Source: an optimization exercise on an open RTL-to-GDS flow (aim: small area). Production flows keep margins and buffers that such runs may drop. At most, simulation tests tie the RTL to the original design; equivalence was not proved. The series may have gaps, and a smaller design here may also do less where the tests do not look. The RTL of runs 3 to 5 was laid out without a check of its function. Power and IR drop assume default switching activity. The flow treats the clock pin as an ideal source, which a real chip does not have.

`flow/config.mk`:
```
export PLATFORM = sky130hd
export DESIGN_NAME = dMemBase
export DESIGN_NICKNAME = dMemBase
export VERILOG_FILES = /design/flow/design.v
export SDC_FILE = /design/flow/constraint.sdc
export NUM_CORES = 8
export LEC_CHECK = 0
export CAP_MARGIN = 40
export CORE_MARGIN = 2
export CORE_UTILIZATION = 40
export SLEW_MARGIN = 40
```
`flow/constraint.sdc`:
```
create_clock -name core_clock -period 10.0 [get_ports {clk}]
set_input_delay 2.0000 -clock core_clock [delete_from_list [all_inputs] [get_ports {clk}]]
set_output_delay 2.0000 -clock core_clock [all_outputs]
set_load 0.01 [all_outputs]
```
`flow/design.v`:
```
module dMemBase(addr, clk, enable, dataIn, readwrite, reset, dataOut);
input [31:0] addr;
input clk, enable, readwrite, reset;
input [31:0] dataIn;
output reg [31:0] dataOut;
wire [1023:0] storage;
wire [6:0] a0 = addr[6:0];
wire [6:0] a1 = addr[6:0] + 7'd1;
wire [6:0] a2 = addr[6:0] + 7'd2;
wire [6:0] a3 = addr[6:0] + 7'd3;
wire rd = enable && !readwrite;
wire wr = enable && readwrite;
genvar g;
generate
	for (g = 0; g < 128; g = g + 1) begin : loc
		reg [7:0] q;
		always @(posedge clk) begin
			if (reset) q <= 8'd0;
			else if (wr && a0 == g) q <= dataIn[7:0];
			else if (wr && a1 == g) q <= dataIn[15:8];
			else if (wr && a2 == g) q <= dataIn[23:16];
			else if (wr && a3 == g) q <= dataIn[31:24];
		end
		assign storage[8*g +: 8] = q;
	end
endgenerate
always @(posedge clk) begin
	if (!reset && rd) begin
		dataOut <= {storage[8*a3 +: 8], storage[8*a2 +: 8], storage[8*a1 +: 8], storage[8*a0 +: 8]};
	end
end 
endmodule
```
`flow/run.sh`:
```
#!/bin/bash
# synth_recipe.tcl (not shown) runs the flow's synth.tcl, then flattens the netlist and writes it again
# the make line also repeats each setting of config.mk as NAME=value (left out here)
make -C /OpenROAD-flow-scripts/flow DESIGN_CONFIG=/design/flow/config.mk WORK_HOME=/design/flow/orfs CLKGATE_MAP_FILE= SYNTH_SCRIPT=/design/flow/synth_recipe.tcl finish
```
Fig. 1: run 1, cell classes on the final placement
Scale: 1 px per µm.
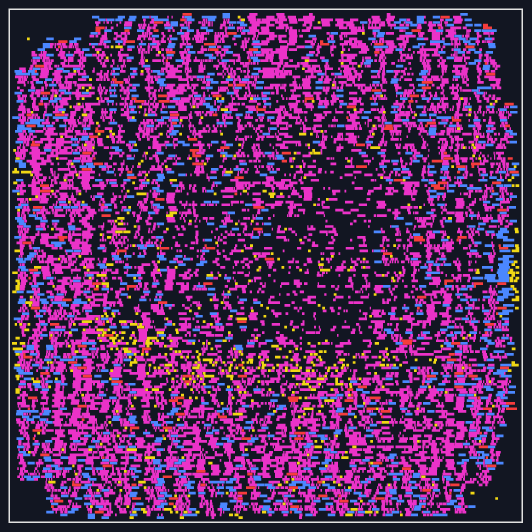
legend:
  flops:
    colour: blue
    cells: 1056
    share_of_their_area: 19%
  all other logic:
    colour: magenta
    cells: 9443
    share_of_their_area: 71%
  clock drivers and dummy loads:
    colour: red
    cells: 265
    share_of_their_area: 4.5%
  other buffers and delay cells:
    colour: yellow
    cells: 650
    share_of_their_area: 5.4%
FP Rows: 186
post-route cell area: 115000 µm²
Core Region: 256000 µm²

Fig. 2: run 1, layout detail
Region (236, 133) to (276, 173) µm. Cells in grey, sequential cells in the stronger grey; small squares are vias.
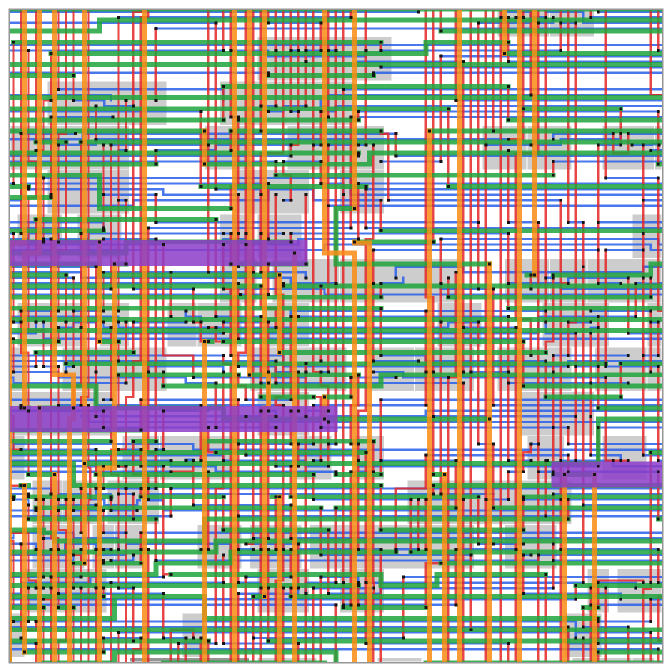
legend:
  met3:
    colour: green
  met4:
    colour: orange
  met1:
    colour: blue
  met5:
    colour: purple
  met2:
    colour: red
cells with their middle in the window: 67
most frequent: buf_4 (14), nand3_1 (7)
sequential cells in the window: 0

Fig. 3: run 1, the metal 4 layer
Scale: 1 px per µm. Supply wires on this layer in grey.
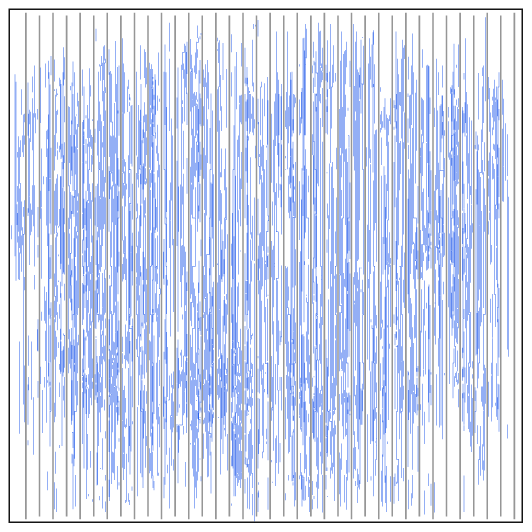
wire length on this layer: 88.8 mm
main direction: vertical
nets with wire on the layer: 950
drt total wl: 795000 µm
via count: 128k

==> flow_summary.toml, run 1 <==
[status]
status = "no timing/DRC/antenna violations"

[floorplanning]
taps = 3384
start_util = 0.402
die_w_um = 512

[final_layout]
area.growth.synth_to_final_pct = 11.8
multi_input_area_share = 0.677
multi_input_area_um2 = 78100
clk_share = 0.0435
top_register = "loc.q"
dominant-cell-class = "multi-input combinational cells"
signal_buffers = 650
fin_util = 0.449
seqCellArea_um2 = 21500
antenna_cells = 121
reg.largest.list = "loc.q (1024), dataOut (32)"
drive_above_1_share = 0.209
mostFrequentLayoutCell = "nor2_1"
nClkBuffers = 198
nets = 11400

[setup_path]
critPathArrivalTime_ns = 7.95
cp_cell_sequence = "buf_16, clkinv_2, ha_1, nand3b_1, o21a_1, nor2_2, buf_4, nand2_1, o211ai_1, and2_0, a2111oi_0"
crit_family = "simple AND/OR/NAND/NOR gates"
path_max_fanout = 92
cp.required_ns = 10.70
reg2reg_depth = 7
r2r_end = "dataOut[6]"
startpoint = "addr[0]"
rrSetupSlack_ns = 6.31
endpoint = "loc[12].q[4]"
crit_cells = 11

[synthesis]
synthAdderAreaFrac = 0.00109
synth_xor_area_frac = 0.00172
ys_async_sr_fraction = 0
synth_compound_area_frac = 0.277
yosys.area_share.simple = 0.154
synthesis.nets = 12100
synth_top_area_frac = 0.222
synth.cells.most_frequent = "nor2_1 (1273), nand2_1 (1105), clkbuf_1 (1066), dfxtp_1 (1024), mux4_2 (1015)"
synthMuxAreaShare = 0.297
yosysUniqueCellTypes = 97
yosysMostFrequentCell = "nor2_1"
ys_warn_count = 1

[placed_design]
gp_congestion = 1.17
dpl_worst_slack_ns = 2.33

[sta]
final.period_utilization = 0.725
fmax_ghz = 0.138
setup_viol = 0
grt_setup_unrepaired = "false"
worstMarginPinSlew_ns = 1.09
finClkSkew_ns = 0.0335
holdWs_ns = 0.508
setup_ws_ns = 2.75

[clocking]
htree_levels = 4
cts_tree = "built"
ctsLongestPathBuffers = 3
cts.sinks = 1056
cts_buffers = 145

[pwr]
power_density_nw_per_um2 = 117
p_int_mw = 8.35
combPwrFrac = 0.248
p_comb_mw = 3.34
power_clock_mw = 5.78

[global_route]
grt_overflow_total = 0
grt_max_degree = 154

[routing]
dr.first_iter.drc_count = 29500
drcViolationCount = 0
viasPerCell = 8.61
highest_layer = "met5"
ant_nets = 0

[hold_path]
hold_depth = 2

[job]
drv_cap = 0
Fig. 4: run 1, routing view
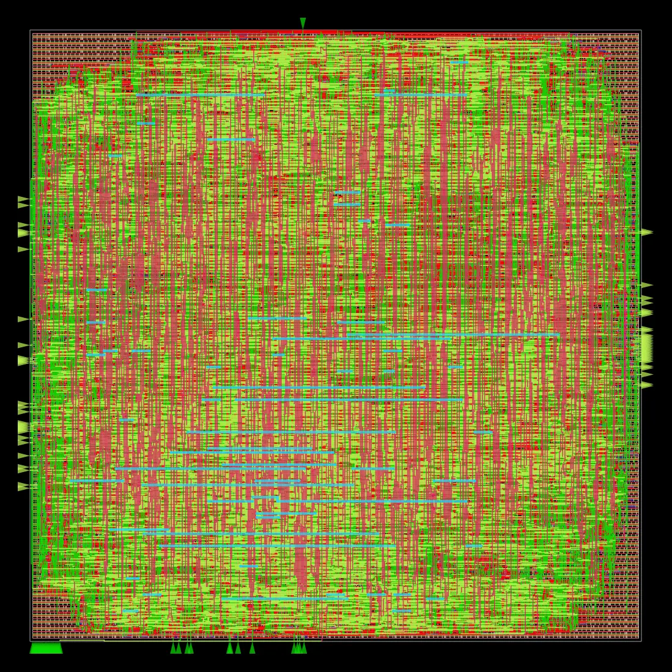

==> run 2, diff against run 1 <==
==> flow/design.v (replaced) <==
module dMemBase(addr, clk, enable, dataIn, readwrite, reset, dataOut);
input [31:0] addr;
input clk, enable, readwrite, reset;
input [31:0] dataIn;
output reg [31:0] dataOut;
wire [4:0] R = addr[6:2];
wire [1:0] k = addr[1:0];
wire rd = enable && !readwrite;
wire wr = enable && readwrite;
wire [31:0] dec;
genvar g, c;
generate
	for (g = 0; g < 32; g = g + 1) begin : rdec
		assign dec[g] = (R == g);
	end
endgenerate
wire [3:0] hi;
assign hi[0] = (k == 2'd0);
assign hi[1] = (k <= 2'd1);
assign hi[2] = (k <= 2'd2);
assign hi[3] = 1'b1;
wire [127:0] hit;
wire [127:0] we;
wire [31:0] decw = ({32{wr}} & dec) | {32{reset}};
wire [3:0] hiw = hi | {4{reset}};
wire [3:0] low = ~hi | {4{reset}};
generate
	for (g = 0; g < 32; g = g + 1) begin : hrow
		for (c = 0; c < 4; c = c + 1) begin : hcol
			assign hit[4*g+c] = (dec[g] & hi[c]) | (dec[(g+31)%32] & ~hi[c]);
			assign we[4*g+c]  = (decw[g] & hiw[c]) | (decw[(g+31)%32] & low[c]);
		end
	end
endgenerate
wire [7:0] lane [0:3];
assign lane[0] = dataIn[7:0];
assign lane[1] = dataIn[15:8];
assign lane[2] = dataIn[23:16];
assign lane[3] = dataIn[31:24];
wire [7:0] wd [0:3];
generate
	for (c = 0; c < 4; c = c + 1) begin : wcol
		assign wd[c] = reset ? 8'd0 : lane[(c - k) & 2'd3];
	end
endgenerate
wire [1023:0] storage;
generate
	for (g = 0; g < 128; g = g + 1) begin : loc
		reg [7:0] q;
		always @(posedge clk) begin
			if (we[g]) q <= wd[g % 4];
		end
		assign storage[8*g +: 8] = q;
	end
endgenerate
reg [7:0] col [0:3];
integer r, cc;
always @(*) begin
	for (cc = 0; cc < 4; cc = cc + 1) begin
		col[cc] = 8'd0;
		for (r = 0; r < 32; r = r + 1)
			col[cc] = col[cc] | (storage[8*(4*r+cc) +: 8] & {8{hit[4*r+cc]}});
	end
end
wire [31:0] rdata = {col[(k+2'd3)&2'd3], col[(k+2'd2)&2'd3], col[(k+2'd1)&2'd3], col[k]};
always @(posedge clk) begin
	if (!reset && rd) dataOut <= rdata;
end
endmodule
--- a/flow/config.mk
+++ b/flow/config.mk
@@ -6,4 +6,5 @@
 export NUM_CORES = 8
 export LEC_CHECK = 0
+export ABC_AREA = 1
 export CAP_MARGIN = 40
 export CORE_MARGIN = 2
Fig. 5: run 2, routing view
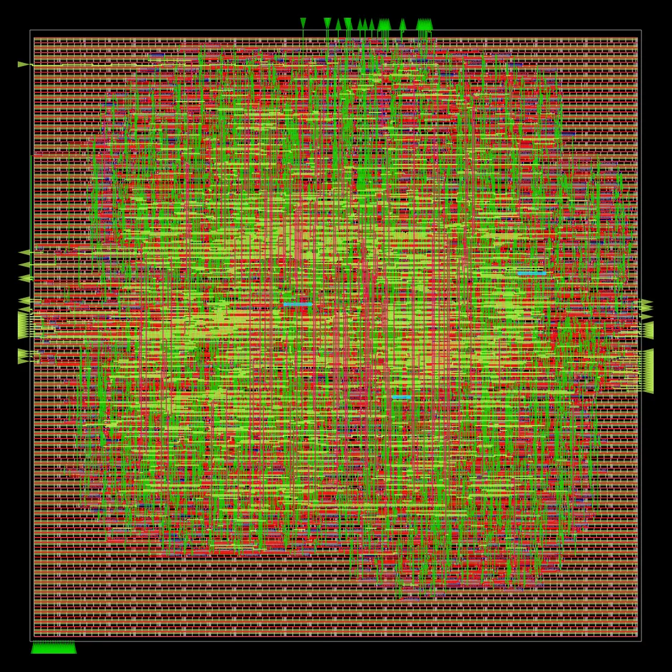
WL met3: 21500 µm
drt wl/cell: 27.2 µm

==> flow_summary.toml, run 2 <==
[status]
status = "no timing/DRC/antenna violations"

[routing]
viasPerCell = 5.78
routed_wl_um = 154000
highest_layer = "met5"
drcViolationCount = 0

[final_layout]
drive_above_1_share = 0.0807
seqCellArea_um2 = 31700
clk_share = 0.0649
top_register = "loc.q"
fin_util = 0.468
reg.largest.list = "loc.q (1024), dataOut (32)"
area.growth.synth_to_final_pct = 15.7
dominant-cell-class = "flip-flops and latches"
postLayoutCellArea_um2 = 51000
mostFrequentLayoutCell = "nand2_1"
multi_input_area_share = 0.238
nClkBuffers = 129
signal_buffers = 157

[pwr]
power_clock_mw = 3.84
p_comb_mw = 1.17
p_int_mw = 7.92
combPwrFrac = 0.110

[setup_path]
startpoint = "addr[6]"
reg2reg_depth = 8
critPathArrivalTime_ns = 6.42
crit_cells = 8
rrSetupSlack_ns = 7.72
cp_cell_sequence = "clkdlybuf4s50_1, inv_2, nand3_1, clkinv_1, a21oi_2, inv_1, o22ai_1, inv_1"
cp.required_ns = 10.39
crit_family = "buffers and inverters"
path_max_fanout = 17

[floorplanning]
core-area_um2 = 109000
start_util = 0.404
taps = 1476
die_w_um = 336

[global_route]
grt_overflow_total = 0
grt_max_degree = 55

[sta]
holdWs_ns = 0.999
setup_viol = 0
final.period_utilization = 0.603
fmax_ghz = 0.166
setup_ws_ns = 3.97
finClkSkew_ns = 0.0244

[synthesis]
synthesis.nets = 3975
yosysMostFrequentCell = "nand2_1"
ys_warn_count = 2
synthMuxAreaShare = 0
synth_top_area_frac = 0.719
synth.cells.most_frequent = "nand2_1 (1204), edfxtp_1 (1056), nand3_1 (799), nor2_1 (347), inv_1 (148)"
synth_compound_area_frac = 0.0273

[placed_design]
dpl_worst_slack_ns = 3.37
gp_congestion = 0.950

[clocking]
ctsLongestPathBuffers = 3
htree_levels = 3
cts_tree = "built"

[job]
drv_cap = 0
Fig. 6: run 2, cell classes on the final placement
Scale: 2 px per µm.
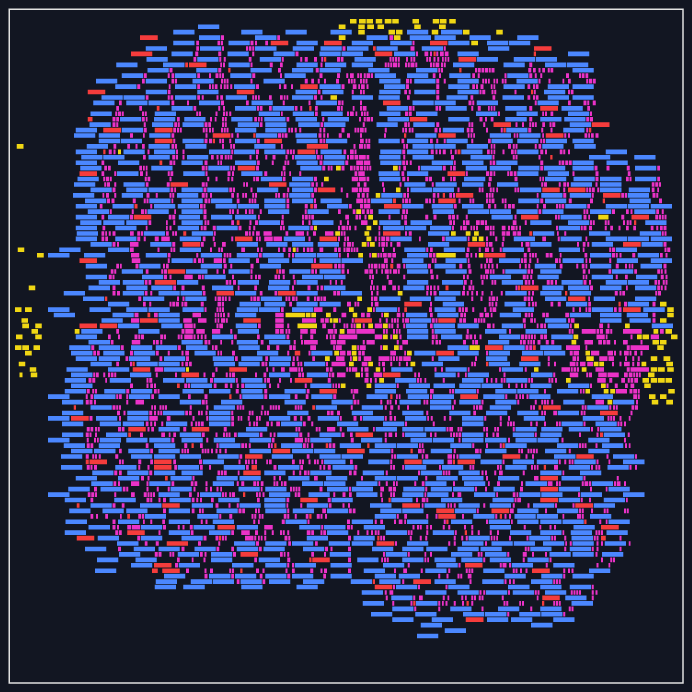
legend:
  flops:
    colour: blue
    cells: 1056
    share_of_their_area: 64%
  clock drivers and dummy loads:
    colour: red
    cells: 197
    share_of_their_area: 6.7%
  other buffers and delay cells:
    colour: yellow
    cells: 157
    share_of_their_area: 2.9%
  all other logic:
    colour: magenta
    cells: 2778
    share_of_their_area: 26%

Fig. 7: run 2, the metal 4 layer
Scale: 1 px per µm. Supply wires on this layer in grey.
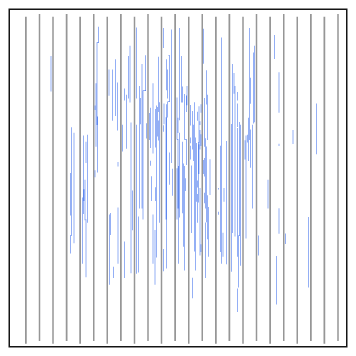

==> run 3: a larger rewrite; changed files in full <==
removed: flow/run.sh
==> flow/design.v <==
module dm_aoi222(input a1, a2, b1, b2, c1, c2, output y);
	assign y = ~((a1 & a2) | (b1 & b2) | (c1 & c2));
endmodule
module dm_aoi22(input a1, a2, b1, b2, output y);
	assign y = ~((a1 & a2) | (b1 & b2));
endmodule
module dm_nand4(input a, b, c, d, output y);
	assign y = ~(a & b & c & d);
endmodule
module dm_nand3(input a, b, c, output y);
	assign y = ~(a & b & c);
endmodule
module dm_nand2(input a, b, output y);
	assign y = ~(a & b);
endmodule
module dm_or3(input a, b, c, output y);
	assign y = a | b | c;
endmodule
module dm_nor2(input a, b, output y);
	assign y = ~(a | b);
endmodule
module dm_ctrl(
	input [6:0] addr,
	input enable, readwrite, reset,
	output [63:0] rn,     
	output [63:0] wn,     
	output [15:0] rs,     
	output hold,          
	output [15:0] rw      
);
	wire [1:0] k = addr[1:0];
	wire [4:0] R = addr[6:2];
	wire rd_ok = enable & ~readwrite & ~reset;
	wire wr = enable & readwrite;
	assign hold = ~rd_ok;
	genvar c, i;
	generate
		for (c = 0; c < 4; c = c + 1) begin : col
			wire [4:0] row = R + {4'd0, (c < k)};
			for (i = 0; i < 4; i = i + 1) begin : p2
				wire p = (row[1:0] == i);
				assign rn[16*c + i] = ~p;
				assign wn[16*c + i] = ~((p & wr) | reset);
			end
			for (i = 0; i < 8; i = i + 1) begin : p3
				wire p = (row[4:2] == i);
				assign rn[16*c + 4 + i] = ~p;
				assign wn[16*c + 4 + i] = ~(p | reset);
			end
			for (i = 0; i < 4; i = i + 1) begin : rot
				assign rs[4*i + c] = rd_ok & (((k + i) & 2'd3) == c);
				assign rw[4*c + i] = ~reset & (((c - k) & 2'd3) == i);
			end
		end
	endgenerate
endmodule
module dMemBase(addr, clk, enable, dataIn, readwrite, reset, dataOut);
input [31:0] addr;
input clk, enable, readwrite, reset;
input [31:0] dataIn;
output reg [31:0] dataOut;
wire [63:0] rn, wn;
wire [15:0] rs, rw;
wire hold;
dm_ctrl u_ctrl(.addr(addr[6:0]), .enable(enable), .readwrite(readwrite), .reset(reset),
	.rn(rn), .wn(wn), .rs(rs), .hold(hold), .rw(rw));
wire [1023:0] storage;
wire [127:0] sel, we;
wire [31:0] wd;
wire [31:0] colb;
wire [31:0] dnext;
genvar r, c, b, t;
generate
	for (r = 0; r < 32; r = r + 1) begin : rsel
		for (c = 0; c < 4; c = c + 1) begin : cs
			dm_nor2 u_s(.a(rn[16*c + (r % 4)]), .b(rn[16*c + 4 + (r / 4)]), .y(sel[4*r + c]));
			dm_nor2 u_w(.a(wn[16*c + (r % 4)]), .b(wn[16*c + 4 + (r / 4)]), .y(we[4*r + c]));
		end
	end
	for (c = 0; c < 4; c = c + 1) begin : wdc
		for (b = 0; b < 8; b = b + 1) begin : wdb
			wire x, z;
			dm_aoi222 u_a(.a1(rw[4*c+0]), .a2(dataIn[b]), .b1(rw[4*c+1]), .b2(dataIn[8+b]),
				.c1(rw[4*c+2]), .c2(dataIn[16+b]), .y(x));
			dm_nand2 u_n(.a(rw[4*c+3]), .b(dataIn[24+b]), .y(z));
			dm_nand2 u_o(.a(x), .b(z), .y(wd[8*c+b]));
		end
	end
	for (r = 0; r < 128; r = r + 1) begin : loc
		reg [7:0] q;
		always @(posedge clk) begin
			if (we[r]) q <= wd[8*(r % 4) +: 8];
		end
		assign storage[8*r +: 8] = q;
	end
	for (c = 0; c < 4; c = c + 1) begin : rdc
		for (b = 0; b < 8; b = b + 1) begin : rdb
			wire [10:0] x;
			wire [2:0] y;
			for (t = 0; t < 10; t = t + 1) begin : g3
				dm_aoi222 u_a(
					.a1(sel[4*(3*t+0)+c]), .a2(storage[8*(4*(3*t+0)+c)+b]),
					.b1(sel[4*(3*t+1)+c]), .b2(storage[8*(4*(3*t+1)+c)+b]),
					.c1(sel[4*(3*t+2)+c]), .c2(storage[8*(4*(3*t+2)+c)+b]), .y(x[t]));
			end
			dm_aoi22 u_l(.a1(sel[4*30+c]), .a2(storage[8*(4*30+c)+b]),
				.b1(sel[4*31+c]), .b2(storage[8*(4*31+c)+b]), .y(x[10]));
			dm_nand4 u_y0(.a(x[0]), .b(x[1]), .c(x[2]), .d(x[3]), .y(y[0]));
			dm_nand4 u_y1(.a(x[4]), .b(x[5]), .c(x[6]), .d(x[7]), .y(y[1]));
			dm_nand3 u_y2(.a(x[8]), .b(x[9]), .c(x[10]), .y(y[2]));
			dm_or3 u_c(.a(y[0]), .b(y[1]), .c(y[2]), .y(colb[8*c+b]));
		end
	end
	for (t = 0; t < 4; t = t + 1) begin : lane
		for (b = 0; b < 8; b = b + 1) begin : lb
			wire x, z;
			dm_aoi222 u_a(.a1(rs[4*t+0]), .a2(colb[b]), .b1(rs[4*t+1]), .b2(colb[8+b]),
				.c1(rs[4*t+2]), .c2(colb[16+b]), .y(x));
			dm_aoi22 u_b(.a1(rs[4*t+3]), .a2(colb[24+b]), .b1(hold), .b2(dataOut[8*t+b]), .y(z));
			dm_nand2 u_o(.a(x), .b(z), .y(dnext[8*t+b]));
		end
	end
endgenerate
always @(posedge clk) dataOut <= dnext;
endmodule
==> flow/flow/run.sh <==
#!/bin/bash
# Own layout flow: the standard flow, with
#  - synthesis mapped by abc with an area-oriented script (flow/area.abc),
#  - CTS with small clock buffers and no dummy loads.
set -euo pipefail
W=$(pwd)
export OWN_WORK=$W
export OWN_ABC_SCRIPT=$W/flow/area.abc
CTS="-sink_clustering_enable -repair_clock_nets -dont_use_dummy_load -buf_list {sky130_fd_sc_hd__clkbuf_4 sky130_fd_sc_hd__clkbuf_8}"
bash standard.sh SYNTH_SCRIPT=$W/flow/synth.tcl "CTS_ARGS=$CTS" finish > $W/standard.log 2>&1
==> flow/flow/area.abc <==
strash
dch
amap
topo
stime -c
==> flow/flow/synth.tcl <==
# The standard synthesis (synth_recipe.tcl), with the abc mapping step
# run with an area-oriented script (amap) in place of ORFS's.
proc abc {args} {
  set i [lsearch -exact $args -script]
  if { $i >= 0 } { lset args [expr { $i + 1 }] $::env(OWN_ABC_SCRIPT) }
  yosys abc {*}$args
}
source $::env(OWN_WORK)/synth_recipe.tcl
==> flow/standard.sh <==
#!/bin/bash
# synth_recipe.tcl (not shown) runs the flow's synth.tcl, then flattens the netlist and writes it again
# the make line also repeats each setting of config.mk as NAME=value (left out here)
make -C /OpenROAD-flow-scripts/flow DESIGN_CONFIG=/design/flow/config.mk WORK_HOME=/design/flow/orfs CLKGATE_MAP_FILE= SYNTH_SCRIPT=/design/flow/synth_recipe.tcl "${@:-finish}"
==> flow/config.mk <==
export PLATFORM = sky130hd
export DESIGN_NAME = dMemBase
export DESIGN_NICKNAME = dMemBase
export VERILOG_FILES = /design/flow/design.v
export SDC_FILE = /design/flow/constraint.sdc
export NUM_CORES = 8
export LEC_CHECK = 0
export ABC_AREA = 1
export CAP_MARGIN = 40
export CORE_MARGIN = 2
export CORE_UTILIZATION = 40
export SLEW_MARGIN = 40
export SYNTH_HIERARCHICAL = 1
Fig. 8: run 3, the metal 4 layer
Scale: 1 px per µm. Supply wires on this layer in grey.
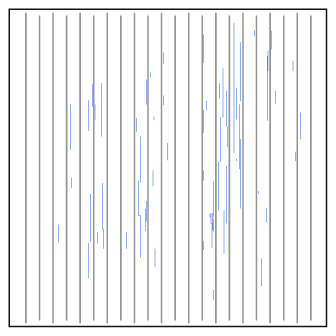
share of all routed wire: 1.7%
longest straight run: 130 µm
wire length on this layer: 1730 µm
nets with wire on the layer: 40
main direction: vertical

Fig. 9: run 3, M1 wires
Scale: 1.5 px per µm. Supply wires on this layer in grey.
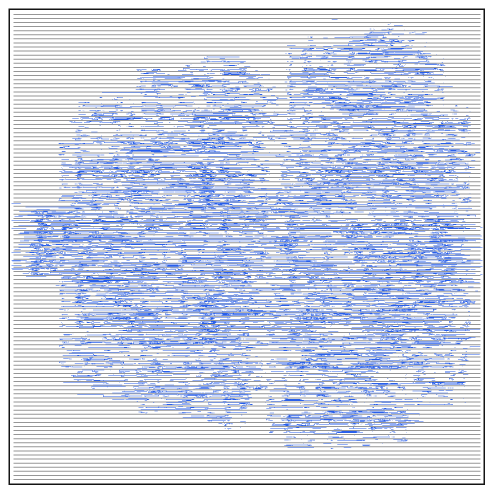
share of all routed wire: 41%
nets with wire on the layer: 2430
longest straight run: 109 µm

==> flow_summary.toml, run 3 <==
[synthesis]
syn_inst = 2210
synthesis.nets = 2284
ys_warn_count = 71

[setup_path]
crit_cells = 13
crit_buf_inv = 2
path_max_fanout = 9
reg2reg_depth = 5
cp_cell_sequence = "clkdlybuf4s50_1, clkinv_1, nor2_1, ha_1, nor2_1, a21oi_1, or2_0, nor2_1, a222oi_1, nand4_1, or3_1, a222oi_1, nand2_1"
crit_family = "simple AND/OR/NAND/NOR gates"
startpoint_type = "input port"
cp.required_ns = 10.67
critPathArrivalTime_ns = 7.06
rrSetupSlack_ns = 7.65
startpoint = "addr[1]"

[status]
status = "no timing/DRC/antenna violations"

[routing]
highest_layer = "met5"
drcViolationCount = 0
viasPerCell = 6.35
dr_wl_met3_um = 12600
dr_total_vias = 23700
drt-met1-wl_um = 41300
ant_nets = 0
post_drt_wl_per_cell_um = 26.9
dr.first_iter.drc_count = 4668
routed_wl_um = 100000

[sta]
final_hold_viol_count = 0
fmax_ghz = 0.157
relSlewSlack = 0.424
setup_ws_ns = 3.62
final.period_utilization = 0.638
holdWs_ns = 0.484
setup_viol = 0
finClkSkew_ns = 0.0683
post-route-min-period_ns = 6.38

[final_layout]
multi_input_area_share = 0.167
nClkBuffers = 165
seqCellArea_um2 = 31400
fin_util = 0.453
clk_share = 0.0519
mostFrequentLayoutCell = "edfxtp_1"
mostFrequentLayoutCells = "edfxtp_1 (1024), a222oi_1 (384), nor2_1 (311)"
nNonClkInverters = 51
dominant-cell-class = "flip-flops and latches"
signal_buffers = 108
drive_above_1_share = 0.0988
top_register = "loc.q"
postLayoutCellArea_um2 = 43700
reg.largest.list = "loc.q (1024), dataOut (32)"
area.growth.synth_to_final_pct = 12.5

[placed_design]
gp_congestion = 0.863
dpl_worst_slack_ns = 2.90

[global_route]
grt_max_degree = 50
grt_overflow_total = 0
grt_pass1_vias = 22900
grt_use_total = 0.199
grt_pass1_wl_um = 146000

[clocking]
ctsLongestPathBuffers = 3
htree_levels = 4
cts_tree = "built"
clkSlewWorstSetupHoldPaths_ns = 0.06
worst_skew_pair.late_latency_ns = 0.81

[floorplanning]
start_util = 0.402
core-area_um2 = 96600
die_h_um = 316
die_w_um = 316
dieArea_um2 = 99700
taps = 1276

[pwr]
p_comb_mw = 0.882
seqPwrFrac = 0.599
p_int_mw = 7.14
power_clock_mw = 2.87
combPwrFrac = 0.094
p_clk_frac = 0.307

[job]
drv_cap = 0
Fig. 10: run 3, placement view
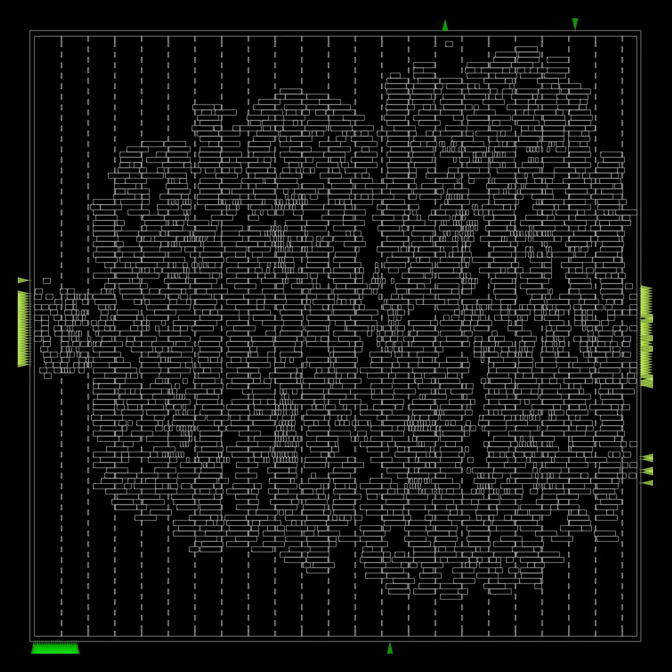

==> run 4, diff against run 3 <==
--- a/flow/design.v
+++ b/flow/design.v
@@ -30,5 +30,6 @@
 );
 	wire [1:0] k = addr[1:0];
-	wire [4:0] R = addr[6:2];
+	wire [1:0] rl = addr[3:2];
+	wire [2:0] rh = addr[6:4];
 	wire rd_ok = enable & ~readwrite & ~reset;
 	wire wr = enable & readwrite;
@@ -37,18 +38,19 @@
 	generate
 		for (c = 0; c < 4; c = c + 1) begin : col
-			wire [4:0] row = R + {4'd0, (c < k)};
+			wire inc = (k > c);
+			wire cy = inc & (rl == 2'd3);
 			for (i = 0; i < 4; i = i + 1) begin : p2
-				wire p = (row[1:0] == i);
+				wire p = inc ? (rl == ((i + 3) % 4)) : (rl == i);
 				assign rn[16*c + i] = ~p;
 				assign wn[16*c + i] = ~((p & wr) | reset);
 			end
 			for (i = 0; i < 8; i = i + 1) begin : p3
-				wire p = (row[4:2] == i);
+				wire p = cy ? (rh == ((i + 7) % 8)) : (rh == i);
 				assign rn[16*c + 4 + i] = ~p;
 				assign wn[16*c + 4 + i] = ~(p | reset);
 			end
 			for (i = 0; i < 4; i = i + 1) begin : rot
-				assign rs[4*i + c] = rd_ok & (((k + i) & 2'd3) == c);
-				assign rw[4*c + i] = ~reset & (((c - k) & 2'd3) == i);
+				assign rs[4*i + c] = rd_ok & (k == ((c - i + 4) % 4));
+				assign rw[4*c + i] = ~reset & (k == ((c - i + 4) % 4));
 			end
 		end
==> flow/flow/run.sh (replaced) <==
#!/bin/bash
# Own layout flow: the standard flow (standard.sh), with
#  - synthesis mapped by abc with an area-oriented script (flow/area.abc),
#  - port buffers of the smallest buffer cell,
#  - CTS with small clock buffers, larger sink clusters and no dummy loads.
# Each tool's output goes to the ORFS logs under orfs/logs/; make's to standard.log.
set -euo pipefail
W=$(pwd)
export OWN_WORK=$W
export OWN_ABC_SCRIPT=$W/flow/area.abc
source $W/flow/knobs.sh
bash standard.sh SYNTH_SCRIPT=$W/flow/synth.tcl \
  "CTS_ARGS=$CTS" "BUFFER_PORTS_ARGS=$BPA" finish > $W/standard.log 2>&1
==> flow/flow/knobs.sh (new file) <==
CTS="-sink_clustering_enable -repair_clock_nets -dont_use_dummy_load -buf_list {sky130_fd_sc_hd__clkbuf_4 sky130_fd_sc_hd__clkbuf_8} -sink_clustering_size 20 -sink_clustering_max_diameter 80"
BPA="-buffer_cell sky130_fd_sc_hd__buf_1"
--- a/flow/config.mk
+++ b/flow/config.mk
@@ -7,7 +7,7 @@
 export LEC_CHECK = 0
 export ABC_AREA = 1
-export CAP_MARGIN = 40
+export CAP_MARGIN = 20
 export CORE_MARGIN = 2
-export CORE_UTILIZATION = 40
-export SLEW_MARGIN = 40
+export CORE_UTILIZATION = 65
+export SLEW_MARGIN = 20
 export SYNTH_HIERARCHICAL = 1
Fig. 11: run 4, placement view
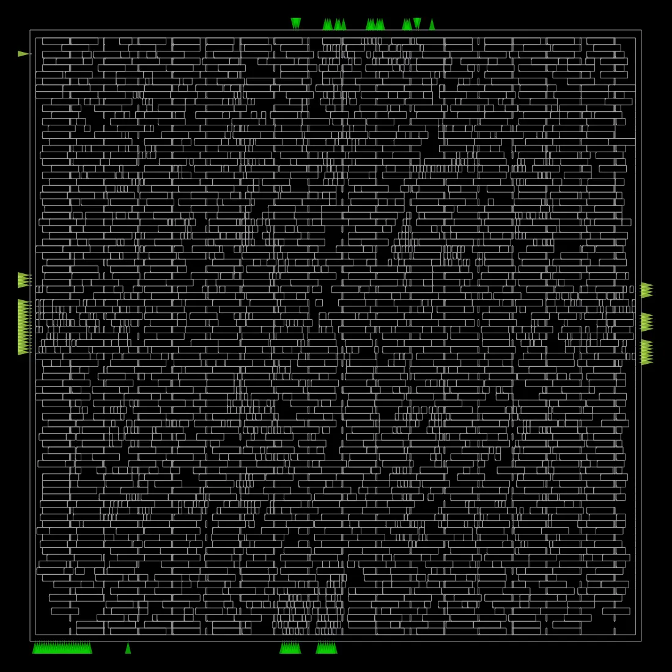
post-route insts no fill: 3083
# fillers: 3772
post-layout util: 0.696
Seq Cell Count: 1056
Seq area share: 0.765

==> flow_summary.toml, run 4 <==
[setup_path]
reg2reg_depth = 5
crit_cells = 14
crit_family = "simple AND/OR/NAND/NOR gates"
crit_buf_inv = 5
cp_cell_sequence = "buf_1, clkinv_1, nor2_1, buf_4, clkinv_1, nor2_1, clkinv_1, o22ai_1, nor2_1, a222oi_1, nand4_1, or3_1, a222oi_1, nand2_1"
startpoint = "addr[2]"
critPathArrivalTime_ns = 7.25
path_max_fanout = 11
cp.required_ns = 10.58

[sta]
finClkSkew_ns = 0.0495
setup_viol = 0
final_hold_viol_count = 0
relSlewSlack = 0.179
fmax_ghz = 0.150
setup_ws_ns = 3.33
post-route-min-period_ns = 6.67
final.period_utilization = 0.667
holdWs_ns = 0.480

[status]
status = "no timing/DRC/antenna violations"

[synthesis]
synthesis.nets = 2223
ys_warn_count = 71
syn_inst = 2155

[routing]
highest_layer = "met5"
routed_wl_um = 96000
post_drt_wl_per_cell_um = 31.1
ant_nets = 0
dr_total_vias = 23200
viasPerCell = 7.53
dr.first_iter.drc_count = 4368
drcViolationCount = 0
drt-met1-wl_um = 36100

[clocking]
clkSlewWorstSetupHoldPaths_ns = 0.11
htree_levels = 2
ctsLongestPathBuffers = 3
cts_tree = "built"

[placed_design]
gp_congestion = 0.864

[floorplanning]
dieArea_um2 = 61500
die_w_um = 248
taps = 773
die_h_um = 248

[final_layout]
multi_input_area_share = 0.174
clk_share = 0.0195
drive_above_1_share = 0.0572
nNonClkInverters = 24
area.growth.synth_to_final_pct = 5.96
multi_input_area_um2 = 7140
signal_buffers = 120
seqCellArea_um2 = 31400
dominant-cell-class = "flip-flops and latches"
mostFrequentLayoutCell = "edfxtp_1"
top_register = "loc.q"
reg.largest.list = "loc.q (1024), dataOut (32)"
mostFrequentLayoutCells = "edfxtp_1 (1024), a222oi_1 (384), nor2_1 (297)"

[hold_path]
min_path_type = "flop to flop"

[pwr]
combPwrFrac = 0.106
power_clock_mw = 1.71
p_clk_frac = 0.209
p_int_mw = 6.18
p_comb_mw = 0.870

[global_route]
grt_max_degree = 38
grt_pass1_wl_um = 138000
grt_use_total = 0.310
grt_pass1_vias = 21600

[job]
drv_cap = 0
Fig. 12: run 4, cell classes on the final placement
Scale: 3 px per µm.
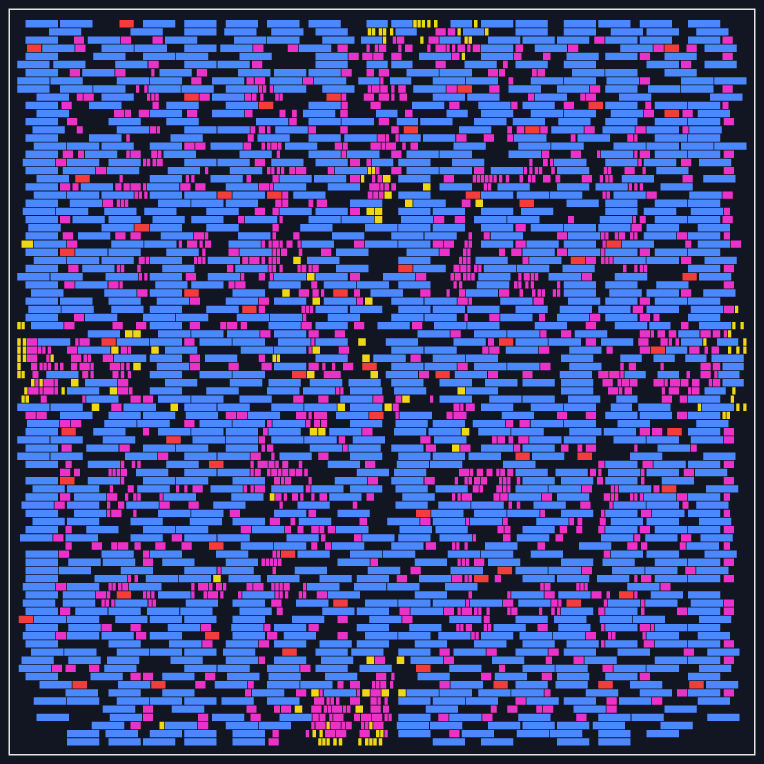
legend:
  all other logic:
    colour: magenta
    cells: 1075
    share_of_their_area: 18%
  other buffers and delay cells:
    colour: yellow
    cells: 120
    share_of_their_area: 1.6%
  flops:
    colour: blue
    cells: 1056
    share_of_their_area: 78%
  cells driving clock nets:
    colour: red
    cells: 58
    share_of_their_area: 2.0%
FP Rows: 89
Core Region: 58900 µm²
post-route cell area: 41000 µm²

Fig. 13: run 4, layout detail
Region (104, 54) to (144, 94) µm. Cells in grey, sequential cells in the stronger grey; small squares are vias.
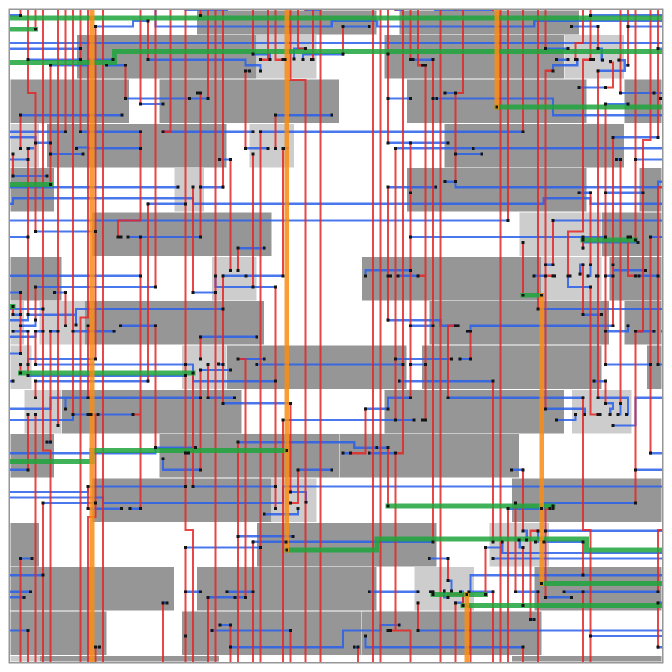

==> run 5, diff against run 4 <==
==> flow/flow/knobs.sh (replaced) <==
CTS="-sink_clustering_enable -repair_clock_nets -dont_use_dummy_load -buf_list {sky130_fd_sc_hd__clkbuf_16} -sink_clustering_size 32 -sink_clustering_max_diameter 100"
BPA="-buffer_cell sky130_fd_sc_hd__buf_1"
Fig. 14: run 5, layout detail
Region (104, 54) to (144, 94) µm. Cells in grey, sequential cells in the stronger grey; small squares are vias.
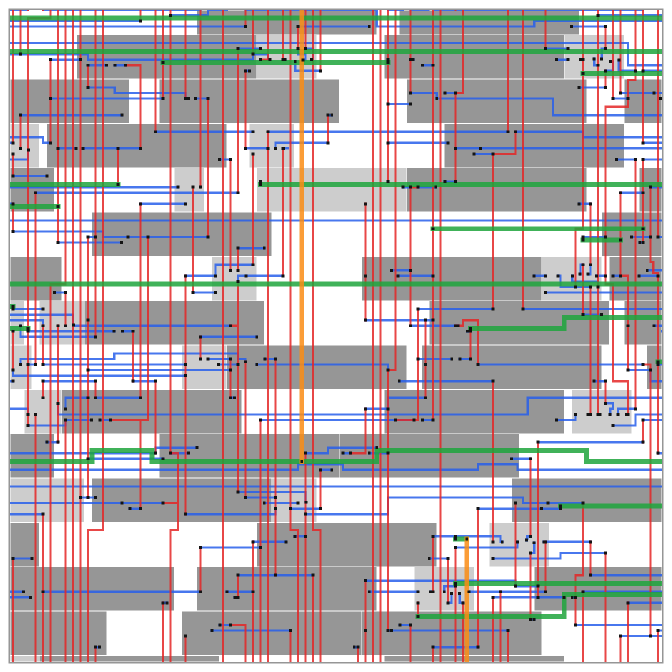
legend:
  met3:
    colour: green
  met2:
    colour: red
  met1:
    colour: blue
  met4:
    colour: orange
cells with their middle in the window: 45
most frequent: edfxtp_1 (29), a222oi_1 (6), a22oi_1 (6)
sequential cells in the window: 29
netlist names of flops here include: loc.q (29)

==> flow_summary.toml, run 5 <==
[pwr]
pg_seq_mw = 5.60
p_int_mw = 6.35
p_comb_mw = 0.867
ir_drop_v = 0.000161
combPwrFrac = 0.104
power-top-group = "sequential cells"
p_clk_frac = 0.225
power_clock_mw = 1.88

[clocking]
cts_buffers = 38
htree_levels = 2
cts_tree = "built"
ctsLongestPathBuffers = 3
ctsResizeCount = 0

[final_layout]
reg.largest.list = "loc.q (1024), dataOut (32)"
largest_reg_flops = 1024
drive_above_1_share = 0.0489
seq_cells = 1056
seq-cell-share = 0.762
multi_input_area_um2 = 7140
layoutNonFillerInstCount = 3064
seqCellArea_um2 = 31400
nets = 2359
mostFrequentLayoutCells = "edfxtp_1 (1024), a222oi_1 (384), nor2_1 (297)"
multi_input_area_share = 0.173
dominant-cell-class = "flip-flops and latches"
fillCellCount = 3746
clk_share = 0.0231
postLayoutCellArea_um2 = 41200
top_register = "loc.q"
mostFrequentLayoutCell = "edfxtp_1"
signal_buffers = 120

[setup_path]
startpoint = "addr[2]"
cp_cell_sequence = "buf_1, clkinv_1, nor2_1, buf_4, clkinv_1, nor2_1, clkinv_1, o22ai_1, nor2_1, a222oi_1, nand4_1, or3_1, a222oi_1, nand2_1"
path_max_fanout = 11
crit_family = "simple AND/OR/NAND/NOR gates"
critPathArrivalTime_ns = 7.31
reg2reg_depth = 5
crit_buf_inv = 5
cp.required_ns = 10.52

[floorplanning]
die_w_um = 248
die_h_um = 248
core-area_um2 = 58900
taps = 773
dieArea_um2 = 61500
num_rows = 89

[routing]
viasPerCell = 7.48
highest_layer = "met4"
dr_total_vias = 22900
routed_wl_um = 95500
ant_nets = 0
post_drt_wl_per_cell_um = 31.2
drcViolationCount = 0
drt-met1-wl_um = 35900
dr.first_iter.drc_count = 4381

[sta]
setup_ws_ns = 3.20
holdWs_ns = 0.480
finClkSkew_ns = 0.0318
final_hold_viol_count = 0
post-route-min-period_ns = 6.80
setup_viol = 0
final.period_utilization = 0.680
fmax_ghz = 0.147

[synthesis]
syn_inst = 2155
synthesis.nets = 2223
ys_warn_count = 71

[job]
drv_cap = 0

[global_route]
grt_use_total = 0.308
grt_pass1_vias = 21400
grt_pass1_wl_um = 137000
antenna_found_initial = 1
grt_max_degree = 38

[placed_design]
dpl_worst_slack_ns = 2.73
gp_congestion = 0.864

[hold_path]
min_path_type = "flop to flop"
hold_depth = 2

[status]
status = "no timing/DRC/antenna violations"
Fig. 15: run 5, the metal 4 layer
Scale: 1.5 px per µm. Supply wires on this layer in grey.
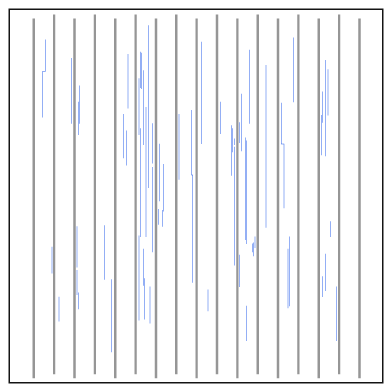
share of all routed wire: 2.5%
main direction: vertical

Fig. 16: run 5, M1 wires
Scale: 2 px per µm. Supply wires on this layer in grey.
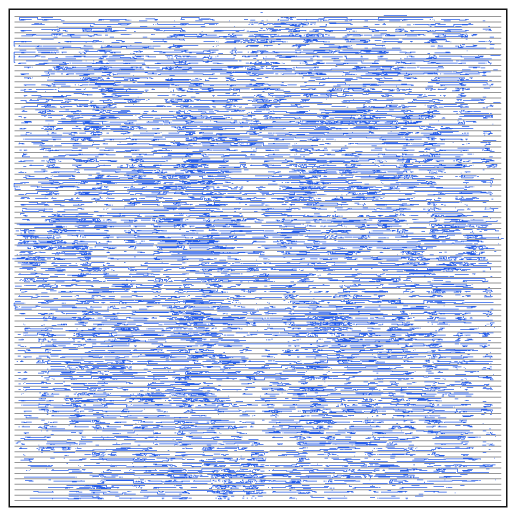

==> run 6, diff against run 5 <==
--- a/flow/design.v
+++ b/flow/design.v
@@ -23,9 +23,10 @@
 	input [6:0] addr,
 	input enable, readwrite, reset,
-	output [63:0] rn,     
-	output [63:0] wn,     
-	output [15:0] rs,     
+	output [15:0] rn2,    
+	output [15:0] wn2,    
+	output [31:0] n3,     
+	output [3:0] rs,      
 	output hold,          
-	output [15:0] rw      
+	output [3:0] rw       
 );
 	wire [1:0] k = addr[1:0];
@@ -42,16 +43,13 @@
 			for (i = 0; i < 4; i = i + 1) begin : p2
 				wire p = inc ? (rl == ((i + 3) % 4)) : (rl == i);
-				assign rn[16*c + i] = ~p;
-				assign wn[16*c + i] = ~((p & wr) | reset);
+				assign rn2[4*c + i] = ~p;
+				assign wn2[4*c + i] = ~((p & wr) | reset);
 			end
 			for (i = 0; i < 8; i = i + 1) begin : p3
 				wire p = cy ? (rh == ((i + 7) % 8)) : (rh == i);
-				assign rn[16*c + 4 + i] = ~p;
-				assign wn[16*c + 4 + i] = ~(p | reset);
+				assign n3[8*c + i] = ~(p | reset);
 			end
-			for (i = 0; i < 4; i = i + 1) begin : rot
-				assign rs[4*i + c] = rd_ok & (k == ((c - i + 4) % 4));
-				assign rw[4*c + i] = ~reset & (k == ((c - i + 4) % 4));
-			end
+			assign rs[c] = rd_ok & (k == c);
+			assign rw[c] = ~reset & (k == c);
 		end
 	endgenerate
@@ -62,9 +60,10 @@
 input [31:0] dataIn;
 output reg [31:0] dataOut;
-wire [63:0] rn, wn;
-wire [15:0] rs, rw;
+wire [15:0] rn2, wn2;
+wire [31:0] n3;
+wire [3:0] rs, rw;
 wire hold;
 dm_ctrl u_ctrl(.addr(addr[6:0]), .enable(enable), .readwrite(readwrite), .reset(reset),
-	.rn(rn), .wn(wn), .rs(rs), .hold(hold), .rw(rw));
+	.rn2(rn2), .wn2(wn2), .n3(n3), .rs(rs), .hold(hold), .rw(rw));
 wire [1023:0] storage;
 wire [127:0] sel, we;
@@ -76,6 +75,6 @@
 	for (r = 0; r < 32; r = r + 1) begin : rsel
 		for (c = 0; c < 4; c = c + 1) begin : cs
-			dm_nor2 u_s(.a(rn[16*c + (r % 4)]), .b(rn[16*c + 4 + (r / 4)]), .y(sel[4*r + c]));
-			dm_nor2 u_w(.a(wn[16*c + (r % 4)]), .b(wn[16*c + 4 + (r / 4)]), .y(we[4*r + c]));
+			dm_nor2 u_s(.a(rn2[4*c + (r % 4)]), .b(n3[8*c + (r / 4)]), .y(sel[4*r + c]));
+			dm_nor2 u_w(.a(wn2[4*c + (r % 4)]), .b(n3[8*c + (r / 4)]), .y(we[4*r + c]));
 		end
 	end
@@ -83,7 +82,7 @@
 		for (b = 0; b < 8; b = b + 1) begin : wdb
 			wire x, z;
-			dm_aoi222 u_a(.a1(rw[4*c+0]), .a2(dataIn[b]), .b1(rw[4*c+1]), .b2(dataIn[8+b]),
-				.c1(rw[4*c+2]), .c2(dataIn[16+b]), .y(x));
-			dm_nand2 u_n(.a(rw[4*c+3]), .b(dataIn[24+b]), .y(z));
+			dm_aoi222 u_a(.a1(rw[(c+4)%4]), .a2(dataIn[b]), .b1(rw[(c+3)%4]), .b2(dataIn[8+b]),
+				.c1(rw[(c+2)%4]), .c2(dataIn[16+b]), .y(x));
+			dm_nand2 u_n(.a(rw[(c+1)%4]), .b(dataIn[24+b]), .y(z));
 			dm_nand2 u_o(.a(x), .b(z), .y(wd[8*c+b]));
 		end
@@ -117,7 +116,7 @@
 		for (b = 0; b < 8; b = b + 1) begin : lb
 			wire x, z;
-			dm_aoi222 u_a(.a1(rs[4*t+0]), .a2(colb[b]), .b1(rs[4*t+1]), .b2(colb[8+b]),
-				.c1(rs[4*t+2]), .c2(colb[16+b]), .y(x));
-			dm_aoi22 u_b(.a1(rs[4*t+3]), .a2(colb[24+b]), .b1(hold), .b2(dataOut[8*t+b]), .y(z));
+			dm_aoi222 u_a(.a1(rs[(4-t)%4]), .a2(colb[b]), .b1(rs[(5-t)%4]), .b2(colb[8+b]),
+				.c1(rs[(6-t)%4]), .c2(colb[16+b]), .y(x));
+			dm_aoi22 u_b(.a1(rs[(7-t)%4]), .a2(colb[24+b]), .b1(hold), .b2(dataOut[8*t+b]), .y(z));
 			dm_nand2 u_o(.a(x), .b(z), .y(dnext[8*t+b]));
 		end
==> flow/flow/knobs.sh (replaced) <==
CTS="-sink_clustering_enable -repair_clock_nets -dont_use_dummy_load -buf_list {sky130_fd_sc_hd__clkbuf_4 sky130_fd_sc_hd__clkbuf_8} -sink_clustering_size 18 -sink_clustering_max_diameter 70"
BPA="-buffer_cell sky130_fd_sc_hd__buf_1"
Fig. 17: run 6, M1 wires
Scale: 2 px per µm. Supply wires on this layer in grey.
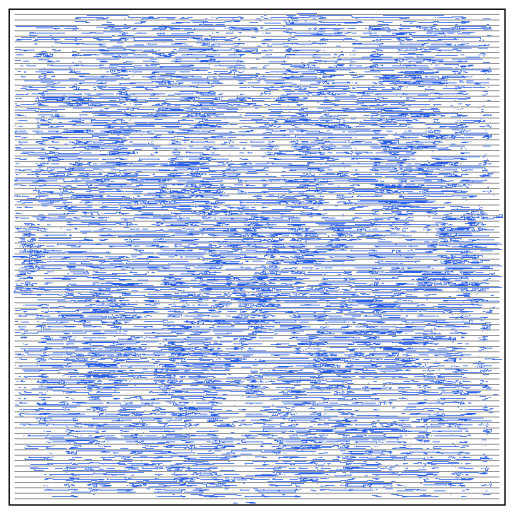
main direction: horizontal
nets with wire on the layer: 2248
M1 GR Usage: 0.469
drt total wl: 96500 µm
via count: 22.9k

Fig. 18: run 6, layout detail
Region (104, 54) to (144, 94) µm. Cells in grey, sequential cells in the stronger grey; small squares are vias.
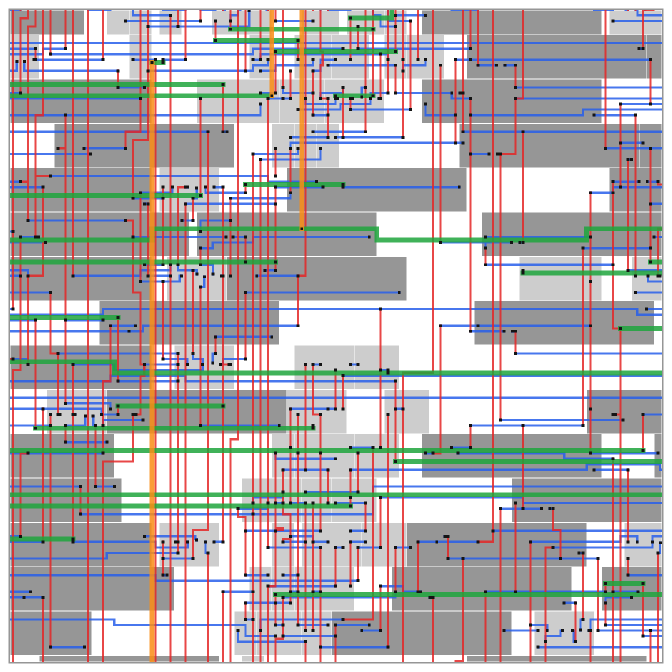
legend:
  met3:
    colour: green
  met4:
    colour: orange
  met1:
    colour: blue
  met2:
    colour: red
most frequent: edfxtp_1 (26), a222oi_1 (11), buf_1 (10)
cells with their middle in the window: 75
sequential cells in the window: 26
netlist names of flops here include: loc.q (26)

==> flow_summary.toml, run 6 <==
[status]
status = "no timing/DRC/antenna violations"

[routing]
highest_layer = "met5"
ant_nets = 0
viasPerCell = 7.46
drt-met1-wl_um = 36600
drcViolationCount = 0

[sta]
final_hold_viol_count = 0
holdWs_ns = 0.478
setup_viol = 0

[pwr]
pg_seq_mw = 5.56
p_int_mw = 6.26
power_clock_mw = 1.83
ir_drop_v = 0.000145
p_comb_mw = 0.883

[final_layout]
drive_above_1_share = 0.0690
mostFrequentLayoutCells = "edfxtp_1 (1024), a222oi_1 (384), nor2_1 (297)"
layoutNonFillerInstCount = 3071
multi_input_area_share = 0.172
seq_cells = 1056
dominant-cell-class = "flip-flops and latches"
fillCellCount = 3784
largest_reg_flops = 1024
reg.largest.list = "loc.q (1024), dataOut (32)"
top_register = "loc.q"
seq-cell-share = 0.764
mostFrequentLayoutCell = "edfxtp_1"
seqCellArea_um2 = 31400

[setup_path]
reg2reg_depth = 5
startpoint = "addr[2]"
crit_buf_inv = 4
critPathArrivalTime_ns = 7.98

[synthesis]
synthesis.nets = 2167

[global_route]
grt_max_degree = 54
grt_use_total = 0.320
antenna_found_initial = 17

[floorplanning]
die_w_um = 247
core-area_um2 = 58700

[job]
drv_cap = 0

[clocking]
cts_tree = "built"

[hold_path]
min_path_type = "flop to flop"
hold_depth = 2

[placed_design]
dpl_worst_slack_ns = 2.06
Fig. 19: run 6, routing view
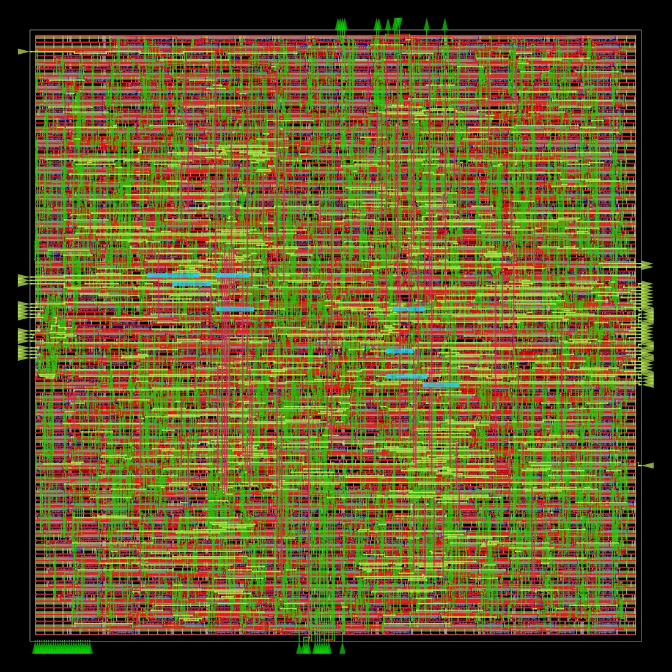

==> run 7, diff against run 6 <==
--- a/flow/design.v
+++ b/flow/design.v
@@ -14,6 +14,12 @@
 	assign y = ~(a & b);
 endmodule
-module dm_or3(input a, b, c, output y);
-	assign y = a | b | c;
+module dm_nor3(input a, b, c, output y);
+	assign y = ~(a | b | c);
+endmodule
+module dm_oai22(input a1, a2, b1, b2, output y);
+	assign y = ~((a1 | a2) & (b1 | b2));
+endmodule
+module dm_a211o(input a1, a2, b, c, output y);
+	assign y = (a1 & a2) | b | c;
 endmodule
 module dm_nor2(input a, b, output y);
@@ -26,5 +32,5 @@
 	output [15:0] wn2,    
 	output [31:0] n3,     
-	output [3:0] rs,      
+	output [3:0] rsn,     
 	output hold,          
 	output [3:0] rw       
@@ -50,5 +56,5 @@
 				assign n3[8*c + i] = ~(p | reset);
 			end
-			assign rs[c] = rd_ok & (k == c);
+			assign rsn[c] = ~(rd_ok & (k == c));
 			assign rw[c] = ~reset & (k == c);
 		end
@@ -62,12 +68,12 @@
 wire [15:0] rn2, wn2;
 wire [31:0] n3;
-wire [3:0] rs, rw;
+wire [3:0] rsn, rw;
 wire hold;
 dm_ctrl u_ctrl(.addr(addr[6:0]), .enable(enable), .readwrite(readwrite), .reset(reset),
-	.rn2(rn2), .wn2(wn2), .n3(n3), .rs(rs), .hold(hold), .rw(rw));
+	.rn2(rn2), .wn2(wn2), .n3(n3), .rsn(rsn), .hold(hold), .rw(rw));
 wire [1023:0] storage;
 wire [127:0] sel, we;
 wire [31:0] wd;
-wire [31:0] colb;
+wire [31:0] ncolb;
 wire [31:0] dnext;
 genvar r, c, b, t;
@@ -110,5 +116,5 @@
 			dm_nand4 u_y1(.a(x[4]), .b(x[5]), .c(x[6]), .d(x[7]), .y(y[1]));
 			dm_nand3 u_y2(.a(x[8]), .b(x[9]), .c(x[10]), .y(y[2]));
-			dm_or3 u_c(.a(y[0]), .b(y[1]), .c(y[2]), .y(colb[8*c+b]));
+			dm_nor3 u_c(.a(y[0]), .b(y[1]), .c(y[2]), .y(ncolb[8*c+b]));
 		end
 	end
@@ -116,8 +122,7 @@
 		for (b = 0; b < 8; b = b + 1) begin : lb
 			wire x, z;
-			dm_aoi222 u_a(.a1(rs[(4-t)%4]), .a2(colb[b]), .b1(rs[(5-t)%4]), .b2(colb[8+b]),
-				.c1(rs[(6-t)%4]), .c2(colb[16+b]), .y(x));
-			dm_aoi22 u_b(.a1(rs[(7-t)%4]), .a2(colb[24+b]), .b1(hold), .b2(dataOut[8*t+b]), .y(z));
-			dm_nand2 u_o(.a(x), .b(z), .y(dnext[8*t+b]));
+			dm_oai22 u_a(.a1(rsn[(4-t)%4]), .a2(ncolb[b]), .b1(rsn[(5-t)%4]), .b2(ncolb[8+b]), .y(x));
+			dm_oai22 u_b(.a1(rsn[(6-t)%4]), .a2(ncolb[16+b]), .b1(rsn[(7-t)%4]), .b2(ncolb[24+b]), .y(z));
+			dm_a211o u_o(.a1(hold), .a2(dataOut[8*t+b]), .b(x), .c(z), .y(dnext[8*t+b]));
 		end
 	end
--- a/flow/config.mk
+++ b/flow/config.mk
@@ -7,7 +7,7 @@
 export LEC_CHECK = 0
 export ABC_AREA = 1
-export CAP_MARGIN = 20
+export CAP_MARGIN = 10
 export CORE_MARGIN = 2
-export CORE_UTILIZATION = 65
-export SLEW_MARGIN = 20
+export CORE_UTILIZATION = 55
+export SLEW_MARGIN = 10
 export SYNTH_HIERARCHICAL = 1
Fig. 20: run 7, routing view
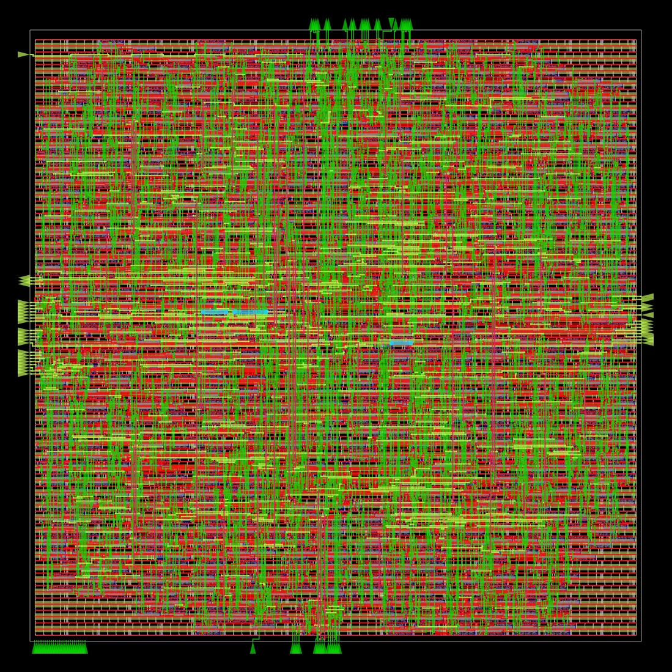
met1 wire length: 40200 µm
via count: 22.7k

==> flow_summary.toml, run 7 <==
[pwr]
ir_drop_v = 0.000128
power_clock_mw = 1.84
swShare = 0.244
pg_seq_mw = 5.56
combPwrFrac = 0.107
p_int_mw = 6.27

[clocking]
cts.sinks = 1056
cts_tree = "built"

[job]
drv_cap = 0

[hold_path]
min_path_type = "flop to flop"
hold_depth = 1

[final_layout]
top_register = "loc.q"
layoutNonFillerInstCount = 3237
mostFrequentLayoutCell = "edfxtp_1"
dominant-cell-class = "flip-flops and latches"
mostFrequentLayoutCells = "edfxtp_1 (1024), a222oi_1 (352), nor2_1 (297)"
drive_above_1_share = 0.0617
fillCellCount = 5127
postLayoutCellArea_um2 = 41300
seqCellArea_um2 = 31400
multi_input_area_share = 0.169
seq_cells = 1056
seq-cell-share = 0.761
reg.largest.list = "loc.q (1024), dataOut (32)"

[global_route]
grt_max_degree = 54
use_met1 = 0.390
antenna_found_initial = 9
grt_pass1_wl_um = 141000
grt_use_total = 0.270
use_met3 = 0.0422

[setup_path]
reg2reg_depth = 5
startpoint = "addr[1]"
crit_buf_inv = 4

[sta]
holdWs_ns = 0.480
setup_viol = 0
tns_ns = 0
relSlewSlack = 0.124
fmax_ghz = 0.138
final_hold_viol_count = 0

[synthesis]
ys_warn_count = 7
ys_ff_latch = 1056
synth_top_area_frac = 0.801
synthesis.nets = 2168

[routing]
viasPerCell = 7.01
routed_wl_um = 97700
highest_layer = "met5"
ant_nets = 0
drcViolationCount = 0
wl_met2_um = 46300

[floorplanning]
dieArea_um2 = 71900
core-area_um2 = 68800
start_util = 0.557
taps = 931

[placed_design]
dpl_worst_slack_ns = 2.24
gp_congestion = 0.824

[status]
status = "no timing/DRC/antenna violations"
Fig. 21: run 7, layout detail
Region (114, 60) to (154, 100) µm. Cells in grey, sequential cells in the stronger grey; small squares are vias.
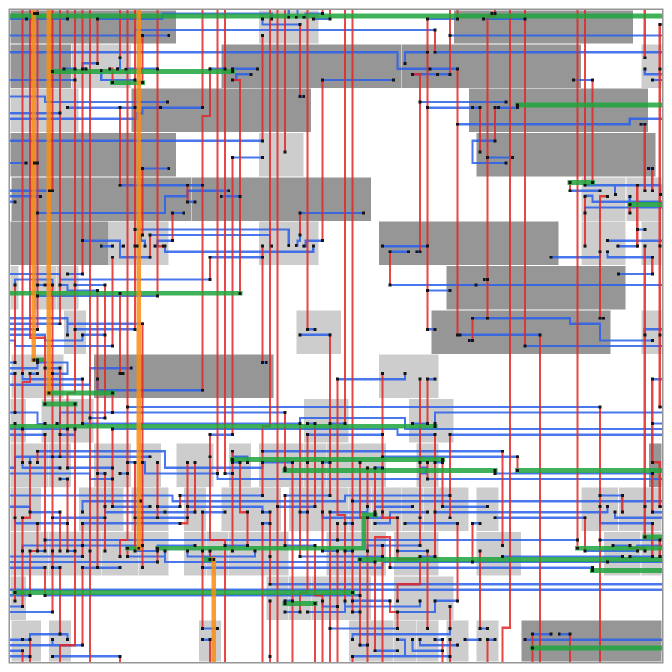
legend:
  met1:
    colour: blue
  met2:
    colour: red
  met3:
    colour: green
  met4:
    colour: orange
most frequent: edfxtp_1 (16), nor2_1 (14), buf_4 (11)
netlist names of flops here include: loc.q (16)
cells with their middle in the window: 83
sequential cells in the window: 16

Fig. 22: run 7, M1 wires
Scale: 2 px per µm. Supply wires on this layer in grey.
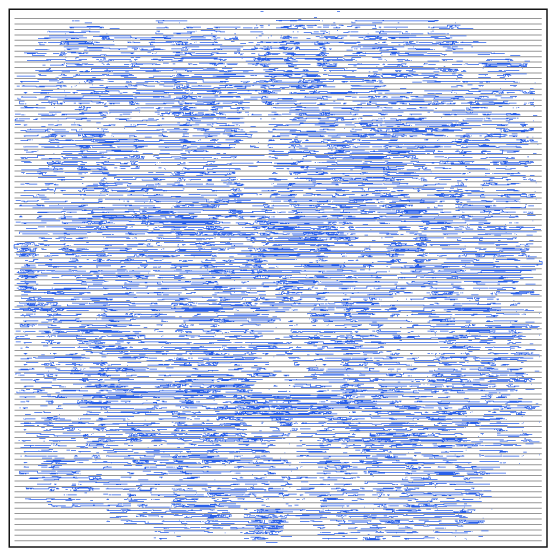

==> run 8, diff against run 7 <==
--- a/flow/config.mk
+++ b/flow/config.mk
@@ -9,5 +9,6 @@
 export CAP_MARGIN = 10
 export CORE_MARGIN = 2
-export CORE_UTILIZATION = 55
+export CORE_UTILIZATION = 50
+export PLACE_DENSITY = 0.75
 export SLEW_MARGIN = 10
 export SYNTH_HIERARCHICAL = 1
Fig. 23: run 8, M1 wires
Scale: 1.5 px per µm. Supply wires on this layer in grey.
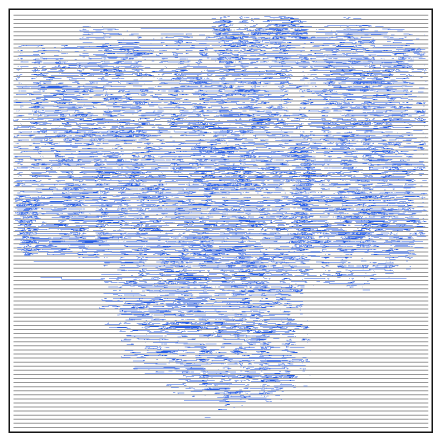
main direction: horizontal
longest straight run: 89.2 µm
share of all routed wire: 36%
nets with wire on the layer: 2260
wire length on this layer: 34.9 mm
drt total wl: 95800 µm
via count: 23.2k
M1 GR Usage: 0.330

==> flow_summary.toml, run 8 <==
[status]
status = "no timing/DRC/antenna violations"

[routing]
highest_layer = "met5"
ant_nets = 0
dr_wl_met3_um = 11900
drt-met1-wl_um = 34900
drcViolationCount = 0
wl_met2_um = 44800
viasPerCell = 6.98

[sta]
tns_ns = 0
final_hold_viol_count = 0
relSlewSlack = 0.0902
holdWs_ns = 0.469
setup_viol = 0
worstMarginPinSlew_ns = 1.36
fmax_ghz = 0.127

[pwr]
pg_seq_mw = 5.56
power_clock_mw = 1.83
combPwrFrac = 0.108
swShare = 0.242
power_density_nw_per_um2 = 200
ir_drop_v = 0.000180
p_int_mw = 6.27

[setup_path]
crit_slowest_cell = "a221oi_1"
crit_cells = 14
path_class = "input port to flop"
endpoint_kind = "flop"
reg2reg_depth = 5
r2r_end = "dataOut[28]"
startpoint = "addr[2]"
crit_buf_inv = 5
cpPeakStageDelay_ns = 0.98

[clocking]
cts_buffers = 69
cts.sinks = 1056
ctsResizeCount = 0
cts_tree = "built"
cts-root-buf = "clkbuf_8"
htree_levels = 3
worst_skew_pair.late_latency_ns = 0.72

[final_layout]
fillCellCount = 5782
nClkBuffers = 69
fin_util = 0.544
area.growth.synth_to_final_pct = 7.71
mostFrequentLayoutCells = "edfxtp_1 (1024), a222oi_1 (352), nor2_1 (297)"
drive_above_1_share = 0.0564
clk_share = 0.0230
seq_cells = 1056
layoutNonFillerInstCount = 3325
seqCellArea_um2 = 31400
top_register = "loc.q"
seq-cell-share = 0.760
dominant-cell-class = "flip-flops and latches"
multi_input_area_share = 0.169
mostFrequentLayoutCell = "edfxtp_1"
multi_input_gates = 1027
postLayoutCellArea_um2 = 41300
reg.largest.list = "loc.q (1024), dataOut (32)"

[floorplanning]
die_w_um = 281
core-area_um2 = 75900
start_util = 0.505
dieArea_um2 = 79000
taps = 1030
die_h_um = 281

[synthesis]
ys_warn_count = 7
yosys.area_share.simple = 0.0564
syn_inst = 2100
ys_async_sr_fraction = 0
synth_top_area_frac = 0.801
yosysMostFrequentCell = "edfxtp_1"
synth_top_family_by_area = "compound AO/OA/AOI/OAI gates"
ys_ff_latch = 1056
synthesis.nets = 2168

[hold_path]
min_path_type = "flop to flop"
hold_depth = 1

[global_route]
use_met3 = 0.0490
grt_pass1_vias = 22200
grt_pass1_wl_um = 139000
grt_use_total = 0.239
grt_max_degree = 41
antenna_found_initial = 6

[placed_design]
hpwl_um = 63700
gp_congestion = 0.879
dpl_worst_slack_ns = 1.74

[job]
drv_cap = 0
Fig. 24: run 8, layout detail
Region (121, 64) to (161, 104) µm. Cells in grey, sequential cells in the stronger grey; small squares are vias.
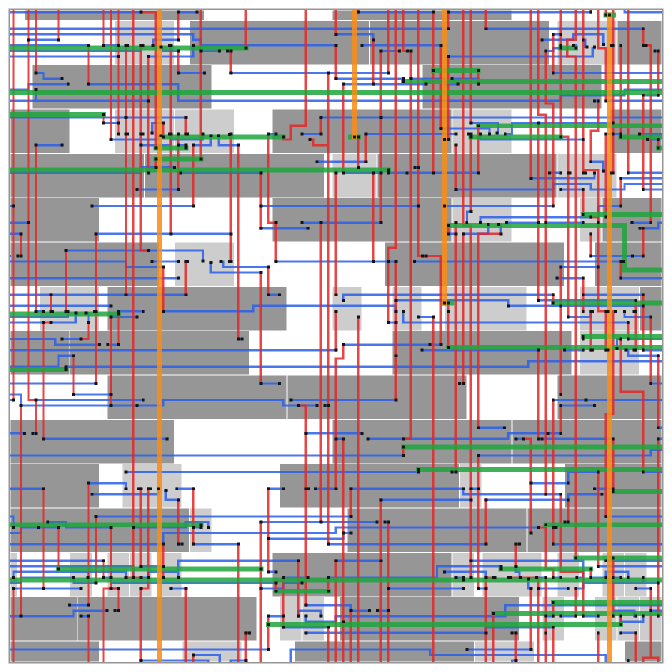
legend:
  met1:
    colour: blue
  met4:
    colour: orange
  met3:
    colour: green
  met2:
    colour: red
cells with their middle in the window: 62
sequential cells in the window: 28
most frequent: edfxtp_1 (28), nor2_1 (17), a222oi_1 (13)
netlist names of flops here include: loc.q (28)

Fig. 25: run 8, routing view
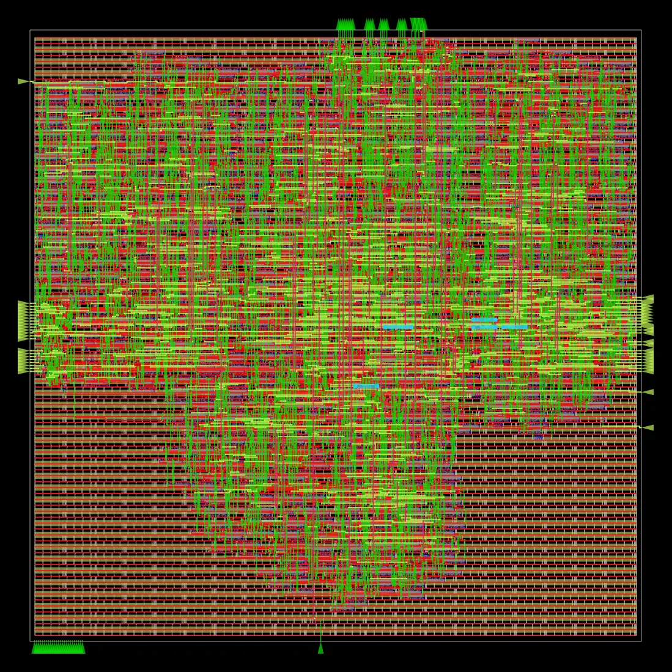

==> run 9, diff against run 8 <==
--- a/flow/config.mk
+++ b/flow/config.mk
@@ -10,5 +10,5 @@
 export CORE_MARGIN = 2
 export CORE_UTILIZATION = 50
-export PLACE_DENSITY = 0.75
+export PLACE_DENSITY = 0.85
 export SLEW_MARGIN = 10
 export SYNTH_HIERARCHICAL = 1
Fig. 26: run 9, routing view
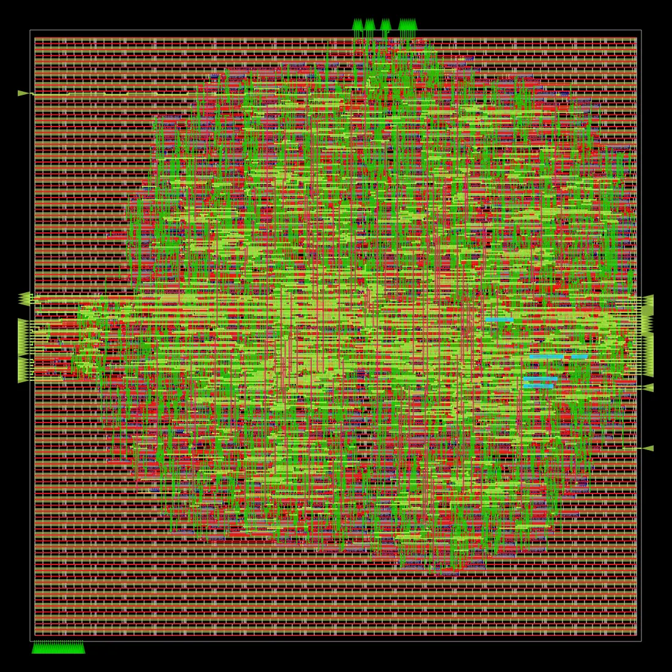
met2 wire len: 44300 µm
All-Layer GR Usage: 0.238
highest metal used: met5
via count: 23.8k
drt total wl: 95800 µm

==> flow_summary.toml, run 9 <==
[status]
status = "no timing/DRC/antenna violations"

[setup_path]
reg2reg_depth = 5
crit_slowest_cell = "a221oi_1"
r2r_end = "dataOut[4]"
path_class = "input port to flop"
crit_buf_inv = 4
startpoint = "addr[2]"
crit_family = "simple AND/OR/NAND/NOR gates"
cp.required_ns = 10.59
cpPeakStageDelay_ns = 1.13
critPathArrivalTime_ns = 8.95
rrSetupSlack_ns = 7.17
crit_cells = 13
endpoint = "dataOut[19]"
endpoint_kind = "flop"

[sta]
finalMaxSlewViolations = 0
fmax_ghz = 0.120
setup_viol = 0
holdWs_ns = 0.479
tns_ns = 0
final_hold_viol_count = 0
worstMarginPinSlew_ns = 1.33
relSlewSlack = 0.111

[synthesis]
syn_area_per_cell_um2 = 18.3
yosysUniqueCellTypes = 16
syn_inst = 2100
synth_edf_count = 1024
ys_async_sr_fraction = 0
ys_ff_latch = 1056
ys_warn_count = 7
synth_top_family_by_area = "compound AO/OA/AOI/OAI gates"
synthesis.nets = 2168
yosysMostFrequentCell = "edfxtp_1"
synth_top_area_frac = 0.801
yosys.area_share.simple = 0.0564

[global_route]
use_met1 = 0.315
grt_max_degree = 54
grt_pass1_vias = 22700
use_met3 = 0.0752
grt_pass1_wl_um = 140000
antenna_found_initial = 7

[final_layout]
seqCellArea_um2 = 31400
nClkBuffers = 70
mostFrequentLayoutCell = "edfxtp_1"
fillCellCount = 5517
largest_reg_flops = 1024
mostFrequentLayoutCells = "edfxtp_1 (1024), a222oi_1 (352), nor2_1 (297)"
nets = 2350
multi_input_gates = 1027
layoutNonFillerInstCount = 3311
drive_above_1_share = 0.0531
fin_util = 0.543
reg.largest.list = "loc.q (1024), dataOut (32)"
multi_input_area_share = 0.169
dominant-cell-class = "flip-flops and latches"
area.growth.synth_to_final_pct = 7.50
clk_share = 0.0234
top_register = "loc.q"
postLayoutCellArea_um2 = 41200
multi_input_area_um2 = 6970
seq_cells = 1056

[pwr]
ir_drop_v = 0.0000990
swShare = 0.244
power_density_nw_per_um2 = 201
power_clock_mw = 1.84
combPwrFrac = 0.107
power_leakage_nw = 12.4
p_int_mw = 6.28
pg_seq_mw = 5.58

[floorplanning]
dieArea_um2 = 79000
start_util = 0.505
die_w_um = 281
taps = 1030
core-area_um2 = 75900
die_h_um = 281

[job]
drv_cap = 0

[placed_design]
gp_congestion = 0.894
dpl_worst_slack_ns = 1.48
hpwl_um = 63000

[clocking]
worst_skew_pair.late_latency_ns = 0.71
cts_buffers = 70
cts-root-buf = "clkbuf_8"
ctsResizeCount = 0
cts_tree = "built"
htree_levels = 3
clkSlewWorstSetupHoldPaths_ns = 0.10
cts.sinks = 1056

[hold_path]
min_path_type = "flop to flop"
hp-start = "dataOut[17]"
hold_depth = 1

[routing]
ant_nets = 0
drt-met1-wl_um = 32000
first_pass_iters = 14
viasPerCell = 7.20
drcViolationCount = 0
dr_wl_met3_um = 15500
Fig. 27: run 9, cell classes on the final placement
Scale: 2 px per µm.
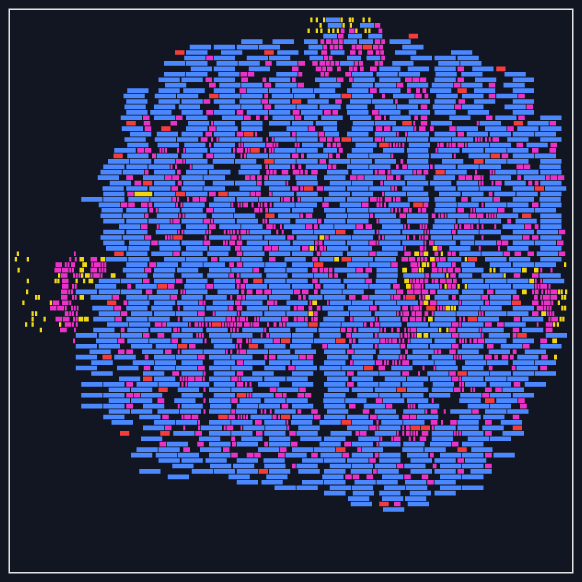
legend:
  all other logic:
    colour: magenta
    cells: 1044
    share_of_their_area: 18%
  other buffers and delay cells:
    colour: yellow
    cells: 110
    share_of_their_area: 1.4%
  flops:
    colour: blue
    cells: 1056
    share_of_their_area: 79%
  cells driving clock nets:
    colour: red
    cells: 70
    share_of_their_area: 2.4%
FP Rows: 101
Seq area share: 0.761

Fig. 28: run 9, layout detail
Region (121, 64) to (161, 104) µm. Cells in grey, sequential cells in the stronger grey; small squares are vias.
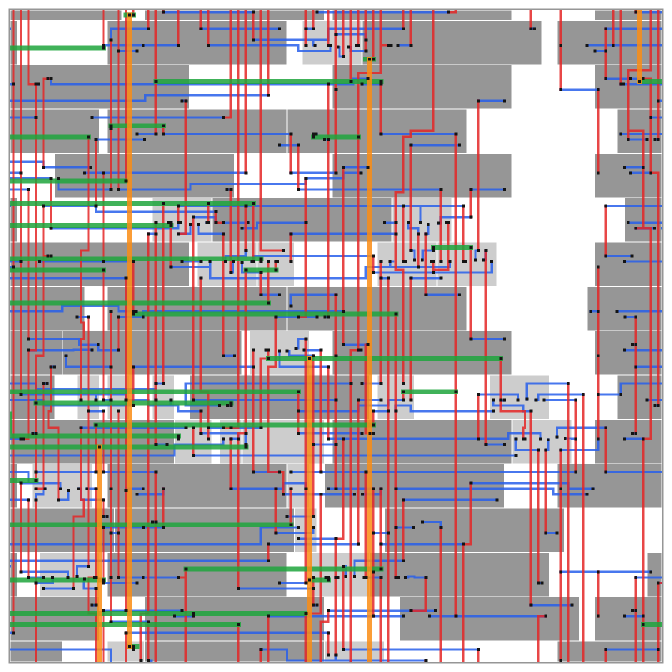

==> run 10, diff against run 9 <==
--- a/flow/config.mk
+++ b/flow/config.mk
@@ -10,5 +10,5 @@
 export CORE_MARGIN = 2
 export CORE_UTILIZATION = 50
-export PLACE_DENSITY = 0.85
+export PLACE_DENSITY = 0.95
 export SLEW_MARGIN = 10
 export SYNTH_HIERARCHICAL = 1
Fig. 29: run 10, layout detail
Region (121, 64) to (161, 104) µm. Cells in grey, sequential cells in the stronger grey; small squares are vias.
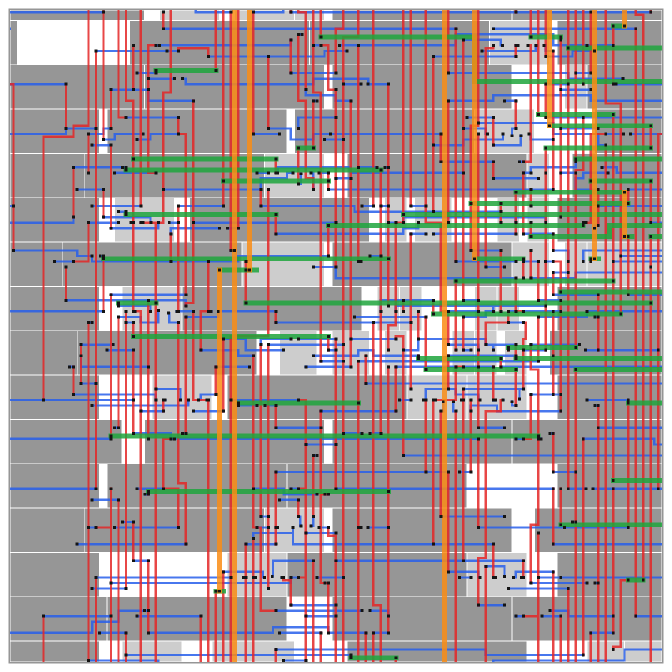
legend:
  met4:
    colour: orange
  met1:
    colour: blue
  met2:
    colour: red
  met3:
    colour: green
cells with their middle in the window: 67
most frequent: edfxtp_1 (36), nor2_1 (14), a222oi_1 (11)
sequential cells in the window: 36
netlist names of flops here include: loc.q (36)

Fig. 30: run 10, M1 wires
Scale: 1.5 px per µm. Supply wires on this layer in grey.
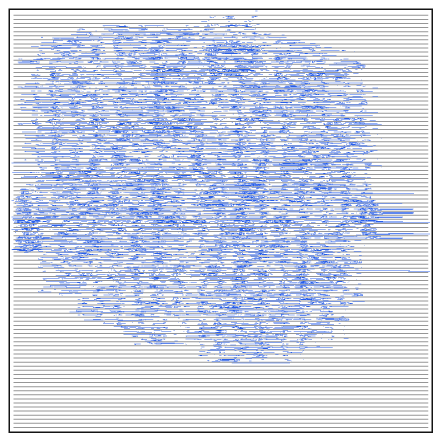
main direction: horizontal
share of all routed wire: 31%
longest straight run: 58.4 µm
nets with wire on the layer: 2250
M1 GR Usage: 0.309
drt total wl: 98200 µm
via count: 24.3k

==> flow_summary.toml, run 10 <==
[pwr]
power_leakage_nw = 12.4
power_clock_mw = 1.81
pg_seq_mw = 5.59
p_int_mw = 6.27
combPwrFrac = 0.109
power_density_nw_per_um2 = 201

[final_layout]
fillCellCount = 5366
multi_input_area_share = 0.170
seq_cells = 1056
largest_reg_flops = 1024
layoutNonFillerInstCount = 3307
drive_above_1_share = 0.0541
multi_input_gates = 1027
seq-cell-share = 0.761
nClkBuffers = 68
mostFrequentLayoutCells = "edfxtp_1 (1024), a222oi_1 (352), nor2_1 (297)"
postLayoutCellArea_um2 = 41200
dominant-cell-class = "flip-flops and latches"
clk_share = 0.0227
reg.largest.list = "loc.q (1024), dataOut (32)"
top_register = "loc.q"
fin_util = 0.543
nets = 2343

[hold_path]
hold_depth = 1
min_path_type = "flop to flop"
hp-start = "dataOut[22]"

[synthesis]
synth_top_family_by_area = "compound AO/OA/AOI/OAI gates"
syn_area_per_cell_um2 = 18.3
ys_warn_count = 7
synth_top_area_frac = 0.801
synth_edf_count = 1024
ys_ff_latch = 1056
ys_async_sr_fraction = 0
synthesis.nets = 2168

[global_route]
grt_pass1_vias = 23300
use_met3 = 0.0801
antenna_found_initial = 8
grt_pass1_wl_um = 143000
grt_max_degree = 54

[floorplanning]
taps = 1030
die_h_um = 281
die_w_um = 281
dieArea_um2 = 79000
core-area_um2 = 75900

[routing]
first_pass_iters = 12
viasPerCell = 7.36
ant_nets = 0
dr_wl_met3_um = 16900
highest_layer = "met5"
drt-met1-wl_um = 30600
drcViolationCount = 0

[clocking]
cts.sinks = 1056
clkSlewWorstSetupHoldPaths_ns = 0.09
cts-root-buf = "clkbuf_8"
ctsResizeCount = 0
cts_buffers = 68
cts_tree = "built"
worst_skew_pair.late_latency_ns = 0.70
htree_levels = 3

[setup_path]
crit_slowest_cell = "a221oi_1"
cp.required_ns = 10.59
reg2reg_depth = 5
crit_family = "simple AND/OR/NAND/NOR gates"
endpoint_kind = "flop"
critPathArrivalTime_ns = 8.84
cpPeakStageDelay_ns = 1.17
crit_buf_inv = 4
startpoint = "addr[2]"
path_class = "input port to flop"
crit_cells = 13

[placed_design]
hpwl_um = 64100
dpl_worst_slack_ns = 1.67

[sta]
holdWs_ns = 0.482
fmax_ghz = 0.121
finalMaxSlewViolations = 0
worstMarginPinSlew_ns = 1.41
relSlewSlack = 0.0526
final.period_utilization = 0.825
setup_viol = 0

[job]
drv_cap = 0

[status]
status = "no timing/DRC/antenna violations"
Fig. 31: run 10, placement view
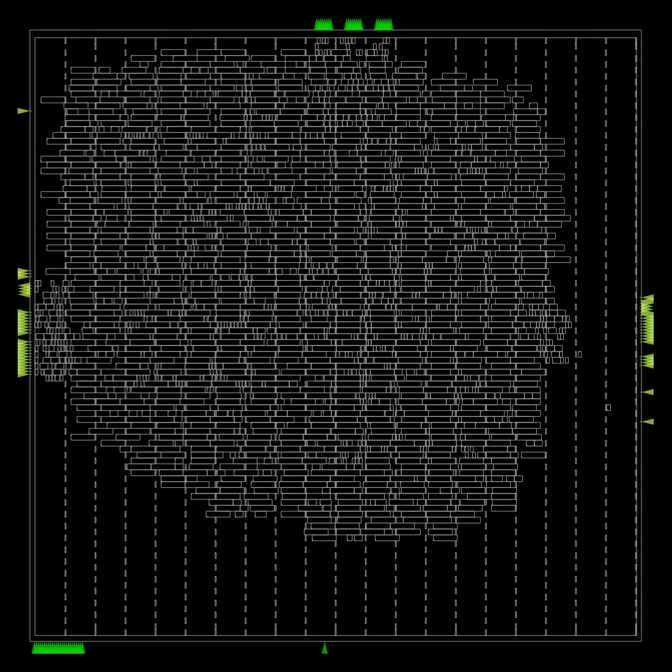

==> run 11, diff against run 10 <==
--- a/flow/config.mk
+++ b/flow/config.mk
@@ -10,5 +10,6 @@
 export CORE_MARGIN = 2
 export CORE_UTILIZATION = 50
-export PLACE_DENSITY = 0.95
+export GPL_TIMING_DRIVEN = 0
+export PLACE_DENSITY = 0.85
 export SLEW_MARGIN = 10
 export SYNTH_HIERARCHICAL = 1
Fig. 32: run 11, placement view
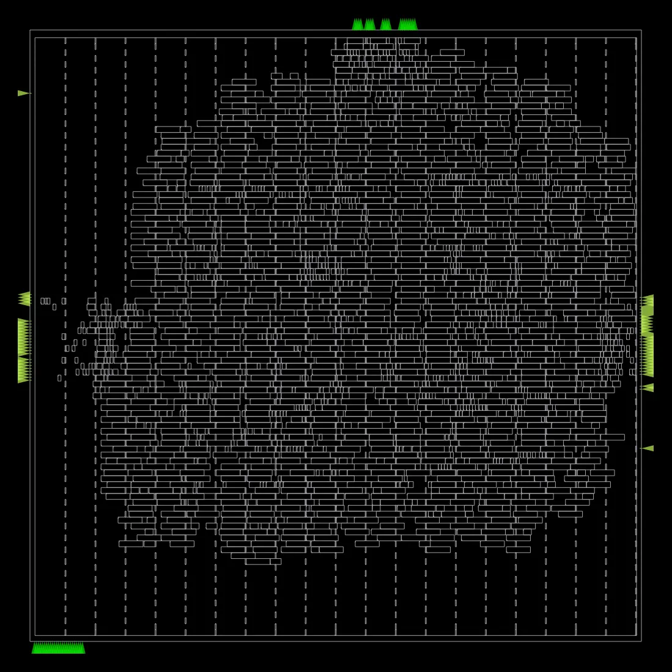
Tapcell Cnt: 1030
# fillers: 5503
post-route insts no fill: 3293

Fig. 33: run 11, M1 wires
Scale: 1.5 px per µm. Supply wires on this layer in grey.
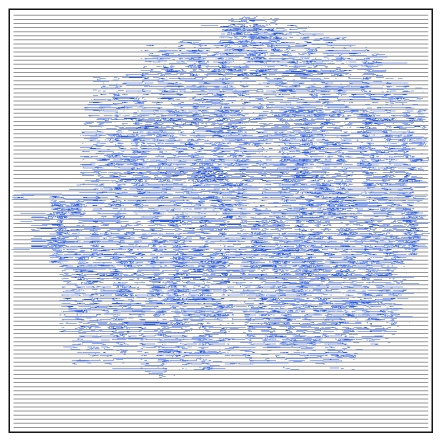
wire length on this layer: 31.7 mm
main direction: horizontal

==> flow_summary.toml, run 11 <==
[setup_path]
critPathArrivalTime_ns = 8.94
crit_cells = 13
cp.required_ns = 10.58
reg2reg_depth = 5
endpoint_kind = "flop"
path_class = "input port to flop"
crit_slowest_cell = "nor3_1"
crit_buf_inv = 4

[sta]
fmax_ghz = 0.120
finalMaxSlewViolations = 0
setup_viol = 0
worstMarginPinSlew_ns = 1.33
holdWs_ns = 0.474
final.period_utilization = 0.835

[hold_path]
min_path_type = "flop to flop"
hp-start = "dataOut[10]"

[final_layout]
reg.largest.list = "loc.q (1024), dataOut (32)"
postLayoutCellArea_um2 = 41200
top_register = "loc.q"
nets = 2330
drive_above_1_share = 0.0544
multi_input_area_share = 0.171
seq_cells = 1056
nClkBuffers = 69

[synthesis]
syn_area_per_cell_um2 = 18.3
ys_ff_latch = 1056

[placed_design]
dpl_worst_slack_ns = 1.23
hpwl_um = 63500

[routing]
highest_layer = "met5"
dr_total_vias = 23700
routed_wl_um = 97000
drt-met1-wl_um = 31700

[clocking]
htree_levels = 3
worst_skew_pair.late_latency_ns = 0.72
ctsResizeCount = 0
cts_tree = "built"
cts.sinks = 1056
cts-root-buf = "clkbuf_8"
cts_buffers = 69

[floorplanning]
core-area_um2 = 75900
dieArea_um2 = 79000
die_w_um = 281

[global_route]
grt_max_degree = 34
grt_pass1_wl_um = 141000
use_met1 = 0.317
antenna_found_initial = 9

[pwr]
p_int_mw = 6.27
combPwrFrac = 0.107
power_clock_mw = 1.83

[job]
drv_cap = 0

[status]
status = "no timing/DRC/antenna violations"

-- port drivers added, routing unchanged --
In the flow no input, the clock included, has a driving cell. The finished layouts below were timed again as built, in two steps.
Step 1: set_driving_cell puts a clkbuf_16 on clk and a buf_2 on each other input, an assumption about the parent block.
Step 2 also shifts input and output timing later by t, the mid clock arrival at the registers, as if the neighbouring blocks saw the same clock.
Slacks: no drivers / after step 1 / after step 2; pairs: no drivers / after step 1.
run | shift t [ns] | slack for setup (ns) | worst setup path after step 2 | slew at the worst register clock pin (ns)
run 1 | 0.955 | 2.751 / 2.756 / 1.802 | input to register | 0.07 / 0.07
run 2 | 0.758 | 3.973 / 3.991 / 3.233 | input to register | 0.07 / 0.07
run 3 | 0.837 | 3.616 / 3.652 / 2.816 | input to register | 0.06 / 0.06
run 4 | 0.767 | 3.329 / 3.364 / 2.597 | input to register | 0.12 / 0.12
run 5 | 0.665 | 3.202 / 3.241 / 2.576 | input to register | 0.12 / 0.12
run 6 | 0.729 | 2.598 / 2.557 / 1.828 | input to register | 0.11 / 0.11
run 7 | 0.723 | 2.774 / 2.763 / 2.040 | input to register | 0.11 / 0.11
run 8 | 0.717 | 2.121 / 2.155 / 1.439 | input to register | 0.11 / 0.11
run 9 | 0.733 | 1.637 / 1.617 / 0.884 | input to register | 0.11 / 0.11
run 10 | 0.729 | 1.750 / 1.669 / 0.940 | input to register | 0.11 / 0.11
run 11 | 0.738 | 1.645 / 1.683 / 0.945 | input to register | 0.11 / 0.11
After both steps setup and hold are still met in every run listed. The setup slack of run 1, which loses most, moves by +0.005 ns with the drivers and by -0.949 ns with both steps.
